From an optimization exercise on the open Yosys and OpenROAD flow, aimed at small area and a short achievable clock period; shortcuts taken in it are not production practice.
RTL that was checked went through simulation tests only; none was proved equivalent to the original.
Not every run is shown, and edits may drop behaviour that the tests do not exercise.
Function not checked in runs 2 to 5: the RTL went through the layout flow alone.

==> flow/design.v <==
module register #
(
    parameter N = 32  
)
(
    input clk,
    input reset,
    input enable,
    input [N-1:0] dataIn,
    output [N-1:0] dataOut
);
    reg [N-1:0] my_register;  
    always @(posedge clk or posedge reset) begin
        if (reset) begin
            my_register <= 0;  
        end
        else if (enable) begin
            my_register <= dataIn;  
        end
    end
    assign dataOut = my_register;  
endmodule
module alu #(
    parameter dataSize = 8
) (
    input logic [2:0] operation_select,
    input logic [dataSize-1:0] operand1, operand2,
    output logic [dataSize-1:0] result,
    output logic negFlag, zeroFlag
);
    logic [dataSize-1:0] sum_res, sub_res, mult_res, rshift_res, lshift_res, 
        xor_res, inc_res;
    assign sum_res = operand1 + operand2;
    assign sub_res = operand1 - operand2; 
    assign mult_res = operand1 * operand2;
	 assign rshift_res = (operand1 >> (operand2 % 8)) | (operand1 << (8 - (operand2 % 8)));
    assign lshift_res = (operand1 << (operand2 % 8)) | (operand1 >> (8 - (operand2 % 8)));
    assign xor_res = operand1 ^ operand2;
    assign inc_res = operand1 + 4; 
    assign result = operation_select == 3'b001 ? xor_res :
                    operation_select == 3'b010 ? sum_res :
                    operation_select == 3'b011 ? sub_res :
                    operation_select == 3'b100 ? mult_res :
                    operation_select == 3'b101 ? rshift_res :
                    operation_select == 3'b110 ? lshift_res :
                    operation_select == 3'b111 ? inc_res :
                    3'b0;
    assign zeroFlag = result == 0;
    assign negFlag = (operand1[dataSize-1] != result[dataSize-1]) && !zeroFlag;
endmodule
module execute #(
	parameter regSize = 32,
	parameter vecSize = 4
)
(
	input logic clk, reset, overwriteFlags,
    input logic [2:0] pcWrEn,
    input logic [2:0] ExecuteOp,
	input logic [vecSize-1:0] [regSize-1:0] vect1, vect2,
	output logic [vecSize-1:0] [regSize-1:0] vectOut,
    output logic pcWrEnOut
);
    logic [1:0] NZ_flags;
    logic [vecSize-1:0] negativeFlags, zeroFlags;
    generate  
        genvar i;
        for (i = 0; i < vecSize; i = i + 1) begin : alu_block
            alu #(
                .dataSize(regSize)
            ) alu (
                .operation_select(ExecuteOp), .operand1(vect1[i]),
                .operand2(vect2[i]), .result(vectOut[i]),
                .negFlag(negativeFlags[i]), .zeroFlag(zeroFlags[i])
            );
        end
    endgenerate
    register #(1) negative_flag_register (
        .clk(clk), .reset(reset), .enable(overwriteFlags),
        .dataIn(|negativeFlags), .dataOut(NZ_flags[0])
    );
    register #(1) zeroFlag_register (
        .clk(clk), .reset(reset), .enable(overwriteFlags),
        .dataIn(&zeroFlags), .dataOut(NZ_flags[1])
    );
    assign pcWrEnOut = pcWrEn == 3'b100 ? ~NZ_flags[1] :
                        pcWrEn == 3'b010 ? NZ_flags[1] :
                        pcWrEn == 3'b001 ? NZ_flags[0] :
                        0;
endmodule
module simd_alu_top (
    input  logic         clk,
    input  logic         rst,
    input  logic         overwriteFlags,
    input  logic [2:0]   pcWrEn,
    input  logic [2:0]   ExecuteOp,
    input  logic [127:0] vect1,
    input  logic [127:0] vect2,
    output logic [127:0] vectOut,
    output logic         pcWrEnOut
);
    logic         overwriteFlags_q;
    logic [2:0]   pcWrEn_q, ExecuteOp_q;
    logic [127:0] vect1_q, vect2_q;
    logic [127:0] vectOut_d;
    always_ff @(posedge clk) begin
        overwriteFlags_q <= overwriteFlags;
        pcWrEn_q         <= pcWrEn;
        ExecuteOp_q      <= ExecuteOp;
        vect1_q          <= vect1;
        vect2_q          <= vect2;
        vectOut          <= vectOut_d;
    end
    execute #(
        .regSize(32),
        .vecSize(4)
    ) execute_stage (
        .clk(clk),
        .reset(rst),
        .overwriteFlags(overwriteFlags_q),
        .ExecuteOp(ExecuteOp_q),
        .pcWrEn(pcWrEn_q),
        .vect1(vect1_q),
        .vect2(vect2_q),
        .vectOut(vectOut_d),
        .pcWrEnOut(pcWrEnOut)
    );
endmodule
==> flow/run.sh <==
#!/bin/bash
# synth_recipe.tcl (not shown) runs the flow's synth.tcl, then flattens the netlist and writes it again
# the make line also repeats each setting of config.mk as NAME=value (left out here)
make -C /OpenROAD-flow-scripts/flow DESIGN_CONFIG=/design/flow/config.mk WORK_HOME=/design/flow/orfs CLKGATE_MAP_FILE= SYNTH_SCRIPT=/design/flow/synth_recipe.tcl finish
==> flow/config.mk <==
export PLATFORM = sky130hd
export DESIGN_NAME = simd_alu_top
export DESIGN_NICKNAME = simd_alu_top
export VERILOG_FILES = /design/flow/design.v
export SDC_FILE = /design/flow/constraint.sdc
export NUM_CORES = 4
export LEC_CHECK = 0
export CAP_MARGIN = 20
export CELL_PAD_IN_SITES_DETAIL_PLACEMENT = 2
export CELL_PAD_IN_SITES_GLOBAL_PLACEMENT = 4
export CORE_MARGIN = 2
export CORE_UTILIZATION = 30
export SLEW_MARGIN = 20
==> flow/constraint.sdc <==
create_clock -name core_clock -period 12.0 [get_ports {clk}]
set_input_delay 2.4000 -clock core_clock [delete_from_list [all_inputs] [get_ports {clk}]]
set_output_delay 2.4000 -clock core_clock [all_outputs]
set_load 0.01 [all_outputs]
run_1/placed.png
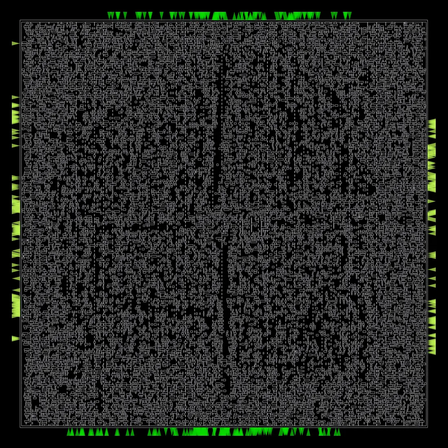
Core Area: 376000 µm²
Cell Count, Final, Fillers Out: 18800
FF+latch count: 393
cell row count: 225
Tapcell Cnt: 4994

run_1/floorplan.png
Pins as bars on the die edge. Tap cells in grey.
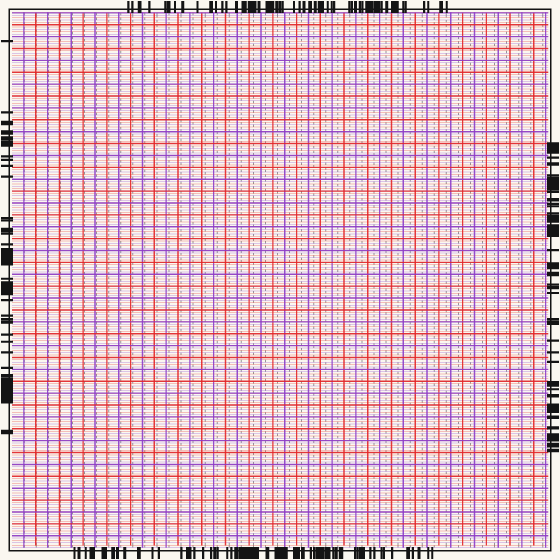
[VDD] red
[VSS] purple
met4 straps: 45
tap cells: 4994

run_1/layers.png
Drawn at 1 px/µm. Only two layers are drawn.
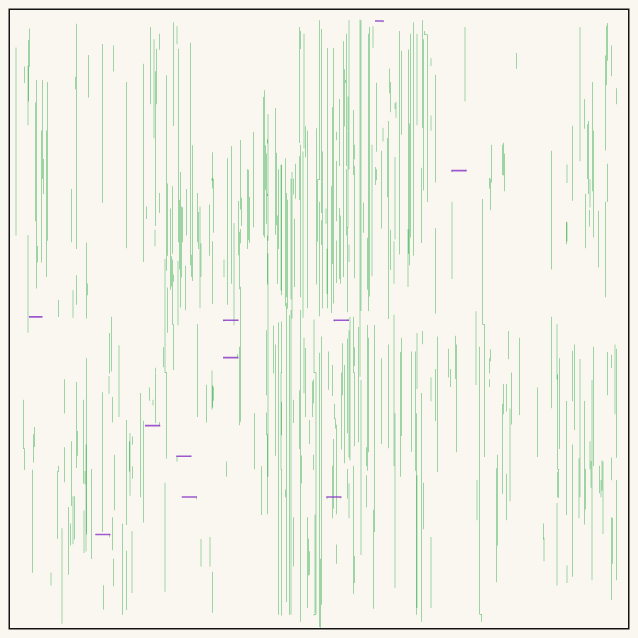
[M5] purple | wire length: 144 µm
[M4] green | wire length: 32.9 mm

run_1/closeup.png
Region (448, 139) to (478, 169) µm. Cells in grey, sequential cells in the stronger grey; small squares are vias.
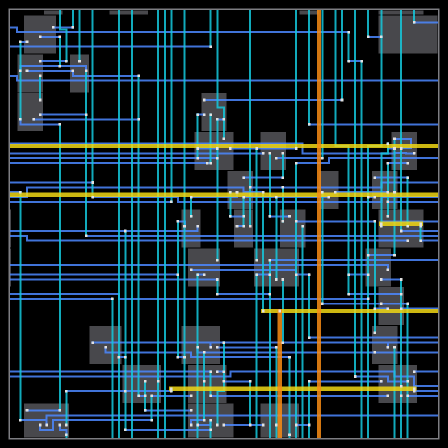
[M1] blue
[M4] orange
[M2] cyan
[M3] yellow
cells with their middle in the window: 28
most frequent: o21ai_0 (5), a21oi_1 (3), a21o_1 (3)
sequential cells in the window: 0

==> metrics.yaml, run 1 <==
status: "timing/DRC/antenna clean"
grt_max_degree: 76
fin_nets: 16300
worst_pin_slew_ns: 1.30
netlist.area_leader.share_pct: 29.0
relSlewSlack_pct: 12.0
ys_seq_elements: 393
place_congestion: 0.932
syn_to_final_growth_pct: 10.5
grt_overflow: 0
grt_use_met1_pct: 47.1
top_usage_layer: "met2"
syn_area_per_cell_um2: 8.17
clk_latency_ns: 0.83
dieArea_um2: 382000
fin_ws_ns: 0.731
fin_crit_ns: 11.27
avgRoutedWirePerCell_um: 36.1
synth_fa_ha_area_share_pct: 37.4
hp-class: "reg2reg"
io_pins: 394
yosysUniqueCellTypes: 98
end_kind: "register"
ys.flop_type: "dfxtp_1"
drt_iter0_drc: 8717
clk_pin_slew_worst_paths_ns: 0.08
yosys-top-cells-area: "fa_1 29%, ha_1 8.3%, dfxtp_1 6.9%"
rsz0062_at_grt: "no"
netlist_instances: 13800
syn_nets: 16500
rr_endpoint: "execute_stage.negative_flag_register.my_register$_DFFE_PP0P_"
synth_mux_area_share_pct: 9.17
slew_viol_final: 0
ys_warn_count: 2
r2r_slack_ns: 0.73
drive_gt1_share_pct: 7.77
finalSetupTns_ns: 0
fin_skew_ns: 0.0568
synth_largest_area_cell: "fa_1"
synth_edf_count: 0
antenna_left: 0
first_pass_iters: 5
worst_ep_arrival_time_ns: 11.96
synth_compound_area_share_pct: 14.9
grt_pass1_wl_mm: 955
fin_crit_sh_pct: 93.9
cts_sinks: 393
grtUsageTotal_pct: 35.0
slowest_stage: "nor4b_1"
viasPerCell: 5.79
dpl.hpwl_mm: 520
required_ns: 12.69
ctsHoldBuffers: 0
cp-start-kind: "register"
reg2reg_from: "vect1_q[65]$_DFF_P_"
grt_pass1_vias: 120000
fp.dieH_um: 618
hold_viol: 0
io_buffer_count: 393
dp_slack_ns: 0.876
synth_top_family_by_area: "adder cells"
synthSimpleGateAreaFrac_pct: 17.8
[run 1: layout make-up]
| type | instances | area (µm²) | area share (%) |
|---|---|---|---|
| clock buffer | 83 | 1710 | 1.37 |
| antenna | 61 | 153 | 0.122 |
| clock inverter | 30 | 294 | 0.235 |
| sequential | 393 | 7980 | 6.38 |
| inverter | 1865 | 7000 | 5.60 |
| tap | 4994 | 6250 | 5.00 |
| multi-input combinational | 10500 | 94600 | 75.7 |
| timing repair buffer | 800 | 7030 | 5.62 |
[run 1: worst max-delay path by stage]
stage                                    start                                                           end  slack [ns]
after floorplan            vect2_q[34]$_DFF_P_  execute_stage.negative_flag_register.my_register$_DFFE_PP0P_        1.69
after global placement     vect1_q[70]$_DFF_P_  execute_stage.negative_flag_register.my_register$_DFFE_PP0P_        0.86
after detailed placement  vect2_q[103]$_DFF_P_  execute_stage.negative_flag_register.my_register$_DFFE_PP0P_        0.88
after CTS                  vect1_q[70]$_DFF_P_  execute_stage.negative_flag_register.my_register$_DFFE_PP0P_        0.86
after global routing       vect1_q[65]$_DFF_P_  execute_stage.negative_flag_register.my_register$_DFFE_PP0P_        0.56
final                      vect1_q[65]$_DFF_P_  execute_stage.negative_flag_register.my_register$_DFFE_PP0P_        0.73
[run 1: state kept, by name (all words and copies together) (netlist names)]
| signal | flops |
|---|---|
| vect1_q | 128 |
| vect2_q | 128 |
| vectOut | 128 |
| ExecuteOp_q | 3 |
| pcWrEn_q | 3 |
| execute_stage.negative_flag_register.my_register | 1 |
| execute_stage.zeroFlag_register.my_register | 1 |
| overwriteFlags_q | 1 |
[run 1: kinds of logic (layout without fill, tap and decap cells)]
group                      count (synthesis)  count (layout)
and+or+nand+nor                         4307            4307
buffers and inverters                   2905            2778
AOI/OAI and AO/OA                       2561            2561
adders and majority gates               2392            2392
muxes                                    760             760
xor gates and xnor gates                 523             523
DFF                                      393             393
other                                      0              61
[run 1: synthesized netlist by cell type, drive strengths merged, types with 202 or more instances]
master  number
dfxtp      391
a21oi      614
ha         752
fa        1640
mux2i      397
nor2      1109
buf        202
inv       1841
xnor2      395
clkbuf     838
mux4       204
and2       796
o21ai      561
nand2     1532
[run 1: worst max-delay path, delay by kind of cell (launching register included)]
family                   cells  cell delay [ns]
AO/OA/AOI/OAI                9             2.84
buffers and inverters        5             1.65
adder cells (fa/ha/maj)      9             3.33
flip-flops                   1             0.31
XOR/XNOR                     1             0.27
AND/OR/NAND/NOR              6             2.73
[run 1: layer usage]
layer  up-vias  part of all wire (%)
met1     58700                    44
li1      45500                     -
met3       907                   5.4
met4        22                   4.9
met5         -                 0.021
met2      3640                    46
[run 1: per-stage QoR]
stage          instance area (µm²)  utilization, %  cells
3_5_place_dp                123000            32.7  18600
6_report                    125000            33.3  18800
5_1_grt                     125000            33.3  18700
3_3_place_gp                123000            32.7  18600
4_1_cts                     125000            33.2  18700
2_1_floorplan               113000               -  13800
## Run 2: files that changed since run 1, shown whole
==> flow/design.v <==
module register #(
    parameter N = 32
) (
    input  logic         clk,
    input  logic         reset,
    input  logic         enable,
    input  logic [N-1:0] dataIn,
    output logic [N-1:0] dataOut
);
    always_ff @(posedge clk or posedge reset) begin
        if (reset)       dataOut <= '0;
        else if (enable) dataOut <= dataIn;
    end
endmodule
module alu_pre (
    input  logic [31:0] a, b,
    input  logic [2:0]  op,
    output logic [124:0] q
);
    wire is_mul = op == 3'd4;
    wire is_add = op == 3'd2 || op == 3'd3 || op == 3'd7;
    wire [31:0] bm = is_mul ? b : {31'd0, is_add};
    wire [32:0] bx = {bm, 1'b0};
    logic [15:0] one, two, neg;
    genvar j;
    generate for (j = 0; j < 16; j = j + 1) begin : enc
        wire b1 = bx[2*j+2], b0 = bx[2*j+1], bl = bx[2*j];
        assign one[j] = b0 ^ bl;
        assign two[j] = (b1 & ~b0 & ~bl) | (~b1 & b0 & bl);
        assign neg[j] = b1 & ~(b0 & bl);
    end endgenerate
    wire [32:0] ax = {a, 1'b0};
    wire [39:0] X = {a, 8'b0} | {8'b0, a};
    logic [39:0] Xr;
    always_comb for (int m = 0; m < 40; m++) Xr[m] = X[39-m];
    wire [39:0] Y = op == 3'd6 ? Xr : X;
    wire [39:0] sh = Y >> b[2:0];
    logic [31:0] shl;
    always_comb for (int i = 0; i < 32; i++) shl[i] = sh[31-i];
    logic [31:0] bb;
    always_comb
        case (op)
            3'd1: bb = a ^ b;
            3'd2: bb = b;
            3'd3: bb = ~b;
            3'd5: bb = sh[31:0];
            3'd6: bb = shl;
            3'd7: bb = 32'd4;
            default: bb = 32'd0;
        endcase
    wire cin = op == 3'd3;
    wire [31:0] pp0 = (({32{one[0]}} & ax[32:1]) | ({32{two[0]}} & ax[31:0])) ^ {32{neg[0]}};
    wire [29:0] pp1 = (({30{one[1]}} & ax[30:1]) | ({30{two[1]}} & ax[29:0])) ^ {30{neg[1]}};
    wire [27:0] pp2 = (({28{one[2]}} & ax[28:1]) | ({28{two[2]}} & ax[27:0])) ^ {28{neg[2]}};
    wire [25:0] pp3 = (({26{one[3]}} & ax[26:1]) | ({26{two[3]}} & ax[25:0])) ^ {26{neg[3]}};
    wire [23:0] pp4 = (({24{one[4]}} & ax[24:1]) | ({24{two[4]}} & ax[23:0])) ^ {24{neg[4]}};
    wire [21:0] pp5 = (({22{one[5]}} & ax[22:1]) | ({22{two[5]}} & ax[21:0])) ^ {22{neg[5]}};
    wire [19:0] pp6 = (({20{one[6]}} & ax[20:1]) | ({20{two[6]}} & ax[19:0])) ^ {20{neg[6]}};
    wire [17:0] pp7 = (({18{one[7]}} & ax[18:1]) | ({18{two[7]}} & ax[17:0])) ^ {18{neg[7]}};
    wire [15:0] pp8 = (({16{one[8]}} & ax[16:1]) | ({16{two[8]}} & ax[15:0])) ^ {16{neg[8]}};
    wire [13:0] pp9 = (({14{one[9]}} & ax[14:1]) | ({14{two[9]}} & ax[13:0])) ^ {14{neg[9]}};
    wire [11:0] pp10 = (({12{one[10]}} & ax[12:1]) | ({12{two[10]}} & ax[11:0])) ^ {12{neg[10]}};
    wire [9:0] pp11 = (({10{one[11]}} & ax[10:1]) | ({10{two[11]}} & ax[9:0])) ^ {10{neg[11]}};
    wire [7:0] pp12 = (({8{one[12]}} & ax[8:1]) | ({8{two[12]}} & ax[7:0])) ^ {8{neg[12]}};
    wire [5:0] pp13 = (({6{one[13]}} & ax[6:1]) | ({6{two[13]}} & ax[5:0])) ^ {6{neg[13]}};
    wire [3:0] pp14 = (({4{one[14]}} & ax[4:1]) | ({4{two[14]}} & ax[3:0])) ^ {4{neg[14]}};
    wire [1:0] pp15 = (({2{one[15]}} & ax[2:1]) | ({2{two[15]}} & ax[1:0])) ^ {2{neg[15]}};
    wire hs0 = neg[11] ^ pp0[22];
    wire hc0 = neg[11] & pp0[22];
    wire hs1 = pp0[23] ^ pp10[3];
    wire hc1 = pp0[23] & pp10[3];
    wire fs2 = neg[12] ^ pp0[24] ^ pp10[4];
    wire fc2 = (neg[12] & pp0[24]) | (pp10[4] & (neg[12] | pp0[24]));
    wire hs3 = pp11[2] ^ pp12[0];
    wire hc3 = pp11[2] & pp12[0];
    wire fs4 = pp0[25] ^ pp10[5] ^ pp11[3];
    wire fc4 = (pp0[25] & pp10[5]) | (pp11[3] & (pp0[25] | pp10[5]));
    wire hs5 = pp12[1] ^ pp1[23];
    wire hc5 = pp12[1] & pp1[23];
    wire fs6 = neg[13] ^ pp0[26] ^ pp10[6];
    wire fc6 = (neg[13] & pp0[26]) | (pp10[6] & (neg[13] | pp0[26]));
    wire fs7 = pp11[4] ^ pp12[2] ^ pp13[0];
    wire fc7 = (pp11[4] & pp12[2]) | (pp13[0] & (pp11[4] | pp12[2]));
    wire hs8 = pp1[24] ^ pp2[22];
    wire hc8 = pp1[24] & pp2[22];
    wire fs9 = pp0[27] ^ pp10[7] ^ pp11[5];
    wire fc9 = (pp0[27] & pp10[7]) | (pp11[5] & (pp0[27] | pp10[7]));
    wire fs10 = pp12[3] ^ pp13[1] ^ pp1[25];
    wire fc10 = (pp12[3] & pp13[1]) | (pp1[25] & (pp12[3] | pp13[1]));
    wire hs11 = pp2[23] ^ pp3[21];
    wire hc11 = pp2[23] & pp3[21];
    wire fs12 = neg[14] ^ pp0[28] ^ pp10[8];
    wire fc12 = (neg[14] & pp0[28]) | (pp10[8] & (neg[14] | pp0[28]));
    wire fs13 = pp11[6] ^ pp12[4] ^ pp13[2];
    wire fc13 = (pp11[6] & pp12[4]) | (pp13[2] & (pp11[6] | pp12[4]));
    wire fs14 = pp14[0] ^ pp1[26] ^ pp2[24];
    wire fc14 = (pp14[0] & pp1[26]) | (pp2[24] & (pp14[0] | pp1[26]));
    wire hs15 = pp3[22] ^ pp4[20];
    wire hc15 = pp3[22] & pp4[20];
    wire fs16 = pp0[29] ^ pp10[9] ^ pp11[7];
    wire fc16 = (pp0[29] & pp10[9]) | (pp11[7] & (pp0[29] | pp10[9]));
    wire fs17 = pp12[5] ^ pp13[3] ^ pp14[1];
    wire fc17 = (pp12[5] & pp13[3]) | (pp14[1] & (pp12[5] | pp13[3]));
    wire fs18 = pp1[27] ^ pp2[25] ^ pp3[23];
    wire fc18 = (pp1[27] & pp2[25]) | (pp3[23] & (pp1[27] | pp2[25]));
    wire hs19 = pp4[21] ^ pp5[19];
    wire hc19 = pp4[21] & pp5[19];
    wire fs20 = neg[15] ^ pp0[30] ^ pp10[10];
    wire fc20 = (neg[15] & pp0[30]) | (pp10[10] & (neg[15] | pp0[30]));
    wire fs21 = pp11[8] ^ pp12[6] ^ pp13[4];
    wire fc21 = (pp11[8] & pp12[6]) | (pp13[4] & (pp11[8] | pp12[6]));
    wire fs22 = pp14[2] ^ pp15[0] ^ pp1[28];
    wire fc22 = (pp14[2] & pp15[0]) | (pp1[28] & (pp14[2] | pp15[0]));
    wire fs23 = pp2[26] ^ pp3[24] ^ pp4[22];
    wire fc23 = (pp2[26] & pp3[24]) | (pp4[22] & (pp2[26] | pp3[24]));
    wire hs24 = pp5[20] ^ pp6[18];
    wire hc24 = pp5[20] & pp6[18];
    wire fs25 = pp0[31] ^ pp10[11] ^ pp11[9];
    wire fc25 = (pp0[31] & pp10[11]) | (pp11[9] & (pp0[31] | pp10[11]));
    wire fs26 = pp12[7] ^ pp13[5] ^ pp14[3];
    wire fc26 = (pp12[7] & pp13[5]) | (pp14[3] & (pp12[7] | pp13[5]));
    wire fs27 = pp15[1] ^ pp1[29] ^ pp2[27];
    wire fc27 = (pp15[1] & pp1[29]) | (pp2[27] & (pp15[1] | pp1[29]));
    wire fs28 = pp3[25] ^ pp4[23] ^ pp5[21];
    wire fc28 = (pp3[25] & pp4[23]) | (pp5[21] & (pp3[25] | pp4[23]));
    wire hs29 = pp6[19] ^ pp7[17];
    wire hc29 = pp6[19] & pp7[17];
    wire hs30 = neg[7] ^ pp0[14];
    wire hc30 = neg[7] & pp0[14];
    wire hs31 = pp0[15] ^ pp1[13];
    wire hc31 = pp0[15] & pp1[13];
    wire fs32 = neg[8] ^ pp0[16] ^ pp1[14];
    wire fc32 = (neg[8] & pp0[16]) | (pp1[14] & (neg[8] | pp0[16]));
    wire hs33 = pp2[12] ^ pp3[10];
    wire hc33 = pp2[12] & pp3[10];
    wire fs34 = pp0[17] ^ pp1[15] ^ pp2[13];
    wire fc34 = (pp0[17] & pp1[15]) | (pp2[13] & (pp0[17] | pp1[15]));
    wire hs35 = pp3[11] ^ pp4[9];
    wire hc35 = pp3[11] & pp4[9];
    wire fs36 = neg[9] ^ pp0[18] ^ pp1[16];
    wire fc36 = (neg[9] & pp0[18]) | (pp1[16] & (neg[9] | pp0[18]));
    wire fs37 = pp2[14] ^ pp3[12] ^ pp4[10];
    wire fc37 = (pp2[14] & pp3[12]) | (pp4[10] & (pp2[14] | pp3[12]));
    wire hs38 = pp5[8] ^ pp6[6];
    wire hc38 = pp5[8] & pp6[6];
    wire fs39 = pp0[19] ^ pp1[17] ^ pp2[15];
    wire fc39 = (pp0[19] & pp1[17]) | (pp2[15] & (pp0[19] | pp1[17]));
    wire fs40 = pp3[13] ^ pp4[11] ^ pp5[9];
    wire fc40 = (pp3[13] & pp4[11]) | (pp5[9] & (pp3[13] | pp4[11]));
    wire hs41 = pp6[7] ^ pp7[5];
    wire hc41 = pp6[7] & pp7[5];
    wire fs42 = neg[10] ^ pp0[20] ^ pp10[0];
    wire fc42 = (neg[10] & pp0[20]) | (pp10[0] & (neg[10] | pp0[20]));
    wire fs43 = pp1[18] ^ pp2[16] ^ pp3[14];
    wire fc43 = (pp1[18] & pp2[16]) | (pp3[14] & (pp1[18] | pp2[16]));
    wire fs44 = pp4[12] ^ pp5[10] ^ pp6[8];
    wire fc44 = (pp4[12] & pp5[10]) | (pp6[8] & (pp4[12] | pp5[10]));
    wire hs45 = pp7[6] ^ pp8[4];
    wire hc45 = pp7[6] & pp8[4];
    wire fs46 = pp0[21] ^ pp10[1] ^ pp1[19];
    wire fc46 = (pp0[21] & pp10[1]) | (pp1[19] & (pp0[21] | pp10[1]));
    wire fs47 = pp2[17] ^ pp3[15] ^ pp4[13];
    wire fc47 = (pp2[17] & pp3[15]) | (pp4[13] & (pp2[17] | pp3[15]));
    wire fs48 = pp5[11] ^ pp6[9] ^ pp7[7];
    wire fc48 = (pp5[11] & pp6[9]) | (pp7[7] & (pp5[11] | pp6[9]));
    wire hs49 = pp8[5] ^ pp9[3];
    wire hc49 = pp8[5] & pp9[3];
    wire fs50 = pp10[2] ^ pp11[0] ^ pp1[20];
    wire fc50 = (pp10[2] & pp11[0]) | (pp1[20] & (pp10[2] | pp11[0]));
    wire fs51 = pp2[18] ^ pp3[16] ^ pp4[14];
    wire fc51 = (pp2[18] & pp3[16]) | (pp4[14] & (pp2[18] | pp3[16]));
    wire fs52 = pp5[12] ^ pp6[10] ^ pp7[8];
    wire fc52 = (pp5[12] & pp6[10]) | (pp7[8] & (pp5[12] | pp6[10]));
    wire fs53 = pp8[6] ^ pp9[4] ^ bb[22];
    wire fc53 = (pp8[6] & pp9[4]) | (bb[22] & (pp8[6] | pp9[4]));
    wire fs54 = pp11[1] ^ pp1[21] ^ pp2[19];
    wire fc54 = (pp11[1] & pp1[21]) | (pp2[19] & (pp11[1] | pp1[21]));
    wire fs55 = pp3[17] ^ pp4[15] ^ pp5[13];
    wire fc55 = (pp3[17] & pp4[15]) | (pp5[13] & (pp3[17] | pp4[15]));
    wire fs56 = pp6[11] ^ pp7[9] ^ pp8[7];
    wire fc56 = (pp6[11] & pp7[9]) | (pp8[7] & (pp6[11] | pp7[9]));
    wire fs57 = pp9[5] ^ hc0 ^ bb[23];
    wire fc57 = (pp9[5] & hc0) | (bb[23] & (pp9[5] | hc0));
    wire fs58 = pp1[22] ^ pp2[20] ^ pp3[18];
    wire fc58 = (pp1[22] & pp2[20]) | (pp3[18] & (pp1[22] | pp2[20]));
    wire fs59 = pp4[16] ^ pp5[14] ^ pp6[12];
    wire fc59 = (pp4[16] & pp5[14]) | (pp6[12] & (pp4[16] | pp5[14]));
    wire fs60 = pp7[10] ^ pp8[8] ^ pp9[6];
    wire fc60 = (pp7[10] & pp8[8]) | (pp9[6] & (pp7[10] | pp8[8]));
    wire fs61 = hc1 ^ bb[24] ^ hs3;
    wire fc61 = (hc1 & bb[24]) | (hs3 & (hc1 | bb[24]));
    wire fs62 = pp2[21] ^ pp3[19] ^ pp4[17];
    wire fc62 = (pp2[21] & pp3[19]) | (pp4[17] & (pp2[21] | pp3[19]));
    wire fs63 = pp5[15] ^ pp6[13] ^ pp7[11];
    wire fc63 = (pp5[15] & pp6[13]) | (pp7[11] & (pp5[15] | pp6[13]));
    wire fs64 = pp8[9] ^ pp9[7] ^ hc3;
    wire fc64 = (pp8[9] & pp9[7]) | (hc3 & (pp8[9] | pp9[7]));
    wire fs65 = bb[25] ^ hs5 ^ fc2;
    wire fc65 = (bb[25] & hs5) | (fc2 & (bb[25] | hs5));
    wire fs66 = pp3[20] ^ pp4[18] ^ pp5[16];
    wire fc66 = (pp3[20] & pp4[18]) | (pp5[16] & (pp3[20] | pp4[18]));
    wire fs67 = pp6[14] ^ pp7[12] ^ pp8[10];
    wire fc67 = (pp6[14] & pp7[12]) | (pp8[10] & (pp6[14] | pp7[12]));
    wire fs68 = pp9[8] ^ hc5 ^ bb[26];
    wire fc68 = (pp9[8] & hc5) | (bb[26] & (pp9[8] | hc5));
    wire fs69 = hs8 ^ fc4 ^ fs6;
    wire fc69 = (hs8 & fc4) | (fs6 & (hs8 | fc4));
    wire fs70 = pp4[19] ^ pp5[17] ^ pp6[15];
    wire fc70 = (pp4[19] & pp5[17]) | (pp6[15] & (pp4[19] | pp5[17]));
    wire fs71 = pp7[13] ^ pp8[11] ^ pp9[9];
    wire fc71 = (pp7[13] & pp8[11]) | (pp9[9] & (pp7[13] | pp8[11]));
    wire fs72 = hc8 ^ bb[27] ^ hs11;
    wire fc72 = (hc8 & bb[27]) | (hs11 & (hc8 | bb[27]));
    wire fs73 = fc6 ^ fc7 ^ fs10;
    wire fc73 = (fc6 & fc7) | (fs10 & (fc6 | fc7));
    wire fs74 = pp5[18] ^ pp6[16] ^ pp7[14];
    wire fc74 = (pp5[18] & pp6[16]) | (pp7[14] & (pp5[18] | pp6[16]));
    wire fs75 = pp8[12] ^ pp9[10] ^ hc11;
    wire fc75 = (pp8[12] & pp9[10]) | (hc11 & (pp8[12] | pp9[10]));
    wire fs76 = bb[28] ^ hs15 ^ fc10;
    wire fc76 = (bb[28] & hs15) | (fc10 & (bb[28] | hs15));
    wire fs77 = fc9 ^ fs12 ^ fs13;
    wire fc77 = (fc9 & fs12) | (fs13 & (fc9 | fs12));
    wire fs78 = pp6[17] ^ pp7[15] ^ pp8[13];
    wire fc78 = (pp6[17] & pp7[15]) | (pp8[13] & (pp6[17] | pp7[15]));
    wire fs79 = pp9[11] ^ hc15 ^ bb[29];
    wire fc79 = (pp9[11] & hc15) | (bb[29] & (pp9[11] | hc15));
    wire fs80 = hs19 ^ fc12 ^ fc13;
    wire fc80 = (hs19 & fc12) | (fc13 & (hs19 | fc12));
    wire fs81 = fc14 ^ fs16 ^ fs17;
    wire fc81 = (fc14 & fs16) | (fs17 & (fc14 | fs16));
    wire fs82 = pp7[16] ^ pp8[14] ^ pp9[12];
    wire fc82 = (pp7[16] & pp8[14]) | (pp9[12] & (pp7[16] | pp8[14]));
    wire fs83 = hc19 ^ bb[30] ^ hs24;
    wire fc83 = (hc19 & bb[30]) | (hs24 & (hc19 | bb[30]));
    wire fs84 = fc16 ^ fc17 ^ fc18;
    wire fc84 = (fc16 & fc17) | (fc18 & (fc16 | fc17));
    wire fs85 = fs20 ^ fs21 ^ fs22;
    wire fc85 = (fs20 & fs21) | (fs22 & (fs20 | fs21));
    wire fs86 = pp8[15] ^ pp9[13] ^ hc24;
    wire fc86 = (pp8[15] & pp9[13]) | (hc24 & (pp8[15] | pp9[13]));
    wire fs87 = bb[31] ^ hs29 ^ fc20;
    wire fc87 = (bb[31] & hs29) | (fc20 & (bb[31] | hs29));
    wire fs88 = fc21 ^ fc22 ^ fc23;
    wire fc88 = (fc21 & fc22) | (fc23 & (fc21 | fc22));
    wire fs89 = fs25 ^ fs26 ^ fs27;
    wire fc89 = (fs25 & fs26) | (fs27 & (fs25 | fs26));
    wire hs90 = neg[4] ^ pp0[8];
    wire hc90 = neg[4] & pp0[8];
    wire hs91 = pp0[9] ^ pp1[7];
    wire hc91 = pp0[9] & pp1[7];
    wire fs92 = neg[5] ^ pp0[10] ^ pp1[8];
    wire fc92 = (neg[5] & pp0[10]) | (pp1[8] & (neg[5] | pp0[10]));
    wire hs93 = pp2[6] ^ pp3[4];
    wire hc93 = pp2[6] & pp3[4];
    wire fs94 = pp0[11] ^ pp1[9] ^ pp2[7];
    wire fc94 = (pp0[11] & pp1[9]) | (pp2[7] & (pp0[11] | pp1[9]));
    wire hs95 = pp3[5] ^ pp4[3];
    wire hc95 = pp3[5] & pp4[3];
    wire fs96 = neg[6] ^ pp0[12] ^ pp1[10];
    wire fc96 = (neg[6] & pp0[12]) | (pp1[10] & (neg[6] | pp0[12]));
    wire fs97 = pp2[8] ^ pp3[6] ^ pp4[4];
    wire fc97 = (pp2[8] & pp3[6]) | (pp4[4] & (pp2[8] | pp3[6]));
    wire hs98 = pp5[2] ^ pp6[0];
    wire hc98 = pp5[2] & pp6[0];
    wire fs99 = pp0[13] ^ pp1[11] ^ pp2[9];
    wire fc99 = (pp0[13] & pp1[11]) | (pp2[9] & (pp0[13] | pp1[11]));
    wire fs100 = pp3[7] ^ pp4[5] ^ pp5[3];
    wire fc100 = (pp3[7] & pp4[5]) | (pp5[3] & (pp3[7] | pp4[5]));
    wire hs101 = pp6[1] ^ bb[13];
    wire hc101 = pp6[1] & bb[13];
    wire fs102 = pp1[12] ^ pp2[10] ^ pp3[8];
    wire fc102 = (pp1[12] & pp2[10]) | (pp3[8] & (pp1[12] | pp2[10]));
    wire fs103 = pp4[6] ^ pp5[4] ^ pp6[2];
    wire fc103 = (pp4[6] & pp5[4]) | (pp6[2] & (pp4[6] | pp5[4]));
    wire fs104 = pp7[0] ^ bb[14] ^ hs30;
    wire fc104 = (pp7[0] & bb[14]) | (hs30 & (pp7[0] | bb[14]));
    wire fs105 = pp2[11] ^ pp3[9] ^ pp4[7];
    wire fc105 = (pp2[11] & pp3[9]) | (pp4[7] & (pp2[11] | pp3[9]));
    wire fs106 = pp5[5] ^ pp6[3] ^ pp7[1];
    wire fc106 = (pp5[5] & pp6[3]) | (pp7[1] & (pp5[5] | pp6[3]));
    wire fs107 = hc30 ^ bb[15] ^ hs31;
    wire fc107 = (hc30 & bb[15]) | (hs31 & (hc30 | bb[15]));
    wire fs108 = pp4[8] ^ pp5[6] ^ pp6[4];
    wire fc108 = (pp4[8] & pp5[6]) | (pp6[4] & (pp4[8] | pp5[6]));
    wire fs109 = pp7[2] ^ pp8[0] ^ hc31;
    wire fc109 = (pp7[2] & pp8[0]) | (hc31 & (pp7[2] | pp8[0]));
    wire fs110 = bb[16] ^ hs33 ^ fs32;
    wire fc110 = (bb[16] & hs33) | (fs32 & (bb[16] | hs33));
    wire fs111 = pp5[7] ^ pp6[5] ^ pp7[3];
    wire fc111 = (pp5[7] & pp6[5]) | (pp7[3] & (pp5[7] | pp6[5]));
    wire fs112 = pp8[1] ^ hc33 ^ bb[17];
    wire fc112 = (pp8[1] & hc33) | (bb[17] & (pp8[1] | hc33));
    wire fs113 = hs35 ^ fc32 ^ fs34;
    wire fc113 = (hs35 & fc32) | (fs34 & (hs35 | fc32));
    wire fs114 = pp7[4] ^ pp8[2] ^ pp9[0];
    wire fc114 = (pp7[4] & pp8[2]) | (pp9[0] & (pp7[4] | pp8[2]));
    wire fs115 = hc35 ^ bb[18] ^ hs38;
    wire fc115 = (hc35 & bb[18]) | (hs38 & (hc35 | bb[18]));
    wire fs116 = fc34 ^ fs36 ^ fs37;
    wire fc116 = (fc34 & fs36) | (fs37 & (fc34 | fs36));
    wire fs117 = pp8[3] ^ pp9[1] ^ hc38;
    wire fc117 = (pp8[3] & pp9[1]) | (hc38 & (pp8[3] | pp9[1]));
    wire fs118 = bb[19] ^ hs41 ^ fc36;
    wire fc118 = (bb[19] & hs41) | (fc36 & (bb[19] | hs41));
    wire fs119 = fc37 ^ fs39 ^ fs40;
    wire fc119 = (fc37 & fs39) | (fs40 & (fc37 | fs39));
    wire fs120 = pp9[2] ^ hc41 ^ bb[20];
    wire fc120 = (pp9[2] & hc41) | (bb[20] & (pp9[2] | hc41));
    wire fs121 = hs45 ^ fc39 ^ fc40;
    wire fc121 = (hs45 & fc39) | (fc40 & (hs45 | fc39));
    wire fs122 = fs42 ^ fs43 ^ fs44;
    wire fc122 = (fs42 & fs43) | (fs44 & (fs42 | fs43));
    wire fs123 = hc45 ^ bb[21] ^ hs49;
    wire fc123 = (hc45 & bb[21]) | (hs49 & (hc45 | bb[21]));
    wire fs124 = fc42 ^ fc43 ^ fc44;
    wire fc124 = (fc42 & fc43) | (fc44 & (fc42 | fc43));
    wire fs125 = fs46 ^ fs47 ^ fs48;
    wire fc125 = (fs46 & fs47) | (fs48 & (fs46 | fs47));
    wire fs126 = hc49 ^ hs0 ^ fc46;
    wire fc126 = (hc49 & hs0) | (fc46 & (hc49 | hs0));
    wire fs127 = fc47 ^ fc48 ^ fs50;
    wire fc127 = (fc47 & fc48) | (fs50 & (fc47 | fc48));
    wire fs128 = fs51 ^ fs52 ^ fs53;
    wire fc128 = (fs51 & fs52) | (fs53 & (fs51 | fs52));
    wire fs129 = hs1 ^ fc50 ^ fc51;
    wire fc129 = (hs1 & fc50) | (fc51 & (hs1 | fc50));
    wire fs130 = fc52 ^ fs54 ^ fs55;
    wire fc130 = (fc52 & fs54) | (fs55 & (fc52 | fs54));
    wire fs131 = fs56 ^ fc53 ^ fs57;
    wire fc131 = (fs56 & fc53) | (fs57 & (fs56 | fc53));
    wire fs132 = fc54 ^ fc55 ^ fc56;
    wire fc132 = (fc54 & fc55) | (fc56 & (fc54 | fc55));
    wire fs133 = fs2 ^ fs58 ^ fs59;
    wire fc133 = (fs2 & fs58) | (fs59 & (fs2 | fs58));
    wire fs134 = fs60 ^ fc57 ^ fs61;
    wire fc134 = (fs60 & fc57) | (fs61 & (fs60 | fc57));
    wire fs135 = fc58 ^ fc59 ^ fc60;
    wire fc135 = (fc58 & fc59) | (fc60 & (fc58 | fc59));
    wire fs136 = fs4 ^ fs62 ^ fs63;
    wire fc136 = (fs4 & fs62) | (fs63 & (fs4 | fs62));
    wire fs137 = fs64 ^ fc61 ^ fs65;
    wire fc137 = (fs64 & fc61) | (fs65 & (fs64 | fc61));
    wire fs138 = fc62 ^ fc63 ^ fs66;
    wire fc138 = (fc62 & fc63) | (fs66 & (fc62 | fc63));
    wire fs139 = fs67 ^ fs7 ^ fc64;
    wire fc139 = (fs67 & fs7) | (fc64 & (fs67 | fs7));
    wire fs140 = fs68 ^ fc65 ^ fs69;
    wire fc140 = (fs68 & fc65) | (fs69 & (fs68 | fc65));
    wire fs141 = fc66 ^ fc67 ^ fs70;
    wire fc141 = (fc66 & fc67) | (fs70 & (fc66 | fc67));
    wire fs142 = fs71 ^ fs9 ^ fc68;
    wire fc142 = (fs71 & fs9) | (fc68 & (fs71 | fs9));
    wire fs143 = fs72 ^ fc69 ^ fs73;
    wire fc143 = (fs72 & fc69) | (fs73 & (fs72 | fc69));
    wire fs144 = fc70 ^ fc71 ^ fs14;
    wire fc144 = (fc70 & fc71) | (fs14 & (fc70 | fc71));
    wire fs145 = fs74 ^ fs75 ^ fc72;
    wire fc145 = (fs74 & fs75) | (fc72 & (fs74 | fs75));
    wire fs146 = fc73 ^ fs76 ^ fs77;
    wire fc146 = (fc73 & fs76) | (fs77 & (fc73 | fs76));
    wire fs147 = fc74 ^ fs18 ^ fs78;
    wire fc147 = (fc74 & fs18) | (fs78 & (fc74 | fs18));
    wire fs148 = fc75 ^ fs79 ^ fc76;
    wire fc148 = (fc75 & fs79) | (fc76 & (fc75 | fs79));
    wire fs149 = fc77 ^ fs80 ^ fs81;
    wire fc149 = (fc77 & fs80) | (fs81 & (fc77 | fs80));
    wire fs150 = fc78 ^ fs23 ^ fs82;
    wire fc150 = (fc78 & fs23) | (fs82 & (fc78 | fs23));
    wire fs151 = fc79 ^ fs83 ^ fc80;
    wire fc151 = (fc79 & fs83) | (fc80 & (fc79 | fs83));
    wire fs152 = fc81 ^ fs84 ^ fs85;
    wire fc152 = (fc81 & fs84) | (fs85 & (fc81 | fs84));
    wire fs153 = fc82 ^ fs28 ^ fs86;
    wire fc153 = (fc82 & fs28) | (fs86 & (fc82 | fs28));
    wire fs154 = fc83 ^ fc84 ^ fc85;
    wire fc154 = (fc83 & fc84) | (fc85 & (fc83 | fc84));
    wire fs155 = fs87 ^ fs88 ^ fs89;
    wire fc155 = (fs87 & fs88) | (fs89 & (fs87 | fs88));
    wire hs156 = neg[2] ^ pp0[4];
    wire hc156 = neg[2] & pp0[4];
    wire hs157 = pp0[5] ^ pp1[3];
    wire hc157 = pp0[5] & pp1[3];
    wire fs158 = neg[3] ^ pp0[6] ^ pp1[4];
    wire fc158 = (neg[3] & pp0[6]) | (pp1[4] & (neg[3] | pp0[6]));
    wire hs159 = pp2[2] ^ pp3[0];
    wire hc159 = pp2[2] & pp3[0];
    wire fs160 = pp0[7] ^ pp1[5] ^ pp2[3];
    wire fc160 = (pp0[7] & pp1[5]) | (pp2[3] & (pp0[7] | pp1[5]));
    wire hs161 = pp3[1] ^ bb[7];
    wire hc161 = pp3[1] & bb[7];
    wire fs162 = pp1[6] ^ pp2[4] ^ pp3[2];
    wire fc162 = (pp1[6] & pp2[4]) | (pp3[2] & (pp1[6] | pp2[4]));
    wire fs163 = pp4[0] ^ bb[8] ^ hs90;
    wire fc163 = (pp4[0] & bb[8]) | (hs90 & (pp4[0] | bb[8]));
    wire fs164 = pp2[5] ^ pp3[3] ^ pp4[1];
    wire fc164 = (pp2[5] & pp3[3]) | (pp4[1] & (pp2[5] | pp3[3]));
    wire fs165 = hc90 ^ bb[9] ^ hs91;
    wire fc165 = (hc90 & bb[9]) | (hs91 & (hc90 | bb[9]));
    wire fs166 = pp4[2] ^ pp5[0] ^ hc91;
    wire fc166 = (pp4[2] & pp5[0]) | (hc91 & (pp4[2] | pp5[0]));
    wire fs167 = bb[10] ^ hs93 ^ fs92;
    wire fc167 = (bb[10] & hs93) | (fs92 & (bb[10] | hs93));
    wire fs168 = pp5[1] ^ hc93 ^ bb[11];
    wire fc168 = (pp5[1] & hc93) | (bb[11] & (pp5[1] | hc93));
    wire fs169 = hs95 ^ fc92 ^ fs94;
    wire fc169 = (hs95 & fc92) | (fs94 & (hs95 | fc92));
    wire fs170 = hc95 ^ bb[12] ^ hs98;
    wire fc170 = (hc95 & bb[12]) | (hs98 & (hc95 | bb[12]));
    wire fs171 = fc94 ^ fs96 ^ fs97;
    wire fc171 = (fc94 & fs96) | (fs97 & (fc94 | fs96));
    wire fs172 = hc98 ^ fc96 ^ fc97;
    wire fc172 = (hc98 & fc96) | (fc97 & (hc98 | fc96));
    wire fs173 = fs100 ^ fs99 ^ hs101;
    wire fc173 = (fs100 & fs99) | (hs101 & (fs100 | fs99));
    wire fs174 = fc100 ^ fc99 ^ fs102;
    wire fc174 = (fc100 & fc99) | (fs102 & (fc100 | fc99));
    wire fs175 = fs103 ^ hc101 ^ fs104;
    wire fc175 = (fs103 & hc101) | (fs104 & (fs103 | hc101));
    wire fs176 = fc102 ^ fc103 ^ fs105;
    wire fc176 = (fc102 & fc103) | (fs105 & (fc102 | fc103));
    wire fs177 = fs106 ^ fc104 ^ fs107;
    wire fc177 = (fs106 & fc104) | (fs107 & (fs106 | fc104));
    wire fs178 = fc105 ^ fc106 ^ fs108;
    wire fc178 = (fc105 & fc106) | (fs108 & (fc105 | fc106));
    wire fs179 = fs109 ^ fc107 ^ fs110;
    wire fc179 = (fs109 & fc107) | (fs110 & (fs109 | fc107));
    wire fs180 = fc108 ^ fs111 ^ fc109;
    wire fc180 = (fc108 & fs111) | (fc109 & (fc108 | fs111));
    wire fs181 = fs112 ^ fc110 ^ fs113;
    wire fc181 = (fs112 & fc110) | (fs113 & (fs112 | fc110));
    wire fs182 = fc111 ^ fs114 ^ fc112;
    wire fc182 = (fc111 & fs114) | (fc112 & (fc111 | fs114));
    wire fs183 = fs115 ^ fc113 ^ fs116;
    wire fc183 = (fs115 & fc113) | (fs116 & (fs115 | fc113));
    wire fs184 = fc114 ^ fs117 ^ fc115;
    wire fc184 = (fc114 & fs117) | (fc115 & (fc114 | fs117));
    wire fs185 = fc116 ^ fs118 ^ fs119;
    wire fc185 = (fc116 & fs118) | (fs119 & (fc116 | fs118));
    wire fs186 = fc117 ^ fs120 ^ fc118;
    wire fc186 = (fc117 & fs120) | (fc118 & (fc117 | fs120));
    wire fs187 = fc119 ^ fs121 ^ fs122;
    wire fc187 = (fc119 & fs121) | (fs122 & (fc119 | fs121));
    wire fs188 = fc120 ^ fs123 ^ fc121;
    wire fc188 = (fc120 & fs123) | (fc121 & (fc120 | fs123));
    wire fs189 = fc122 ^ fs124 ^ fs125;
    wire fc189 = (fc122 & fs124) | (fs125 & (fc122 | fs124));
    wire fs190 = fc123 ^ fc124 ^ fc125;
    wire fc190 = (fc123 & fc124) | (fc125 & (fc123 | fc124));
    wire fs191 = fs126 ^ fs127 ^ fs128;
    wire fc191 = (fs126 & fs127) | (fs128 & (fs126 | fs127));
    wire fs192 = fc126 ^ fc127 ^ fs129;
    wire fc192 = (fc126 & fc127) | (fs129 & (fc126 | fc127));
    wire fs193 = fs130 ^ fc128 ^ fs131;
    wire fc193 = (fs130 & fc128) | (fs131 & (fs130 | fc128));
    wire fs194 = fc129 ^ fc130 ^ fs132;
    wire fc194 = (fc129 & fc130) | (fs132 & (fc129 | fc130));
    wire fs195 = fs133 ^ fc131 ^ fs134;
    wire fc195 = (fs133 & fc131) | (fs134 & (fs133 | fc131));
    wire fs196 = fc132 ^ fc133 ^ fs135;
    wire fc196 = (fc132 & fc133) | (fs135 & (fc132 | fc133));
    wire fs197 = fs136 ^ fc134 ^ fs137;
    wire fc197 = (fs136 & fc134) | (fs137 & (fs136 | fc134));
    wire fs198 = fc135 ^ fc136 ^ fs138;
    wire fc198 = (fc135 & fc136) | (fs138 & (fc135 | fc136));
    wire fs199 = fs139 ^ fc137 ^ fs140;
    wire fc199 = (fs139 & fc137) | (fs140 & (fs139 | fc137));
    wire fs200 = fc138 ^ fs141 ^ fc139;
    wire fc200 = (fc138 & fs141) | (fc139 & (fc138 | fs141));
    wire fs201 = fs142 ^ fc140 ^ fs143;
    wire fc201 = (fs142 & fc140) | (fs143 & (fs142 | fc140));
    wire fs202 = fc141 ^ fs144 ^ fc142;
    wire fc202 = (fc141 & fs144) | (fc142 & (fc141 | fs144));
    wire fs203 = fs145 ^ fc143 ^ fs146;
    wire fc203 = (fs145 & fc143) | (fs146 & (fs145 | fc143));
    wire fs204 = fc144 ^ fs147 ^ fc145;
    wire fc204 = (fc144 & fs147) | (fc145 & (fc144 | fs147));
    wire fs205 = fs148 ^ fc146 ^ fs149;
    wire fc205 = (fs148 & fc146) | (fs149 & (fs148 | fc146));
    wire fs206 = fc147 ^ fs150 ^ fc148;
    wire fc206 = (fc147 & fs150) | (fc148 & (fc147 | fs150));
    wire fs207 = fs151 ^ fc149 ^ fs152;
    wire fc207 = (fs151 & fc149) | (fs152 & (fs151 | fc149));
    wire fs208 = fc150 ^ fs153 ^ fc151;
    wire fc208 = (fc150 & fs153) | (fc151 & (fc150 | fs153));
    wire fs209 = fc152 ^ fs154 ^ fs155;
    wire fc209 = (fc152 & fs154) | (fs155 & (fc152 | fs154));
    assign q[0] = cin;
    assign q[1] = neg[0];
    assign q[2] = pp0[0];
    assign q[3] = bb[0];
    assign q[4] = pp0[1];
    assign q[5] = bb[1];
    assign q[6] = neg[1];
    assign q[7] = pp0[2];
    assign q[8] = pp1[0];
    assign q[9] = bb[2];
    assign q[10] = pp0[3];
    assign q[11] = pp1[1];
    assign q[12] = bb[3];
    assign q[13] = pp1[2];
    assign q[14] = pp2[0];
    assign q[15] = bb[4];
    assign q[16] = hs156;
    assign q[17] = pp2[1];
    assign q[18] = hc156;
    assign q[19] = bb[5];
    assign q[20] = hs157;
    assign q[21] = hc157;
    assign q[22] = bb[6];
    assign q[23] = hs159;
    assign q[24] = fs158;
    assign q[25] = hc159;
    assign q[26] = fc158;
    assign q[27] = fs160;
    assign q[28] = hs161;
    assign q[29] = fc160;
    assign q[30] = fs162;
    assign q[31] = hc161;
    assign q[32] = fs163;
    assign q[33] = fc162;
    assign q[34] = fs164;
    assign q[35] = fc163;
    assign q[36] = fs165;
    assign q[37] = fc164;
    assign q[38] = fs166;
    assign q[39] = fc165;
    assign q[40] = fs167;
    assign q[41] = fc166;
    assign q[42] = fs168;
    assign q[43] = fc167;
    assign q[44] = fs169;
    assign q[45] = fc168;
    assign q[46] = fs170;
    assign q[47] = fc169;
    assign q[48] = fs171;
    assign q[49] = fc170;
    assign q[50] = fc171;
    assign q[51] = fs172;
    assign q[52] = fs173;
    assign q[53] = fc172;
    assign q[54] = fs174;
    assign q[55] = fc173;
    assign q[56] = fs175;
    assign q[57] = fc174;
    assign q[58] = fs176;
    assign q[59] = fc175;
    assign q[60] = fs177;
    assign q[61] = fc176;
    assign q[62] = fs178;
    assign q[63] = fc177;
    assign q[64] = fs179;
    assign q[65] = fc178;
    assign q[66] = fs180;
    assign q[67] = fc179;
    assign q[68] = fs181;
    assign q[69] = fc180;
    assign q[70] = fs182;
    assign q[71] = fc181;
    assign q[72] = fs183;
    assign q[73] = fc182;
    assign q[74] = fs184;
    assign q[75] = fc183;
    assign q[76] = fs185;
    assign q[77] = fc184;
    assign q[78] = fs186;
    assign q[79] = fc185;
    assign q[80] = fs187;
    assign q[81] = fc186;
    assign q[82] = fs188;
    assign q[83] = fc187;
    assign q[84] = fs189;
    assign q[85] = fc188;
    assign q[86] = fc189;
    assign q[87] = fs190;
    assign q[88] = fs191;
    assign q[89] = fc190;
    assign q[90] = fs192;
    assign q[91] = fc191;
    assign q[92] = fs193;
    assign q[93] = fc192;
    assign q[94] = fs194;
    assign q[95] = fc193;
    assign q[96] = fs195;
    assign q[97] = fc194;
    assign q[98] = fs196;
    assign q[99] = fc195;
    assign q[100] = fs197;
    assign q[101] = fc196;
    assign q[102] = fs198;
    assign q[103] = fc197;
    assign q[104] = fs199;
    assign q[105] = fc198;
    assign q[106] = fs200;
    assign q[107] = fc199;
    assign q[108] = fs201;
    assign q[109] = fc200;
    assign q[110] = fs202;
    assign q[111] = fc201;
    assign q[112] = fs203;
    assign q[113] = fc202;
    assign q[114] = fs204;
    assign q[115] = fc203;
    assign q[116] = fs205;
    assign q[117] = fc204;
    assign q[118] = fs206;
    assign q[119] = fc205;
    assign q[120] = fs207;
    assign q[121] = fc206;
    assign q[122] = fs208;
    assign q[123] = fc207;
    assign q[124] = fs209;
endmodule
module alu_post (
    input  logic [124:0] q,
    output logic [31:0] result
);
    wire hs210 = q[0] ^ q[1];
    wire hc210 = q[0] & q[1];
    wire hs211 = q[6] ^ q[7];
    wire hc211 = q[6] & q[7];
    wire hs212 = q[10] ^ q[11];
    wire hc212 = q[10] & q[11];
    wire fs213 = q[13] ^ q[14] ^ q[15];
    wire fc213 = (q[13] & q[14]) | (q[15] & (q[13] | q[14]));
    wire fs214 = q[17] ^ q[18] ^ q[19];
    wire fc214 = (q[17] & q[18]) | (q[19] & (q[17] | q[18]));
    wire fs215 = q[21] ^ q[22] ^ q[23];
    wire fc215 = (q[21] & q[22]) | (q[23] & (q[21] | q[22]));
    wire fs216 = q[25] ^ q[26] ^ q[27];
    wire fc216 = (q[25] & q[26]) | (q[27] & (q[25] | q[26]));
    wire fs217 = q[29] ^ q[30] ^ q[31];
    wire fc217 = (q[29] & q[30]) | (q[31] & (q[29] | q[30]));
    wire fs218 = q[33] ^ q[34] ^ q[35];
    wire fc218 = (q[33] & q[34]) | (q[35] & (q[33] | q[34]));
    wire fs219 = q[37] ^ q[38] ^ q[39];
    wire fc219 = (q[37] & q[38]) | (q[39] & (q[37] | q[38]));
    wire fs220 = q[41] ^ q[42] ^ q[43];
    wire fc220 = (q[41] & q[42]) | (q[43] & (q[41] | q[42]));
    wire fs221 = q[45] ^ q[46] ^ q[47];
    wire fc221 = (q[45] & q[46]) | (q[47] & (q[45] | q[46]));
    wire fs222 = q[49] ^ q[50] ^ q[51];
    wire fc222 = (q[49] & q[50]) | (q[51] & (q[49] | q[50]));
    wire fs223 = q[53] ^ q[54] ^ q[55];
    wire fc223 = (q[53] & q[54]) | (q[55] & (q[53] | q[54]));
    wire fs224 = q[57] ^ q[58] ^ q[59];
    wire fc224 = (q[57] & q[58]) | (q[59] & (q[57] | q[58]));
    wire fs225 = q[61] ^ q[62] ^ q[63];
    wire fc225 = (q[61] & q[62]) | (q[63] & (q[61] | q[62]));
    wire fs226 = q[65] ^ q[66] ^ q[67];
    wire fc226 = (q[65] & q[66]) | (q[67] & (q[65] | q[66]));
    wire fs227 = q[69] ^ q[70] ^ q[71];
    wire fc227 = (q[69] & q[70]) | (q[71] & (q[69] | q[70]));
    wire fs228 = q[73] ^ q[74] ^ q[75];
    wire fc228 = (q[73] & q[74]) | (q[75] & (q[73] | q[74]));
    wire fs229 = q[77] ^ q[78] ^ q[79];
    wire fc229 = (q[77] & q[78]) | (q[79] & (q[77] | q[78]));
    wire fs230 = q[81] ^ q[82] ^ q[83];
    wire fc230 = (q[81] & q[82]) | (q[83] & (q[81] | q[82]));
    wire fs231 = q[85] ^ q[86] ^ q[87];
    wire fc231 = (q[85] & q[86]) | (q[87] & (q[85] | q[86]));
    wire fs232 = q[89] ^ q[90] ^ q[91];
    wire fc232 = (q[89] & q[90]) | (q[91] & (q[89] | q[90]));
    wire fs233 = q[93] ^ q[94] ^ q[95];
    wire fc233 = (q[93] & q[94]) | (q[95] & (q[93] | q[94]));
    wire fs234 = q[100] ^ q[97] ^ q[98];
    wire fc234 = (q[100] & q[97]) | (q[98] & (q[100] | q[97]));
    wire fs235 = q[101] ^ q[102] ^ q[103];
    wire fc235 = (q[101] & q[102]) | (q[103] & (q[101] | q[102]));
    wire fs236 = q[105] ^ q[106] ^ q[107];
    wire fc236 = (q[105] & q[106]) | (q[107] & (q[105] | q[106]));
    wire fs237 = q[109] ^ q[110] ^ q[111];
    wire fc237 = (q[109] & q[110]) | (q[111] & (q[109] | q[110]));
    wire fs238 = q[113] ^ q[114] ^ q[115];
    wire fc238 = (q[113] & q[114]) | (q[115] & (q[113] | q[114]));
    wire fs239 = q[117] ^ q[118] ^ q[119];
    wire fc239 = (q[117] & q[118]) | (q[119] & (q[117] | q[118]));
    wire fs240 = q[121] ^ q[122] ^ q[123];
    wire fc240 = (q[121] & q[122]) | (q[123] & (q[121] | q[122]));
    wire hs241 = q[2] ^ q[3];
    wire hc241 = q[2] & q[3];
    wire fs242 = q[4] ^ q[5] ^ hc210;
    wire fc242 = (q[4] & q[5]) | (hc210 & (q[4] | q[5]));
    wire fs243 = q[8] ^ q[9] ^ hs211;
    wire fc243 = (q[8] & q[9]) | (hs211 & (q[8] | q[9]));
    wire fs244 = q[12] ^ hc211 ^ hs212;
    wire fc244 = (q[12] & hc211) | (hs212 & (q[12] | hc211));
    wire fs245 = q[16] ^ hc212 ^ fs213;
    wire fc245 = (q[16] & hc212) | (fs213 & (q[16] | hc212));
    wire fs246 = q[20] ^ fc213 ^ fs214;
    wire fc246 = (q[20] & fc213) | (fs214 & (q[20] | fc213));
    wire fs247 = q[24] ^ fc214 ^ fs215;
    wire fc247 = (q[24] & fc214) | (fs215 & (q[24] | fc214));
    wire fs248 = q[28] ^ fc215 ^ fs216;
    wire fc248 = (q[28] & fc215) | (fs216 & (q[28] | fc215));
    wire fs249 = q[32] ^ fc216 ^ fs217;
    wire fc249 = (q[32] & fc216) | (fs217 & (q[32] | fc216));
    wire fs250 = q[36] ^ fc217 ^ fs218;
    wire fc250 = (q[36] & fc217) | (fs218 & (q[36] | fc217));
    wire fs251 = q[40] ^ fc218 ^ fs219;
    wire fc251 = (q[40] & fc218) | (fs219 & (q[40] | fc218));
    wire fs252 = q[44] ^ fc219 ^ fs220;
    wire fc252 = (q[44] & fc219) | (fs220 & (q[44] | fc219));
    wire fs253 = q[48] ^ fc220 ^ fs221;
    wire fc253 = (q[48] & fc220) | (fs221 & (q[48] | fc220));
    wire fs254 = q[52] ^ fc221 ^ fs222;
    wire fc254 = (q[52] & fc221) | (fs222 & (q[52] | fc221));
    wire fs255 = q[56] ^ fc222 ^ fs223;
    wire fc255 = (q[56] & fc222) | (fs223 & (q[56] | fc222));
    wire fs256 = q[60] ^ fc223 ^ fs224;
    wire fc256 = (q[60] & fc223) | (fs224 & (q[60] | fc223));
    wire fs257 = q[64] ^ fc224 ^ fs225;
    wire fc257 = (q[64] & fc224) | (fs225 & (q[64] | fc224));
    wire fs258 = q[68] ^ fc225 ^ fs226;
    wire fc258 = (q[68] & fc225) | (fs226 & (q[68] | fc225));
    wire fs259 = q[72] ^ fc226 ^ fs227;
    wire fc259 = (q[72] & fc226) | (fs227 & (q[72] | fc226));
    wire fs260 = q[76] ^ fc227 ^ fs228;
    wire fc260 = (q[76] & fc227) | (fs228 & (q[76] | fc227));
    wire fs261 = q[80] ^ fc228 ^ fs229;
    wire fc261 = (q[80] & fc228) | (fs229 & (q[80] | fc228));
    wire fs262 = q[84] ^ fc229 ^ fs230;
    wire fc262 = (q[84] & fc229) | (fs230 & (q[84] | fc229));
    wire fs263 = q[88] ^ fc230 ^ fs231;
    wire fc263 = (q[88] & fc230) | (fs231 & (q[88] | fc230));
    wire fs264 = q[92] ^ fc231 ^ fs232;
    wire fc264 = (q[92] & fc231) | (fs232 & (q[92] | fc231));
    wire fs265 = q[96] ^ fc232 ^ fs233;
    wire fc265 = (q[96] & fc232) | (fs233 & (q[96] | fc232));
    wire fs266 = q[99] ^ fc233 ^ fs234;
    wire fc266 = (q[99] & fc233) | (fs234 & (q[99] | fc233));
    wire fs267 = q[104] ^ fc234 ^ fs235;
    wire fc267 = (q[104] & fc234) | (fs235 & (q[104] | fc234));
    wire fs268 = q[108] ^ fc235 ^ fs236;
    wire fc268 = (q[108] & fc235) | (fs236 & (q[108] | fc235));
    wire fs269 = q[112] ^ fc236 ^ fs237;
    wire fc269 = (q[112] & fc236) | (fs237 & (q[112] | fc236));
    wire fs270 = q[116] ^ fc237 ^ fs238;
    wire fc270 = (q[116] & fc237) | (fs238 & (q[116] | fc237));
    wire fs271 = q[120] ^ fc238 ^ fs239;
    wire fc271 = (q[120] & fc238) | (fs239 & (q[120] | fc238));
    wire fs272 = q[124] ^ fc239 ^ fs240;
    wire fc272 = (q[124] & fc239) | (fs240 & (q[124] | fc239));
    logic [31:0] ms, mc;
    assign ms[0] = hs210;
    assign mc[0] = hs241;
    assign ms[1] = hc241;
    assign mc[1] = fs242;
    assign ms[2] = fc242;
    assign mc[2] = fs243;
    assign ms[3] = fc243;
    assign mc[3] = fs244;
    assign ms[4] = fc244;
    assign mc[4] = fs245;
    assign ms[5] = fc245;
    assign mc[5] = fs246;
    assign ms[6] = fc246;
    assign mc[6] = fs247;
    assign ms[7] = fc247;
    assign mc[7] = fs248;
    assign ms[8] = fc248;
    assign mc[8] = fs249;
    assign ms[9] = fc249;
    assign mc[9] = fs250;
    assign ms[10] = fc250;
    assign mc[10] = fs251;
    assign ms[11] = fc251;
    assign mc[11] = fs252;
    assign ms[12] = fc252;
    assign mc[12] = fs253;
    assign ms[13] = fc253;
    assign mc[13] = fs254;
    assign ms[14] = fc254;
    assign mc[14] = fs255;
    assign ms[15] = fc255;
    assign mc[15] = fs256;
    assign ms[16] = fc256;
    assign mc[16] = fs257;
    assign ms[17] = fc257;
    assign mc[17] = fs258;
    assign ms[18] = fc258;
    assign mc[18] = fs259;
    assign ms[19] = fc259;
    assign mc[19] = fs260;
    assign ms[20] = fc260;
    assign mc[20] = fs261;
    assign ms[21] = fc261;
    assign mc[21] = fs262;
    assign ms[22] = fc262;
    assign mc[22] = fs263;
    assign ms[23] = fc263;
    assign mc[23] = fs264;
    assign ms[24] = fc264;
    assign mc[24] = fs265;
    assign ms[25] = fc265;
    assign mc[25] = fs266;
    assign ms[26] = fc266;
    assign mc[26] = fs267;
    assign ms[27] = fc267;
    assign mc[27] = fs268;
    assign ms[28] = fc268;
    assign mc[28] = fs269;
    assign ms[29] = fc269;
    assign mc[29] = fs270;
    assign ms[30] = fc270;
    assign mc[30] = fs271;
    assign ms[31] = fc271;
    assign mc[31] = fs272;
    assign result = ms + mc;
endmodule
module execute #(
    parameter NQ = 125
) (
    input  logic            clk, reset, overwriteFlags,
    input  logic [2:0]      pcWrEn,
    input  logic [4*NQ-1:0] q,         
    input  logic [3:0]      a31,       
    output logic [127:0]    vectOut,
    output logic            pcWrEnOut
);
    logic [1:0] NZ_flags;
    logic [3:0] negativeFlags, zeroFlags;
    genvar i;
    generate for (i = 0; i < 4; i = i + 1) begin : alu_block
        alu_post alu (.q(q[NQ*i +: NQ]), .result(vectOut[32*i +: 32]));
        assign zeroFlags[i] = vectOut[32*i +: 32] == 32'd0;
        assign negativeFlags[i] = (a31[i] != vectOut[32*i + 31]) && !zeroFlags[i];
    end endgenerate
    register #(1) negative_flag_register (
        .clk(clk), .reset(reset), .enable(overwriteFlags),
        .dataIn(|negativeFlags), .dataOut(NZ_flags[0])
    );
    register #(1) zeroFlag_register (
        .clk(clk), .reset(reset), .enable(overwriteFlags),
        .dataIn(&zeroFlags), .dataOut(NZ_flags[1])
    );
    assign pcWrEnOut = (pcWrEn[2] & ~NZ_flags[1]) | (pcWrEn[1] & NZ_flags[1]) |
                       (pcWrEn[0] & NZ_flags[0]);
endmodule
module simd_alu_top (
    input  logic         clk,
    input  logic         rst,
    input  logic         overwriteFlags,
    input  logic [2:0]   pcWrEn,
    input  logic [2:0]   ExecuteOp,
    input  logic [127:0] vect1,
    input  logic [127:0] vect2,
    output logic [127:0] vectOut,
    output logic         pcWrEnOut
);
    localparam NQ = 125;
    logic            overwriteFlags_q;
    logic [2:0]      pcWrEn_q;
    logic [4*NQ-1:0] q_d, q_q;
    logic [3:0]      a31_q;
    logic [127:0]    vectOut_d;
    genvar i;
    generate for (i = 0; i < 4; i = i + 1) begin : lane
        alu_pre alu_pre (
            .a(vect1[32*i +: 32]), .b(vect2[32*i +: 32]), .op(ExecuteOp),
            .q(q_d[NQ*i +: NQ])
        );
    end endgenerate
    always_ff @(posedge clk) begin
        overwriteFlags_q <= overwriteFlags;
        pcWrEn_q         <= {pcWrEn == 3'b100, pcWrEn == 3'b010, pcWrEn == 3'b001};
        q_q              <= q_d;
        a31_q            <= {vect1[127], vect1[95], vect1[63], vect1[31]};
        vectOut          <= vectOut_d;
    end
    execute #(
        .NQ(NQ)
    ) execute_stage (
        .clk(clk),
        .reset(rst),
        .overwriteFlags(overwriteFlags_q),
        .pcWrEn(pcWrEn_q),
        .q(q_q),
        .a31(a31_q),
        .vectOut(vectOut_d),
        .pcWrEnOut(pcWrEnOut)
    );
endmodule
==> flow/config.mk <==
export PLATFORM = sky130hd
export DESIGN_NAME = simd_alu_top
export DESIGN_NICKNAME = simd_alu_top
export VERILOG_FILES = /design/flow/design.v
export SDC_FILE = /design/flow/constraint.sdc
export NUM_CORES = 4
export LEC_CHECK = 0
export CAP_MARGIN = 20
export CELL_PAD_IN_SITES_DETAIL_PLACEMENT = 2
export CELL_PAD_IN_SITES_GLOBAL_PLACEMENT = 4
export CORE_MARGIN = 2
export CORE_UTILIZATION = 30
export SETUP_SLACK_MARGIN = 5
export SLEW_MARGIN = 20
run_2/closeup.png
Region (380, 117) to (410, 147) µm. Cells in grey, sequential cells in the stronger grey; small squares are vias.
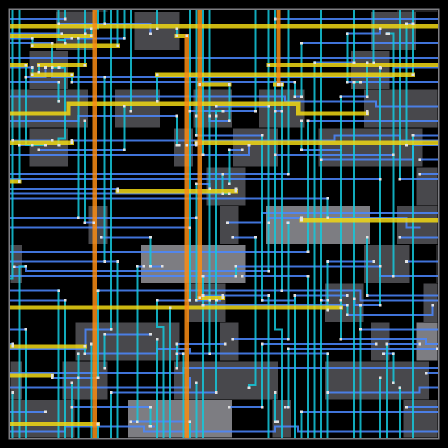
[M2] cyan
[M1] blue
[M3] yellow
[M4] orange
most frequent: a22oi_1 (8), inv_1 (6), fa_1 (6)
netlist names of flops here include: q_q (3)
sequential cells in the window: 3
cells with their middle in the window: 31

run_2/placed.png
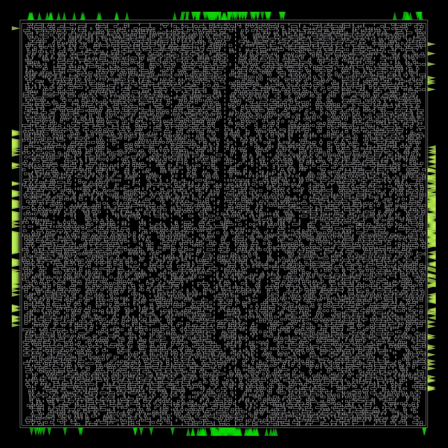
Core Area: 271000 µm²
cell row count: 191
Core Util, Final: 34.5%
sequential share of cell area: 13.6%

run_2/floorplan.png
Drawn at 1 px/µm. Pins as bars on the die edge. Tap cells in grey.
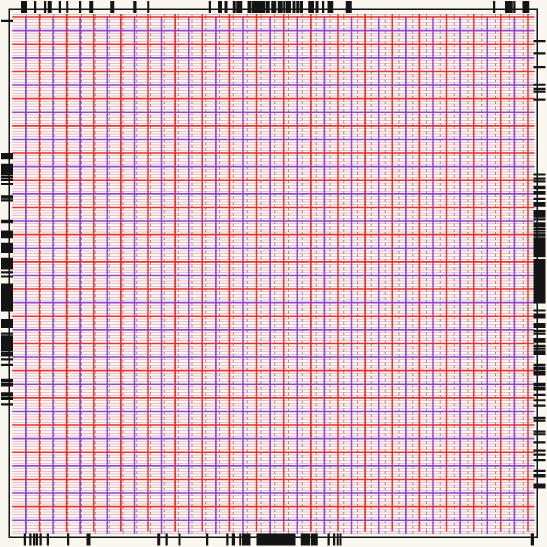
[VSS] purple
[VDD] red
met5 straps: 38
signal pins: 394
met4 straps: 38
rows: 191
met1 rails: 192

run_2/layers.png
Drawn at 1 px/µm. Only two layers are drawn.
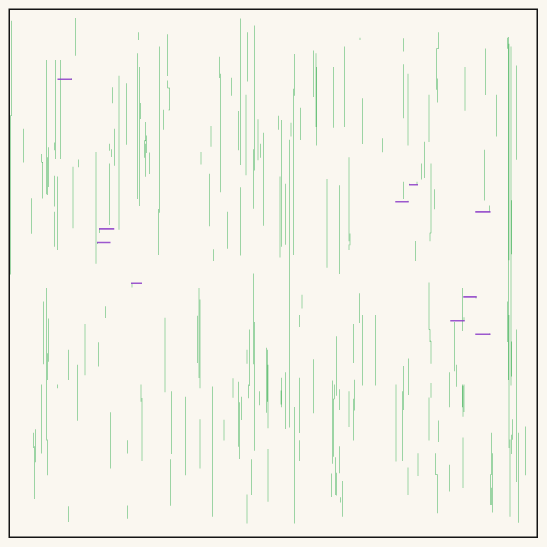
[M5] purple | wire length: 120 µm
[M4] green | wire length: 11400 µm

==> run 2 against run 1 <==
Still clean; clock skew rose by 0.012 ns; worst hold slack got worse by 0.25 ns; sequential share of layout area rose by 7.2 points; synthesized area fell by 28%; register-to-register slack improved by 4.6 ns; global-route usage fell by 6.7 points; non-clock buffer count fell by 112; final cell count fell by 30%; largest cell class unchanged; highest routed layer unchanged.
==> metrics.yaml, run 2 <==
numCtsBuffers: 97
top_usage_layer: "met2"
path_buf_inv: 5
status: "timing/DRC/antenna clean"
use_met2_pct: 46.7
ys_async_sr_fraction_pct: 0.315
final_cells: 13200
cts_sinks: 635
largest_reg_flops: 497
fmax_mhz: 146
dieArea_um2: 277000
antenna_found_initial: 47
cts_tree: "done"
syn_area_per_cell_um2: 8.51
first_pass_iters: 7
wl_mm: 399
r2r_slack_ns: 5.33
io_pins: 394
fin_skew_ns: 0.0689
r2r_cells: 15
crit_family: "XOR/XNOR gates"
max-cap-violations: 0
worst_pin_slew_ns: 1.21
hp-class: "reg2reg"
synth_edf_count: 0
layout_common_cells: "1474 x inv_1, 965 x xnor2_1, 934 x a22oi_1, 902 x fa_1, 633 x dfxtp_1"
regMostFlops: "q_q"
grt_pass1_vias: 79300
end_kind: "register"
crit_chain: "clkbuf_16, clkinv_2, nand2b_4, buf_16, nor2_1, ha_1, buf_8, a22oi_2, xnor2_2, fa_1, fa_1, inv_1, fa_2, xnor2_2, xnor2_1, xnor2_1, xnor2_1, xnor2_1, xnor2_1, xnor2_1, xnor2_1, xnor2_1"
die_w_um: 527
final_common_cell: "inv_1"
finalSetupTns_ns: 0
multi_input_area_um2: 60900
route.detailed.drc: 0
fin_nets: 11000
grt_pass1_wl_mm: 576
clk_latency_ns: 0.88
initial_utilization_pct: 30.2
fin_crit_sh_pct: 57.1
hp-start: "overwriteFlags_q$_DFF_P_"
netlist_instances: 9632
reg.largest.list: "q_q x497, vectOut x128, a31_q x4"
hold_viol: 0
hold_end: "execute_stage.negative_flag_register.dataOut$_DFFE_PP0P_"
drive_gt1_share_pct: 7.43
grtUsageTotal_pct: 28.2
slew_viol_final: 0
clk_pin_slew_worst_paths_ns: 0.07
cp-start-kind: "input pin"
slowest_stage: "fa_1"
cp_max_fo: 69
crit_top_cell: "xnor2_1"
globalRouteMet3Util_pct: 3.29
ys_warn_count: 3
syn_nets: 11100
ys.flop_type: "dfxtp_1"
worst_ep_arrival_time_ns: 7.56
place_congestion: 0.855
slowest_delay_ns: 0.56
yosysMostFrequentCell: "inv_1"
grt_overflow: 0
synth.yosys.seq_area_share_pct: 15.5
grt_max_degree: 81
fp.dieH_um: 527
ys_seq_elements: 635
syn-cell-area_um2: 81900
criticalPathCategory: "in2reg"
yosysUniqueCellTypes: 92
reg2reg_from: "q_q[375]$_DFF_P_"
io_buffer_count: 393
htree_levels: 3
rsz0062_at_grt: "yes"
cts-root-buf: "clkbuf_16"
grt_use_met1_pct: 38.7
ff_latch_area_um2: 12700
viasPerCell: 5.48
avgRoutedWirePerCell_um: 30.2
clock_path_buffers: 4
netlist.area_leader.share_pct: 22.1
rr_endpoint: "execute_stage.negative_flag_register.dataOut$_DFFE_PP0P_"
relSlewSlack_pct: 18.8
synth_largest_area_cell: "fa_1"
fin_crit_ns: 6.85
vias: 72500
fill_cells: 30200
hold_depth: 2
dp.cells: 13000
ctsHoldBuffers: 0
antenna_left: 0
required_ns: 12.71
syn_to_final_growth_pct: 14.1
synth_common_cells: "1478 x inv_1, 970 x xnor2_1, 936 x a22oi_1, 904 x fa_1, 733 x clkbuf_1"
report.final.setup_viol: 0
dpl.hpwl_mm: 292
drt_iter0_drc: 4757
yosys-top-cells-area: "fa_1 22%, dfxtp_1 15%, xnor2_1 10%"
## run 2: kinds of logic after synthesis
logic type | count (synthesis) | share of synthesized area, %
fa+ha+maj | 1212 | 26.8
simple gates | 1521 | 8.75
compound gates | 2208 | 18.6
mux | 467 | 6.30
xor+xnor | 1244 | 13.3
buf+inv | 2345 | 10.8
flops | 635 | 15.5
## run 2: layer usage
layer | up-vias | part of all wire [%]
met4 | 20 | 2.9
met5 | - | 0.030
met1 | 38400 | 46
met2 | 1910 | 47
li1 | 31600 | -
met3 | 479 | 4.8
## run 2: worst max path at each step
stage	startpoint	endpoint	slack, ns	depth (start not counted)
after floorplan	ExecuteOp[0]	q_q[124]$_DFF_P_	5.00	24
after global placement	ExecuteOp[0]	q_q[374]$_DFF_P_	3.18	20
after detailed placement	ExecuteOp[0]	q_q[374]$_DFF_P_	3.01	20
after CTS	ExecuteOp[0]	q_q[374]$_DFF_P_	4.92	22
after global routing	ExecuteOp[1]	q_q[374]$_DFF_P_	4.97	22
final	ExecuteOp[1]	q_q[374]$_DFF_P_	5.15	22
## run 2: worst register-to-register path, stage by stage (launching register included)
cell and delay, ns:
dfxtp_1 0.95, ha_1 0.31, fa_1 0.47, fa_1 0.46, a211oi_1 0.49, nor4_1 0.23, o31ai_1 0.64, nand2_1 0.29
xor2_1 0.22, nor4b_1 0.68, nand3_1 0.28, nor4b_1 0.33, nand4b_1 0.36, o41ai_2 0.39, buf_4 0.28, a31oi_1 0.13
## run 2: cell type report
type / instances / area share [%]
Multi-Input combinational cell: 6655 / 65.2
Sequential cell: 635 / 13.6
Timing Repair Buffer: 688 / 6.77
Inverter: 1485 / 5.99
Tap cell: 3570 / 4.78
Clock buffer: 133 / 3.01
Clock inverter: 38 / 0.598
Antenna cell: 18 / 0.0482
Timing Repair inverter: 2 / 0.0107
## run 2: through the flow
stage	hold slack [ns]	setup slack, ns	cell area [µm²]
after floorplan	0.457	5.00	82300
after global placement	0.487	3.18	89500
after detailed placement	0.500	3.01	89500
after CTS	0.507	4.92	93100
after global routing	0.522	4.97	93400
final	0.500	5.15	93500
## run 2: timing repair
action	in CTS	in global routing
buffers inserted	8	3
hold endpoints to repair	0	0
pin swaps	1	5
resized for setup	27	57
cloned	4	3
setup endpoints to repair	75	13
==> run 3, diff against run 2 <==
==> flow/config.mk (replaced) <==
export PLATFORM = sky130hd
export DESIGN_NAME = simd_alu_top
export DESIGN_NICKNAME = simd_alu_top
export VERILOG_FILES = /design/flow/design.v
export SDC_FILE = /design/flow/constraint.sdc
export NUM_CORES = 4
export LEC_CHECK = 0
export CAP_MARGIN = 20
export CELL_PAD_IN_SITES_DETAIL_PLACEMENT = 1
export CELL_PAD_IN_SITES_GLOBAL_PLACEMENT = 1
export CORE_MARGIN = 2
export CORE_UTILIZATION = 50
export SETUP_SLACK_MARGIN = 5
export SLEW_MARGIN = 20
run_3/placed.png
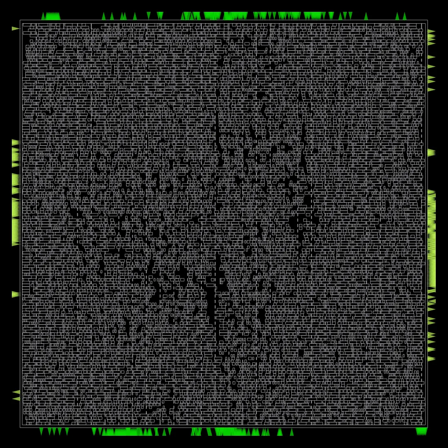
FF+latch count: 635
Cell Count, Final, Fillers Out: 11800
# fillers: 18800

run_3/closeup.png
Region (292, 87) to (322, 117) µm. Cells in grey, sequential cells in the stronger grey; small squares are vias.
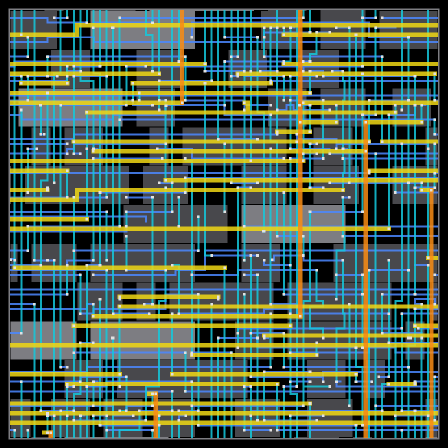
[M4] orange
[M1] blue
[M3] yellow
[M2] cyan
most frequent: a22oi_1 (16), xnor2_1 (10), fa_1 (9)
sequential cells in the window: 5
cells with their middle in the window: 47
netlist names of flops here include: q_q (5)

run_3/floorplan.png
Drawn at 1 px/µm. Pins as bars on the die edge. Tap cells in grey.
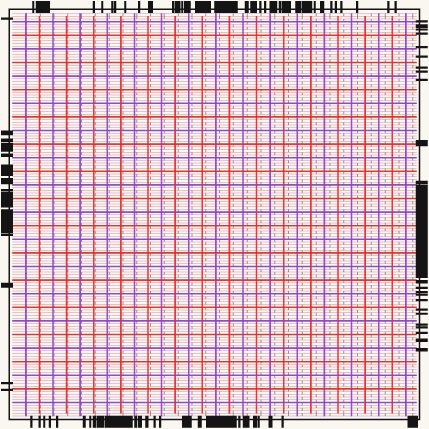
[VDD] red
[VSS] purple
tap cells: 2175
met5 straps: 29

run_3/layers.png
Drawn at 1 px/µm. Only two layers are drawn.
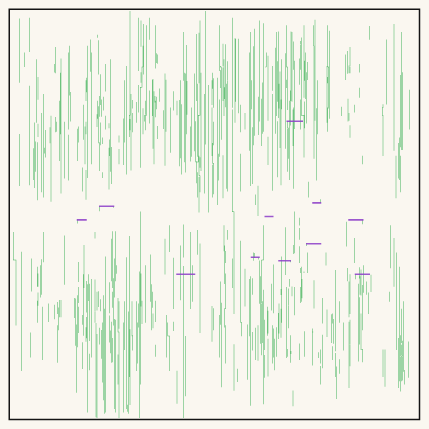
[M5] purple | wire length: 129 µm
[M4] green | wire length: 21.0 mm

==> run 3 against run 2 <==
Die area fell by 40%; final cell count down 11%; critical endpoint is now q_q[499]$_DFF_P_; clock skew down 0.014 ns; clock-buffer cell count shrank 19; worst setup slack got worse by 0.13 ns.
==> metrics.yaml, run 3 <==
status: "timing/DRC/antenna clean"
antenna_found_initial: 42
grt_max_degree: 205
required_ns: 12.61
grt_overflow: 0
yosysMostFrequentCell: "inv_1"
io_pins: 394
dieArea_um2: 167000
cp_max_fo: 34
ctsHoldBuffers: 0
relSlewSlack_pct: 19.4
clk_latency_ns: 0.78
drive_gt1_share_pct: 7.06
antenna_left: 0
cts-root-buf: "clkbuf_16"
viasPerCell: 6.29
crit_family: "adder cells"
hold_viol: 0
slowest_delay_ns: 0.66
syn_to_final_growth_pct: 11.5
finalSetupTns_ns: 0
syn-cell-area_um2: 81900
criticalPathCategory: "in2reg"
regMostFlops: "q_q"
place_congestion: 0.957
avgRoutedWirePerCell_um: 28.7
hold_depth: 2
final_util_pct: 56.1
path_buf_inv: 3
fin_skew_ns: 0.0547
slowest_stage: "ha_1"
grtUsageTotal_pct: 39.8
route.detailed.drc: 0
cp-start-kind: "input pin"
ys_seq_elements: 635
largest_reg_flops: 497
io_buffer_count: 393
fin_crit_ns: 6.98
initial_utilization_pct: 50.3
slew_viol_final: 0
hp-class: "reg2reg"
clock_path_buffers: 3
dpl.hpwl_mm: 240
worst_pin_slew_ns: 1.21
clk_pin_slew_worst_paths_ns: 0.06
synth_common_cells: "1478 x inv_1, 970 x xnor2_1, 936 x a22oi_1, 904 x fa_1, 733 x clkbuf_1"
htree_levels: 3
synth.yosys.seq_area_share_pct: 15.5
fmax_mhz: 143
r2r_cells: 14
end_kind: "register"
vias: 74300
fp.dieH_um: 409
core-area_um2: 163000
cts_sinks: 635
worst_ep_arrival_time_ns: 7.59
fin_crit_sh_pct: 58.2
die_w_um: 409
final_common_cell: "inv_1"
cts_tree: "done"
grt_pass1_wl_mm: 506
ys_warn_count: 3
layout_common_cells: "1474 x inv_1, 967 x xnor2_1, 934 x a22oi_1, 902 x fa_1, 633 x dfxtp_1"
netlist_instances: 9632
fin_nets: 11000
report.final.setup_viol: 0
path_depth: 21
first_pass_iters: 8
grt_pass1_vias: 79200
syn_area_per_cell_um2: 8.51
ys.flop_type: "dfxtp_1"
yosysUniqueCellTypes: 92
netlist.area_leader.share_pct: 22.1
synth_edf_count: 0
rsz0062_at_grt: "yes"
reg.largest.list: "q_q x497, vectOut x128, a31_q x4"
wl_mm: 339
numCtsBuffers: 83
max-cap-violations: 0
core.rowCount: 148
crit_chain: "buf_6, nand2b_4, nor2_4, buf_4, and2_1, ha_1, a22oi_1, xnor2_1, fa_1, fa_1, inv_1, fa_1, xnor2_1, xnor2_1, xnor2_1, xnor2_1, xnor2_1, xnor2_1, xnor2_1, xnor2_1, xnor2_1"
ys_async_sr_fraction_pct: 0.315
hold_ws_ns: 0.494
synth_largest_area_cell: "fa_1"
yosys-top-cells-area: "fa_1 22%, dfxtp_1 15%, xnor2_1 10%"
==> run 3: final timing paths <==
kind | from | endpoint | slack, ns
max in group asynchronous | rst | execute_stage.zeroFlag_register.dataOut$_DFFE_PP0P_ | 10.06
setup reg to reg | q_q[375]$_DFF_P_ | execute_stage.negative_flag_register.dataOut$_DFFE_PP0P_ | 5.27
hold reg to reg | overwriteFlags_q$_DFF_P_ | execute_stage.negative_flag_register.dataOut$_DFFE_PP0P_ | 0.49
min in group asynchronous | rst | execute_stage.negative_flag_register.dataOut$_DFFE_PP0P_ | 1.80
setup / recovery | ExecuteOp[0] | q_q[499]$_DFF_P_ | 5.02
hold / removal | overwriteFlags_q$_DFF_P_ | execute_stage.negative_flag_register.dataOut$_DFFE_PP0P_ | 0.49
==> run 3: logic make-up after synthesis <==
logic type / share of synthesized area, %
buffers and inverters: 10.8
xor gates and xnor gates: 13.3
DFF: 15.5
adders and majority gates: 26.8
and+or+nand+nor: 8.75
muxes: 6.30
AOI/OAI and AO/OA: 18.6
==> run 3: worst register-to-register path, stage by stage (launching register included) <==
cell and delay, ns:
dfxtp_1 0.91, ha_1 0.31, fa_1 0.47, ha_1 0.34, a211oi_1 0.37, o21ai_0 0.16, a21boi_1 0.53, o21ai_0 0.22
a2111oi_0 0.71, or4b_2 0.64, nor4_1 0.85, nand4b_1 0.18, nor4_1 0.62, a21o_1 0.15, a31oi_1 0.09
==> run 3: timing repair <==
item,4_1_cts,5_1_grt
pin swaps,4,2
setup buffers,12,16
gates resized for setup,40,50
cloned,9,1
setup endpoints to repair,97,32
==> run 3: metal layers <==
metal  wire, µm  GRT usage (%)
met5        128              0
met4      21000           21.9
met3      32700           8.68
met2     154000           63.2
met1     131000           50.5
==> run 3: per-stage QoR <==
step	instance area, µm²	setup slack (ns)	std cells
floorplan	82300	5.00	9632
global route	91400	4.82	11800
detailed placement	87600	3.30	11600
CTS	91000	4.91	11800
finish	91400	5.02	11800
global placement	87600	3.35	11600
==> run 3: layout make-up <==
| class | instances | area (µm²) | share of cell area (%) |
|---|---|---|---|
| inverter | 1485 | 5600 | 6.13 |
| multi-input combinational | 6659 | 61000 | 66.7 |
| timing repair buffer | 676 | 6240 | 6.83 |
| clock inverter | 40 | 648 | 0.709 |
| clock buffer | 114 | 2420 | 2.65 |
| antenna | 23 | 57.6 | 0.0630 |
| timing repair inverter | 2 | 10.0 | 0.0110 |
| tap | 2175 | 2720 | 2.98 |
| sequential | 635 | 12700 | 13.9 |
## Run 4: large edit since run 3, in outline
flow/design.v: 883 -> 846 lines; modules unchanged: 1
  alu_pre: edited, 599 -> 612 lines
  alu_post: edited, 197 -> 146 lines
  execute: edited, 29 -> 30 lines
  simd_alu_top: edited, 44 -> 44 lines
==> module execute as of run 4 <==
module execute #(
    parameter NQ = 108
) (
    input  logic            clk, reset, overwriteFlags,
    input  logic [2:0]      pcWrEn,
    input  logic [4*NQ-1:0] q,         
    input  logic [3:0]      a31,       
    output logic [127:0]    vectOut,
    output logic            pcWrEnOut
);
    logic [1:0] NZ_flags;
    logic [3:0] negativeFlags, zeroFlags;
    genvar i;
    generate for (i = 0; i < 4; i = i + 1) begin : alu_block
        alu_post alu (
            .q(q[NQ*i +: NQ]), .result(vectOut[32*i +: 32]), .zero(zeroFlags[i])
        );
        assign negativeFlags[i] = (a31[i] != vectOut[32*i + 31]) && !zeroFlags[i];
    end endgenerate
    register #(1) negative_flag_register (
        .clk(clk), .reset(reset), .enable(overwriteFlags),
        .dataIn(|negativeFlags), .dataOut(NZ_flags[0])
    );
    register #(1) zeroFlag_register (
        .clk(clk), .reset(reset), .enable(overwriteFlags),
        .dataIn(&zeroFlags), .dataOut(NZ_flags[1])
    );
    assign pcWrEnOut = (pcWrEn[2] & ~NZ_flags[1]) | (pcWrEn[1] & NZ_flags[1]) |
                       (pcWrEn[0] & NZ_flags[0]);
endmodule
==> module simd_alu_top as of run 4 <==
module simd_alu_top (
    input  logic         clk,
    input  logic         rst,
    input  logic         overwriteFlags,
    input  logic [2:0]   pcWrEn,
    input  logic [2:0]   ExecuteOp,
    input  logic [127:0] vect1,
    input  logic [127:0] vect2,
    output logic [127:0] vectOut,
    output logic         pcWrEnOut
);
    localparam NQ = 108;
    logic            overwriteFlags_q;
    logic [2:0]      pcWrEn_q;
    logic [4*NQ-1:0] q_d, q_q;
    logic [3:0]      a31_q;
    logic [127:0]    vectOut_d;
    genvar i;
    generate for (i = 0; i < 4; i = i + 1) begin : lane
        alu_pre alu_pre (
            .a(vect1[32*i +: 32]), .b(vect2[32*i +: 32]), .op(ExecuteOp),
            .q(q_d[NQ*i +: NQ])
        );
    end endgenerate
    always_ff @(posedge clk) begin
        overwriteFlags_q <= overwriteFlags;
        pcWrEn_q         <= {pcWrEn == 3'b100, pcWrEn == 3'b010, pcWrEn == 3'b001};
        q_q              <= q_d;
        a31_q            <= {vect1[127], vect1[95], vect1[63], vect1[31]};
        vectOut          <= vectOut_d;
    end
    execute #(
        .NQ(NQ)
    ) execute_stage (
        .clk(clk),
        .reset(rst),
        .overwriteFlags(overwriteFlags_q),
        .pcWrEn(pcWrEn_q),
        .q(q_q),
        .a31(a31_q),
        .vectOut(vectOut_d),
        .pcWrEnOut(pcWrEnOut)
    );
endmodule
==> module alu_post as of run 4 <==
module alu_post (
    input  logic [107:0] q,
    output logic [31:0] result,
    output logic        zero
);
    wire hs229 = q[21] ^ q[22];
    wire hc229 = q[21] & q[22];
    wire hs230 = q[27] ^ q[28];
    wire hc230 = q[27] & q[28];
    wire hs231 = q[33] ^ q[34];
    wire hc231 = q[33] & q[34];
    wire hs232 = q[39] ^ q[40];
    wire hc232 = q[39] & q[40];
    wire hs233 = q[45] ^ q[46];
    wire hc233 = q[45] & q[46];
    wire fs234 = q[49] ^ q[50] ^ q[51];
    wire fc234 = (q[49] & q[50]) | (q[51] & (q[49] | q[50]));
    wire fs235 = q[53] ^ q[54] ^ q[55];
    wire fc235 = (q[53] & q[54]) | (q[55] & (q[53] | q[54]));
    wire fs236 = q[57] ^ q[58] ^ q[59];
    wire fc236 = (q[57] & q[58]) | (q[59] & (q[57] | q[58]));
    wire fs237 = q[61] ^ q[62] ^ q[63];
    wire fc237 = (q[61] & q[62]) | (q[63] & (q[61] | q[62]));
    wire fs238 = q[65] ^ q[66] ^ q[67];
    wire fc238 = (q[65] & q[66]) | (q[67] & (q[65] | q[66]));
    wire fs239 = q[69] ^ q[70] ^ q[71];
    wire fc239 = (q[69] & q[70]) | (q[71] & (q[69] | q[70]));
    wire fs240 = q[73] ^ q[74] ^ q[75];
    wire fc240 = (q[73] & q[74]) | (q[75] & (q[73] | q[74]));
    wire fs241 = q[77] ^ q[78] ^ q[79];
    wire fc241 = (q[77] & q[78]) | (q[79] & (q[77] | q[78]));
    wire fs242 = q[81] ^ q[82] ^ q[83];
    wire fc242 = (q[81] & q[82]) | (q[83] & (q[81] | q[82]));
    wire fs243 = q[85] ^ q[86] ^ q[87];
    wire fc243 = (q[85] & q[86]) | (q[87] & (q[85] | q[86]));
    wire fs244 = q[89] ^ q[90] ^ q[91];
    wire fc244 = (q[89] & q[90]) | (q[91] & (q[89] | q[90]));
    wire hs245 = q[23] ^ q[24];
    wire hc245 = q[23] & q[24];
    wire fs246 = q[25] ^ q[26] ^ hc229;
    wire fc246 = (q[25] & q[26]) | (hc229 & (q[25] | q[26]));
    wire fs247 = q[29] ^ q[30] ^ hs230;
    wire fc247 = (q[29] & q[30]) | (hs230 & (q[29] | q[30]));
    wire fs248 = q[31] ^ q[32] ^ hc230;
    wire fc248 = (q[31] & q[32]) | (hc230 & (q[31] | q[32]));
    wire fs249 = q[35] ^ q[36] ^ hs231;
    wire fc249 = (q[35] & q[36]) | (hs231 & (q[35] | q[36]));
    wire fs250 = q[37] ^ q[38] ^ hc231;
    wire fc250 = (q[37] & q[38]) | (hc231 & (q[37] | q[38]));
    wire fs251 = q[41] ^ q[42] ^ hs232;
    wire fc251 = (q[41] & q[42]) | (hs232 & (q[41] | q[42]));
    wire fs252 = q[43] ^ q[44] ^ hc232;
    wire fc252 = (q[43] & q[44]) | (hc232 & (q[43] | q[44]));
    wire fs253 = q[47] ^ q[48] ^ hs233;
    wire fc253 = (q[47] & q[48]) | (hs233 & (q[47] | q[48]));
    wire fs254 = q[52] ^ hc233 ^ fs234;
    wire fc254 = (q[52] & hc233) | (fs234 & (q[52] | hc233));
    wire fs255 = q[56] ^ fc234 ^ fs235;
    wire fc255 = (q[56] & fc234) | (fs235 & (q[56] | fc234));
    wire fs256 = q[60] ^ fc235 ^ fs236;
    wire fc256 = (q[60] & fc235) | (fs236 & (q[60] | fc235));
    wire fs257 = q[64] ^ fc236 ^ fs237;
    wire fc257 = (q[64] & fc236) | (fs237 & (q[64] | fc236));
    wire fs258 = q[68] ^ fc237 ^ fs238;
    wire fc258 = (q[68] & fc237) | (fs238 & (q[68] | fc237));
    wire fs259 = q[72] ^ fc238 ^ fs239;
    wire fc259 = (q[72] & fc238) | (fs239 & (q[72] | fc238));
    wire fs260 = q[76] ^ fc239 ^ fs240;
    wire fc260 = (q[76] & fc239) | (fs240 & (q[76] | fc239));
    wire fs261 = q[80] ^ fc240 ^ fs241;
    wire fc261 = (q[80] & fc240) | (fs241 & (q[80] | fc240));
    wire fs262 = q[84] ^ fc241 ^ fs242;
    wire fc262 = (q[84] & fc241) | (fs242 & (q[84] | fc241));
    wire fs263 = q[88] ^ fc242 ^ fs243;
    wire fc263 = (q[88] & fc242) | (fs243 & (q[88] | fc242));
    wire fs264 = q[92] ^ fc243 ^ fs244;
    wire fc264 = (q[92] & fc243) | (fs244 & (q[92] | fc243));
    logic [31:0] ms, mc;
    wire top_par = q[100] ^ q[101] ^ q[102] ^ q[103] ^ q[104] ^ q[105] ^ q[106] ^ q[107] ^ q[93] ^ q[94] ^ q[95] ^ q[96] ^ q[97] ^ q[98] ^ q[99] ^ fc244 ^ fc264;
    assign ms[0] = q[0];
    assign mc[0] = q[1];
    assign ms[1] = q[2];
    assign mc[1] = 1'b0;
    assign ms[2] = q[3];
    assign mc[2] = q[4];
    assign ms[3] = q[5];
    assign mc[3] = q[6];
    assign ms[4] = q[7];
    assign mc[4] = q[8];
    assign ms[5] = q[10];
    assign mc[5] = q[9];
    assign ms[6] = q[11];
    assign mc[6] = q[12];
    assign ms[7] = q[13];
    assign mc[7] = q[14];
    assign ms[8] = q[15];
    assign mc[8] = q[16];
    assign ms[9] = q[17];
    assign mc[9] = q[18];
    assign ms[10] = q[19];
    assign mc[10] = q[20];
    assign ms[11] = hs229;
    assign mc[11] = hs245;
    assign ms[12] = hc245;
    assign mc[12] = fs246;
    assign ms[13] = fc246;
    assign mc[13] = fs247;
    assign ms[14] = fc247;
    assign mc[14] = fs248;
    assign ms[15] = fc248;
    assign mc[15] = fs249;
    assign ms[16] = fc249;
    assign mc[16] = fs250;
    assign ms[17] = fc250;
    assign mc[17] = fs251;
    assign ms[18] = fc251;
    assign mc[18] = fs252;
    assign ms[19] = fc252;
    assign mc[19] = fs253;
    assign ms[20] = fc253;
    assign mc[20] = fs254;
    assign ms[21] = fc254;
    assign mc[21] = fs255;
    assign ms[22] = fc255;
    assign mc[22] = fs256;
    assign ms[23] = fc256;
    assign mc[23] = fs257;
    assign ms[24] = fc257;
    assign mc[24] = fs258;
    assign ms[25] = fc258;
    assign mc[25] = fs259;
    assign ms[26] = fc259;
    assign mc[26] = fs260;
    assign ms[27] = fc260;
    assign mc[27] = fs261;
    assign ms[28] = fc261;
    assign mc[28] = fs262;
    assign ms[29] = fc262;
    assign mc[29] = fs263;
    assign ms[30] = fc263;
    assign mc[30] = fs264;
    assign ms[31] = top_par;
    assign mc[31] = 1'b0;
    assign result = ms + mc;
    assign zero = (ms ^ mc) == {ms[30:0] | mc[30:0], 1'b0};
endmodule
==> flow/flow/run.sh (new file) <==
#!/bin/bash
# Standard layout, with one netlist clean-up between synthesis and floorplan:
# flow/fixinv.py removes the inverters that Yosys's full-adder extraction
# leaves between full adders (a full adder is self-dual, so flipping the
# polarity of some adders cancels them). Registers are not touched.
# Every port is buffered as in the standard flow, with the library's smallest
# buffer (buf_1) rather than buffer_ports' default pick.
# Timing repair aims at a setup slack of $MARGIN ns at the design's clock.
set -euo pipefail
MARGIN=6.5
RES=orfs/results/$FLOW_PLATFORM/simd_alu_top/base
bash standard.sh synth > synth.log 2>&1
python3 flow/fixinv.py $RES/1_2_yosys.v $RES/1_2_yosys.fixinv.v > fixinv.log 2>&1
cp $RES/1_2_yosys.v $RES/1_2_yosys.orig.v
mv $RES/1_2_yosys.fixinv.v $RES/1_2_yosys.v
rm -f $RES/1_synth.odb $RES/1_synth.sdc
bash standard.sh SETUP_SLACK_MARGIN=$MARGIN "BUFFER_PORTS_ARGS=-buffer_cell sky130_fd_sc_hd__buf_1" finish > layout.log 2>&1
==> flow/flow/fixinv.py (new file) <==
#!/usr/bin/env python3
"""Removes inverters between full adders in a flat sky130 netlist written by Yosys.

A full adder is self-dual: FA(~a, ~b, ~c) = (~cout, ~sum). Each fa cell may
therefore be "flipped" (its outputs then carry the complements of their
values, and its inputs must be fed complemented) without changing the
circuit. This picks flips greedily to minimise the number of nets that need
an inverted copy, then rewrites the netlist with one inverter per such net.

usage: fixinv.py IN.v OUT.v"""
import re
import sys

INV = re.compile(r"sky130_fd_sc_hd__(clk)?inv_\d+$")
FA = re.compile(r"sky130_fd_sc_hd__fa_\d+$")
OUT_PINS = {"X", "Y", "Q", "Q_N", "SUM", "COUT", "HI", "LO"}

src = open(sys.argv[1]).read()
m = re.search(r"^module\s+(\S+)\s*\((.*?)\);", src, re.S | re.M)
head_end = src.index(";", m.end() - 1) + 1
end = src.rindex("endmodule")
body = re.sub(r"\(\*.*?\*\)", "", src[head_end:end], flags=re.S)

# split the body into statements
stmts = [s.strip() for s in re.split(r";\s*\n", body) if s.strip()]
cells = []          # [type, name, [(pin, net)]]
others = []         # declarations and assigns, kept verbatim
ports_out = set()
cell_re = re.compile(r"^(sky130_fd_sc_hd__\w+)\s+(\S+)\s*\((.*)\)\s*$", re.S)
pin_re = re.compile(r"\.(\w+)\(\s*((?:\\\S+\s)|[^()]*?)\s*\)")
for s in stmts:
    s2 = s.rstrip(";").strip()
    cm = cell_re.match(s2)
    if cm:
        pins = [(p, n.strip()) for p, n in pin_re.findall(cm.group(3))]
        cells.append([cm.group(1), cm.group(2), pins])
    else:
        others.append(s2)
        om = re.match(r"output\s+(?:\[(\d+):(\d+)\]\s+)?(\S+)", s2)
        if om:
            if om.group(1):
                hi, lo = int(om.group(1)), int(om.group(2))
                for i in range(min(hi, lo), max(hi, lo) + 1):
                    ports_out.add(f"{om.group(3)}[{i}]")
            else:
                ports_out.add(om.group(3))
# nets used by assign statements count as fixed loads/drivers: keep them untouched
assign_nets = set()
for s in others:
    if s.startswith("assign"):
        for tok in re.findall(r"\\\S+|[A-Za-z_][\w$]*(?:\[\d+\])?", s[6:]):
            assign_nets.add(tok)

# inverters we may remove: output not a port and not used by an assign
inv_of = {}
removable = set()
for i, (t, name, pins) in enumerate(cells):
    if INV.match(t):
        d = dict(pins)
        y, a = d.get("Y"), d.get("A")
        if y and a and y not in ports_out and y not in assign_nets and a not in assign_nets:
            inv_of[y] = a
            removable.add(i)

def lit(net):
    pol = 0
    seen = 0
    while net in inv_of and seen < 100:
        net = inv_of[net]
        pol ^= 1
        seen += 1
    return net, pol

driver_fa = {}      # base net -> fa cell index
fa_ids = []
for i, (t, name, pins) in enumerate(cells):
    if FA.match(t):
        fa_ids.append(i)
        for p, n in pins:
            if p in ("SUM", "COUT"):
                driver_fa[n] = i

# loads: (cell index, pin, base, pol)
loads = []
for i, (t, name, pins) in enumerate(cells):
    if i in removable:
        continue
    for p, n in pins:
        if p in OUT_PINS:
            continue
        b, pol = lit(n)
        loads.append((i, p, b, pol))

x = {i: 0 for i in fa_ids}
loads_by_net = {}
for k, (i, p, b, pol) in enumerate(loads):
    loads_by_net.setdefault(b, []).append(k)
nets_of_fa = {i: set() for i in fa_ids}
for k, (i, p, b, pol) in enumerate(loads):
    if i in x:
        nets_of_fa[i].add(b)
for b, i in driver_fa.items():
    nets_of_fa[i].add(b)

def need_inv(k):
    i, p, b, pol = loads[k]
    par = pol ^ x.get(driver_fa.get(b, -1), 0)
    if i in x:
        par ^= x[i]
    return par

def net_cost(b):
    return 1 if any(need_inv(k) for k in loads_by_net.get(b, ())) else 0

def total():
    return sum(net_cost(b) for b in loads_by_net)

before = total()
improved = True
rounds = 0
while improved and rounds < 50:
    improved = False
    rounds += 1
    for f in fa_ids:
        nets = nets_of_fa[f]
        c0 = sum(net_cost(b) for b in nets)
        x[f] ^= 1
        c1 = sum(net_cost(b) for b in nets)
        if c1 < c0:
            improved = True
        else:
            x[f] ^= 1
after = total()

# rewrite
new_inv = {}
out_cells = []
for i, (t, name, pins) in enumerate(cells):
    if i in removable:
        continue
    newpins = []
    for p, n in pins:
        if p in OUT_PINS:
            newpins.append((p, n))
            continue
        b, pol = lit(n)
        par = pol ^ x.get(driver_fa.get(b, -1), 0)
        if i in x:
            par ^= x[i]
        if par:
            if b not in new_inv:
                new_inv[b] = f"fixinv_n{len(new_inv)}"
            newpins.append((p, new_inv[b]))
        else:
            newpins.append((p, b))
    out_cells.append((t, name, newpins))

lines = [src[:head_end]]
for s in others:
    lines.append("  " + s + " ;")
for b, nn in new_inv.items():
    lines.append(f"  wire {nn};")
for t, name, pins in out_cells:
    ps = ",\n".join(f"    .{p}({n}{' ' if n.startswith(chr(92)) else ''})" for p, n in pins)
    lines.append(f"  {t} {name} (\n{ps}\n  );")
for k, (b, nn) in enumerate(new_inv.items()):
    bb = b + (" " if b.startswith("\\") else "")
    lines.append(f"  sky130_fd_sc_hd__inv_1 fixinv_{k} (\n    .A({bb}),\n    .Y({nn})\n  );")
lines.append("endmodule")
open(sys.argv[2], "w").write("\n".join(lines) + "\n")
sys.stderr.write(f"fixinv: {len(fa_ids)} full adders, {sum(x.values())} flipped; "
                 f"{len(removable)} inverters removed, {len(new_inv)} inserted "
                 f"(nets needing inversion {before} -> {after})\n")
==> flow/standard.sh (new file) <==
#!/bin/bash
# synth_recipe.tcl (not shown) runs the flow's synth.tcl, then flattens the netlist and writes it again
# the make line also repeats each setting of config.mk as NAME=value (left out here)
make -C /OpenROAD-flow-scripts/flow DESIGN_CONFIG=/design/flow/config.mk WORK_HOME=/design/flow/orfs CLKGATE_MAP_FILE= SYNTH_SCRIPT=/design/flow/synth_recipe.tcl "${@:-finish}"
==> flow/config.mk (replaced) <==
export PLATFORM = sky130hd
export DESIGN_NAME = simd_alu_top
export DESIGN_NICKNAME = simd_alu_top
export VERILOG_FILES = /design/flow/design.v
export SDC_FILE = /design/flow/constraint.sdc
export NUM_CORES = 4
export LEC_CHECK = 0
export CAP_MARGIN = 20
export CELL_PAD_IN_SITES_DETAIL_PLACEMENT = 2
export CELL_PAD_IN_SITES_GLOBAL_PLACEMENT = 4
export CORE_MARGIN = 2
export CORE_UTILIZATION = 30
export SLEW_MARGIN = 20
removed: flow/run.sh
run_4/layers.png
Drawn at 1 px/µm. Only two layers are drawn.
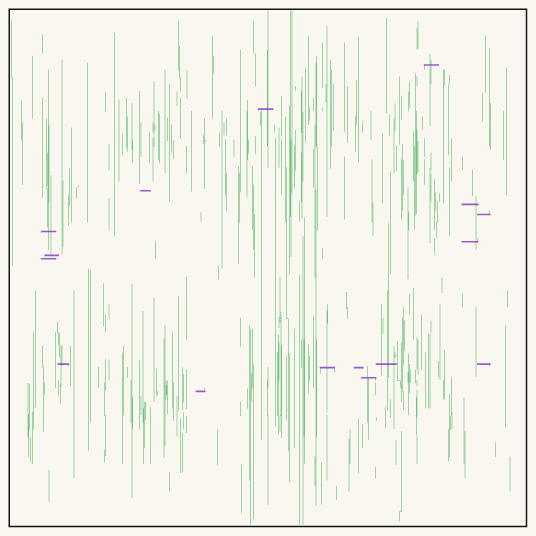
[M4] green | wire length: 20.6 mm
[M5] purple | wire length: 206 µm

run_4/placed.png
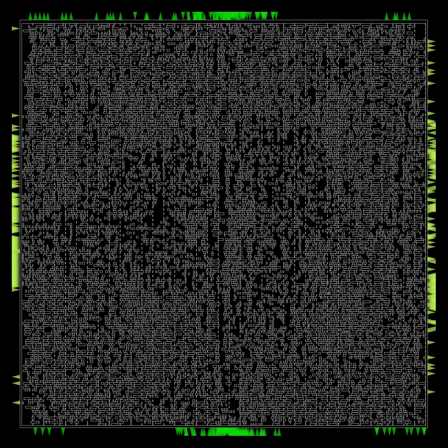
sequential share of cell area: 11.6%
cell row count: 187
Tapcell Cnt: 3496

run_4/floorplan.png
Drawn at 1 px/µm. Pins as bars on the die edge. Tap cells in grey.
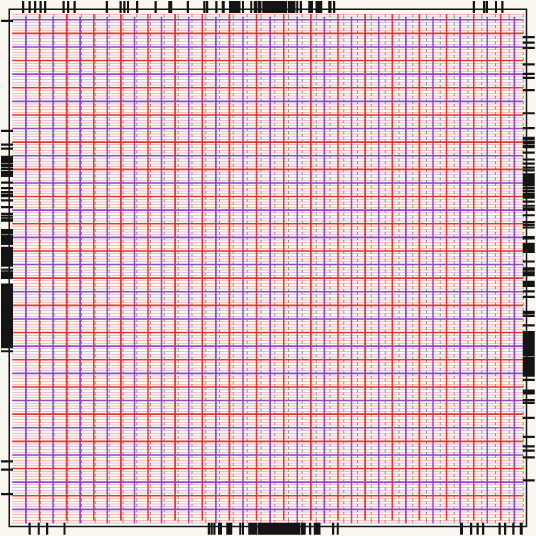
[VDD] red
[VSS] purple
signal pins: 394
rows: 187

run_4/closeup.png
Region (372, 114) to (402, 144) µm. Cells in grey, sequential cells in the stronger grey; small squares are vias.
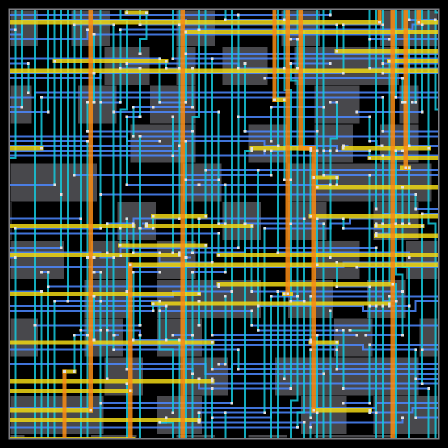
[M2] cyan
[M1] blue
[M3] yellow
[M4] orange
most frequent: xnor2_1 (10), a22oi_1 (8), buf_4 (7)
sequential cells in the window: 0
cells with their middle in the window: 42

==> run 4 against run 3 <==
Global-route usage down 7.0 points; critical endpoint is now q_q[368]$_DFF_P_; sequential share of layout area down 2.4 points; final area up 8.1%; routed wire length up 34%; still clean on timing, DRC and antenna; synthesized area down 4.1%; final cell count up 10%.
==> metrics.yaml, run 4 <==
dpl.hpwl_mm: 289
grt_pass1_vias: 81500
grtUsageTotal_pct: 32.8
clk_latency_ns: 0.80
finalSetupTns_ns: 0
required_ns: 12.71
final_common_cell: "xnor2_1"
regMostFlops: "q_q"
fin_crit_ns: 5.67
vias: 76600
cts_sinks: 570
io_buffer_count: 393
drt_iter0_drc: 6947
netlist_instances: 8914
layout_common_cells: "1019 x xnor2_1, 847 x a22oi_1, 650 x inv_1, 568 x dfxtp_1, 543 x fa_1"
cp-start-kind: "input pin"
final_util_pct: 38.0
fin_crit_sh_pct: 47.2
slowest_stage: "fa_2"
cp_max_fo: 5
reg.largest.list: "q_q x432, vectOut x128, a31_q x4"
relSlewSlack_pct: 21.3
fmax_mhz: 176
hold_viol: 0
status: "timing/DRC/antenna clean"
syn_to_final_growth_pct: 25.8
htree_levels: 3
report.final.setup_viol: 0
antenna_left: 0
cts_tree: "done"
place_congestion: 0.860
syn-cell-area_um2: 78500
grt_overflow: 0
rsz0062_at_grt: "yes"
syn_nets: 10500
slew_viol_final: 0
antenna_found_initial: 53
grt_pass1_wl_mm: 629
dieArea_um2: 266000
clock_path_buffers: 3
syn_area_per_cell_um2: 8.81
criticalPathCategory: "in2reg"
viasPerCell: 5.89
hp-class: "reg2reg"
clk_pin_slew_worst_paths_ns: 0.06
io_pins: 394
slowest_delay_ns: 0.55
largest_reg_flops: 432
first_pass_iters: 5
cts-root-buf: "clkbuf_16"
grt_max_degree: 143
core-area_um2: 260000
max-cap-violations: 0
worst_ep_arrival_time_ns: 6.37
worst_pin_slew_ns: 1.17
crit_chain: "clkbuf_16, nand2b_4, or2_4, buf_12, buf_12, buf_16, buf_12, buf_8, nor2_8, clkinvlp_4, fa_1, inv_1, fa_2, fa_2, fa_2"
avgRoutedWirePerCell_um: 34.9
die_w_um: 516
wl_mm: 454
fin_nets: 11000
end_kind: "register"
drive_gt1_share_pct: 22.6
initial_utilization_pct: 30.2
route.detailed.drc: 0
numCtsBuffers: 82
fin_skew_ns: 0.0540
fp.dieH_um: 516
ys_warn_count: 3
ctsHoldBuffers: 0
==> run 4: worst max-delay path: cells and delay by family <==
| family | cells | cell delay [ns] |
|---|---|---|
| buffers and inverters | 8 | 1.15 |
| and+or+nand+nor | 3 | 0.71 |
| adders and majority gates | 4 | 2.06 |
==> run 4: timing repair <==
| action | 4_1_cts | 5_1_grt |
|---|---|---|
| pin swaps | 225 | 443 |
| endpoints found under the setup margin | 391 | 185 |
| setup buffers | 359 | 174 |
| gates resized for setup | 531 | 482 |
| cloned | 65 | 27 |
==> run 4: through the flow <==
| step | cell area [µm²] | instances | setup slack, ns | hold WS [ns] |
|---|---|---|---|---|
| 6_report | 98800 | 13000 | 6.33 | 0.499 |
| 5_1_grt | 98800 | 13000 | 6.29 | 0.518 |
| 4_1_cts | 94400 | 12800 | 6.31 | 0.498 |
| 3_5_place_dp | 84500 | 12200 | 4.22 | 0.491 |
| 3_3_place_gp | 84500 | 12200 | 4.43 | 0.485 |
| 2_1_floorplan | 80500 | 8914 | 5.75 | 0.455 |
==> run 4: layout make-up <==
type / instances / area [µm²]
Antenna cell: 30 / 75.1
Clock buffer: 106 / 2250
Clock inverter: 48 / 719
Fill cell: 28100 / 161000
Inverter: 737 / 2900
Multi-Input combinational cell: 6745 / 65000
Sequential cell: 570 / 11400
Tap cell: 3496 / 4370
Timing Repair Buffer: 1270 / 12100
==> run 4: path summary, 6_finish.rpt <==
check	end	start	cells after the start	slack [ns]
worst max-delay path	q_q[368]$_DFF_P_	ExecuteOp[0]	15	6.33
worst min-delay path	execute_stage.zeroFlag_register.dataOut$_DFFE_PP0P_	overwriteFlags_q$_DFF_P_	1	0.50
worst max register to register	execute_stage.negative_flag_register.dataOut$_DFFE_PP0P_	q_q[49]$_DFF_P_	14	6.72
worst min register to register	execute_stage.zeroFlag_register.dataOut$_DFFE_PP0P_	overwriteFlags_q$_DFF_P_	1	0.50
max in group asynchronous	execute_stage.zeroFlag_register.dataOut$_DFFE_PP0P_	rst	2	10.41
min in group asynchronous	execute_stage.negative_flag_register.dataOut$_DFFE_PP0P_	rst	2	1.48
==> run 4: layer usage <==
metal	vias up	wire length, µm	GRT usage [%]
li1	32000	-	-
met1	40600	191000	43.4
met2	3173	211000	53.6
met3	791	30800	5.01
met4	32	20600	12.4
met5	-	206	0
==> run 5: too many edits to list; what changed since run 4 <==
flow/design.v: 846 -> 1247 lines; modules unchanged: 1
  alu: new, 1151 lines
  execute: edited, 30 -> 34 lines
  simd_alu_top: edited, 44 -> 48 lines
  removed: alu_pre, alu_post
==> module simd_alu_top as of run 5 <==
module simd_alu_top (
    input  logic         clk,
    input  logic         rst,
    input  logic         overwriteFlags,
    input  logic [2:0]   pcWrEn,
    input  logic [2:0]   ExecuteOp,
    input  logic [127:0] vect1,
    input  logic [127:0] vect2,
    output logic [127:0] vectOut,
    output logic         pcWrEnOut
);
    logic         ow_q;
    logic         en_mul, en_xor, en_add, en_shr, en_shl, sub, inc;
    logic         selNZ, selZ, selN;
    logic [127:0] vect1_q, vect2_q, vectOut_d;
    logic [3:0]   a31_q;
    logic         pend;
    always_ff @(posedge clk) begin
        ow_q    <= overwriteFlags;
        en_mul  <= ExecuteOp == 3'd4;
        en_xor  <= ExecuteOp == 3'd1;
        en_add  <= ExecuteOp == 3'd2 || ExecuteOp == 3'd3 || ExecuteOp == 3'd7;
        en_shr  <= ExecuteOp == 3'd5;
        en_shl  <= ExecuteOp == 3'd6;
        sub     <= ExecuteOp == 3'd3;
        inc     <= ExecuteOp == 3'd7;
        selNZ   <= pcWrEn == 3'b100;
        selZ    <= pcWrEn == 3'b010;
        selN    <= pcWrEn == 3'b001;
        vect1_q <= vect1;
        vect2_q <= vect2;
        vectOut <= vectOut_d;
        a31_q   <= {vect1_q[127], vect1_q[95], vect1_q[63], vect1_q[31]};
    end
    always_ff @(posedge clk or posedge rst) begin
        if (rst) pend <= 1'b0;
        else     pend <= ow_q;
    end
    execute execute_stage (
        .clk(clk), .reset(rst),
        .en_mul(en_mul), .en_xor(en_xor), .en_add(en_add),
        .en_shr(en_shr), .en_shl(en_shl), .sub(sub), .inc(inc),
        .vect1(vect1_q), .vect2(vect2_q), .vectOut_d(vectOut_d),
        .vectOut_q(vectOut), .a31_q(a31_q), .pend(pend),
        .selNZ(selNZ), .selZ(selZ), .selN(selN),
        .pcWrEnOut(pcWrEnOut)
    );
endmodule
==> module execute as of run 5 <==
module execute (
    input  logic         clk, reset,
    input  logic         en_mul, en_xor, en_add, en_shr, en_shl, sub, inc,
    input  logic [127:0] vect1, vect2,
    output logic [127:0] vectOut_d,
    input  logic [127:0] vectOut_q,
    input  logic [3:0]   a31_q,
    input  logic         pend,
    input  logic         selNZ, selZ, selN,
    output logic         pcWrEnOut
);
    genvar i;
    generate for (i = 0; i < 4; i = i + 1) begin : alu_block
        alu alu (
            .a(vect1[32*i +: 32]), .b(vect2[32*i +: 32]),
            .en_mul(en_mul), .en_xor(en_xor), .en_add(en_add),
            .en_shr(en_shr), .en_shl(en_shl), .sub(sub), .inc(inc),
            .result(vectOut_d[32*i +: 32])
        );
    end endgenerate
    logic [3:0] zero, negf;
    generate for (i = 0; i < 4; i = i + 1) begin : flags
        assign zero[i] = vectOut_q[32*i +: 32] == 32'd0;
        assign negf[i] = (a31_q[i] != vectOut_q[32*i + 31]) && !zero[i];
    end endgenerate
    logic [1:0] NZ_new, NZ_stored, NZ;
    assign NZ_new = {&zero, |negf};
    assign NZ = pend ? NZ_new : NZ_stored;
    register #(2) nz_register (
        .clk(clk), .reset(reset), .enable(pend),
        .dataIn(NZ_new), .dataOut(NZ_stored)
    );
    assign pcWrEnOut = (selNZ & ~NZ[1]) | (selZ & NZ[1]) | (selN & NZ[0]);
endmodule
==> flow/run.sh (new file) <==
#!/bin/bash
# synth_recipe.tcl (not shown) runs the flow's synth.tcl, then flattens the netlist and writes it again
# the make line also repeats each setting of config.mk as NAME=value (left out here)
make -C /OpenROAD-flow-scripts/flow DESIGN_CONFIG=/design/flow/config.mk WORK_HOME=/design/flow/orfs CLKGATE_MAP_FILE= SYNTH_SCRIPT=/design/flow/synth_recipe.tcl finish
removed: flow/flow/run.sh
removed: flow/flow/fixinv.py
removed: flow/standard.sh
run_5/closeup.png
Region (362, 111) to (392, 141) µm. Cells in grey, sequential cells in the stronger grey; small squares are vias.
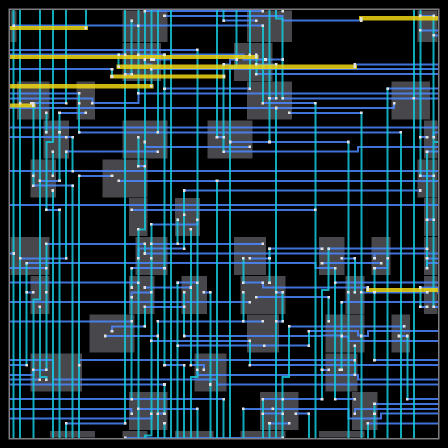
[M1] blue
[M2] cyan
[M3] yellow
sequential cells in the window: 0
most frequent: xnor2_1 (6), a21oi_1 (5)
cells with their middle in the window: 40

run_5/placed.png
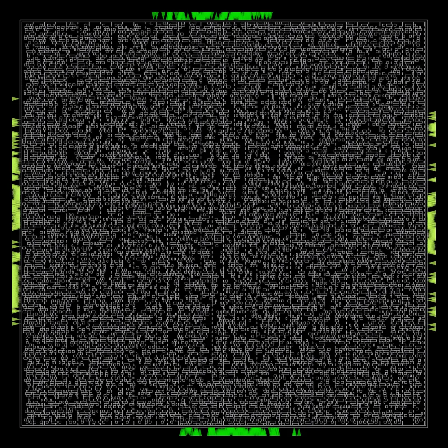
# fillers: 28000
cell row count: 183
Tapcell Cnt: 3330
Core Area: 248000 µm²
sequential share of cell area: 9.68%

run_5/floorplan.png
Drawn at 1 px/µm. Pins as bars on the die edge. Tap cells in grey.
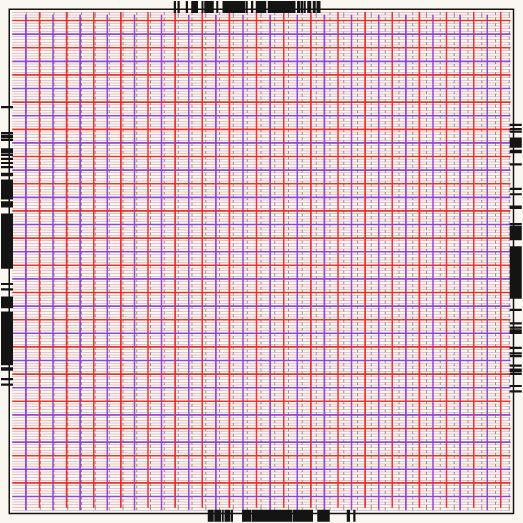
[VSS] purple
[VDD] red
met1 rails: 184
rows: 183
tap cells: 3330
met5 straps: 36
met4 straps: 36

run_5/layers.png
Drawn at 1 px/µm. Only two layers are drawn.
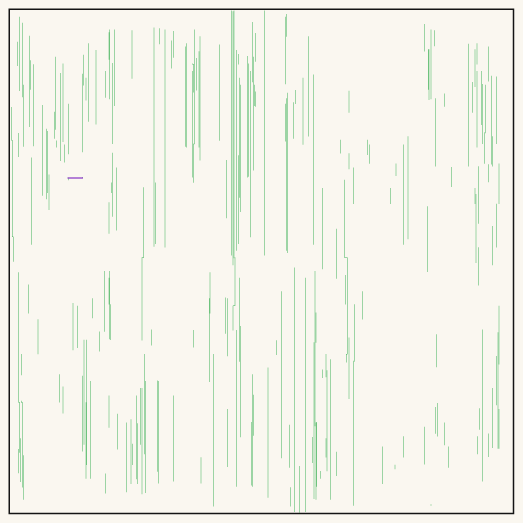
[M4] green | wire length: 15100 µm
[M5] purple | wire length: 13.8 µm

==> run 5 against run 4 <==
Clock-buffer cell count fell by 38; critical path depth up 6; critical endpoint is now vectOut[126]$_DFF_P_; largest cell class unchanged; synthesized cell count about the same; critical path type is now reg2reg; worst setup slack got worse by 2.3 ns; highest routed layer unchanged; non-clock buffer count down 616.
==> metrics.yaml, run 5 <==
grt_overflow: 0
post_cts_buffers: 0
worst_pin_slew_ns: 1.16
reg2reg_from: "vect2_q[98]$_DFF_P_"
die_w_um: 503
crit_start: "vect2_q[98]$_DFF_P_"
r2r_cells: 21
crit_chain: "ha_1, nand2b_1, clkinv_1, xnor2_1, fa_1, inv_1, fa_1, fa_1, fa_1, inv_1, fa_1, ha_1, and3_1, and3_1, and4_1, a32oi_1, o211ai_1, a31oi_1, xnor2_1, a221oi_1, o21ai_0"
postCtsResizedCells: 0
synth_mux_area_share_pct: 3.35
ctsHoldBuffers: 0
yosys-top-cells-area: "fa_1 22%, xnor2_1 13%, dfxtp_1 11%"
numCtsBuffers: 59
antenna_found_initial: 15
hp-class: "reg2reg"
finalSetupTns_ns: 0
fin_skew_ns: 0.0358
synth_edf_count: 0
cts_tree: "done"
viasPerCell: 5.73
route.detailed.drc: 0
syn_to_final_growth_pct: 12.6
r2r_slack_ns: 4.04
vias: 70100
worst_ep_arrival_time_ns: 8.55
htree_levels: 2
synth_fa_ha_area_share_pct: 29.1
rr_endpoint: "vectOut[126]$_DFF_P_"
status: "timing/DRC/antenna clean"
yosysMostFrequentCell: "xnor2_1"
drt_iter0_drc: 5659
ys_async_sr_fraction_pct: 0.746
synth_largest_area_cell: "fa_1"
cp-start-kind: "register"
cts-root-buf: "clkbuf_16"
synth_top_family_by_area: "adder cells"
fmax_mhz: 126
criticalPathCategory: "reg2reg"
syn-cell-area_um2: 74700
io_pins: 394
first_pass_iters: 7
dpl-instance-area_um2: 82000
fp.dieH_um: 503
synth_common_cells: "1082 x xnor2_1, 934 x a22oi_1, 933 x inv_1, 820 x fa_1, 571 x clkbuf_1"
initial_utilization_pct: 30.1
rsz0062_at_grt: "no"
final_common_cell: "xnor2_1"
final_util_pct: 33.9
clock_path_buffers: 3
slowest_stage: "dfxtp_2"
hold_viol: 0
crit_top_cell: "fa_1"
place_congestion: 0.849
design_area_um2: 84100
io_buffer_count: 393
netlist.area_leader.share_pct: 22.0
slowest_delay_ns: 0.84
dpl.hpwl_mm: 295
synth.yosys.seq_area_share_pct: 10.8
wl_mm: 405
synthSimpleGateAreaFrac_pct: 10.6
syn_nets: 10400
report.final.setup_viol: 0
required_ns: 12.59
yosysUniqueCellTypes: 96
end_kind: "register"
slew_viol_final: 0
cts_sinks: 402
max-cap-violations: 0
clk_pin_slew_worst_paths_ns: 0.06
dieArea_um2: 253000
grt_pass1_vias: 76400
grtUsageTotal_pct: 31.5
fin_crit_sh_pct: 66.3
fin_crit_ns: 7.96
cp_max_fo: 38
clk_latency_ns: 0.75
relSlewSlack_pct: 22.6
netlist_instances: 8910
ys.flop_type: "dfxtp_1"
synth_compound_area_share_pct: 20.9
ys_warn_count: 2
grt_max_degree: 68
avgRoutedWirePerCell_um: 33.1
syn_area_per_cell_um2: 8.38
grt_pass1_wl_mm: 579
layout_common_cells: "1082 x xnor2_1, 934 x a22oi_1, 928 x inv_1, 820 x fa_1, 537 x nand2_1"
drive_gt1_share_pct: 6.85
fin_nets: 10400
hold_ws_ns: 0.337
synth_xor_area_share_pct: 16.3
antenna_left: 0
endpoint: "vectOut[126]$_DFF_P_"
ys_seq_elements: 402
reg.largest.list: "vect1_q x128, vect2_q x128, vectOut x128"
[run 5: cell types whose count changed in the layout (fill, tap and decap cells not counted), moves of 131 or more]
cell / change
o22ai_1: -233
buf_12: -157
dfxtp_1: -200
mux2i_1: +131
inv_1: +278
buf_1: -317
buf_4: -280
fa_1: +277
nand2_1: +282
fa_2: -357
nand2b_1: +181
clkdlybuf4s50_1: +393
[run 5: final cells by class]
cell class	count	area, µm²
clock buffers	68	1570
diodes	7	17.5
fillers	28000	164000
clock inverters	43	538
inverters	963	3620
well taps	3330	4170
multi-input cells	6766	60200
flip-flops and latches	402	8140
repair buffers	654	5890
[run 5: worst min path at each step]
| stage | start | endpoint | slack (ns) | depth (start not counted) |
|---|---|---|---|---|
| finish | ow_q$_DFF_P_ | pend$_DFF_PP0_ | 0.34 | 0 |
| global route | ow_q$_DFF_P_ | pend$_DFF_PP0_ | 0.36 | 0 |
| CTS | ow_q$_DFF_P_ | pend$_DFF_PP0_ | 0.34 | 0 |
| detailed placement | ow_q$_DFF_P_ | pend$_DFF_PP0_ | 0.33 | 0 |
| global placement | ow_q$_DFF_P_ | pend$_DFF_PP0_ | 0.32 | 0 |
| floorplan | ow_q$_DFF_P_ | pend$_DFF_PP0_ | 0.32 | 0 |
[run 5: kinds of logic (layout without fill, tap and decap cells)]
family,Yosys count,in the layout
adders and majority gates,1242,1242
xor gates and xnor gates,1392,1392
AOI/OAI and AO/OA,2199,2199
muxes,219,219
and+or+nand+nor,1714,1714
buffers and inverters,1742,1728
DFF,402,402
other,0,7
[run 5: critical path, delay by kind of cell (launching register included)]
kind | cells | cell delay, ns
buffers and inverters | 3 | 0.86
flip-flops | 1 | 0.84
adder cells (fa/ha/maj) | 7 | 2.90
AO/OA/AOI/OAI | 5 | 1.34
AND/OR/NAND/NOR | 4 | 1.17
XOR/XNOR | 2 | 0.64
[run 5: metrics by stage]
step / std cells / worst slack [ns]
after floorplan: 8910 / 5.30
after global placement: 12100 / 4.16
after detailed placement: 12100 / 4.04
after CTS: 12200 / 4.02
after global routing: 12200 / 3.51
final: 12200 / 4.04
[run 5: layer usage]
layer	routed length [µm]	vias to the layer above	track usage, %
met5	13	-	0
met4	15100	2	10.8
met3	19000	481	2.88
met2	192000	2123	52.6
met1	178000	37300	42.3
li1	-	30100	-

port drivers added, routing unchanged:
No port has a modelled driver above. Below, the same layouts with a new extraction and two added sets of constraints.
Step 1, drivers: a clkbuf_16 drives clk and a buf_2 each remaining input, both assumed.
Step 2 also shifts input and output timing later by t, the mid clock arrival at the registers, as if the neighbouring blocks saw the same clock.
a / b / c = ideal ports / drivers / drivers and shift; a / b = the first two.
run	shift t [ns]	setup WS [ns]	worst hold slack (ns)
run 1	0.926	0.731 / 0.731 / 0.731	0.751 / 0.751 / 0.751
run 2	0.944	5.152 / 5.046 / 4.102	0.500 / 0.500 / 0.500
run 3	0.848	5.020 / 4.927 / 4.079	0.494 / 0.494 / 0.494
run 4	0.848	6.332 / 6.345 / 5.497	0.499 / 0.499 / 0.499
run 5	0.821	4.038 / 4.038 / 4.038	0.337 / 0.337 / 0.337
After both steps setup and hold are still met in every run listed. For run 2, which loses most, drivers alone change the setup slack by -0.106 ns; drivers and shift together by -1.050 ns.
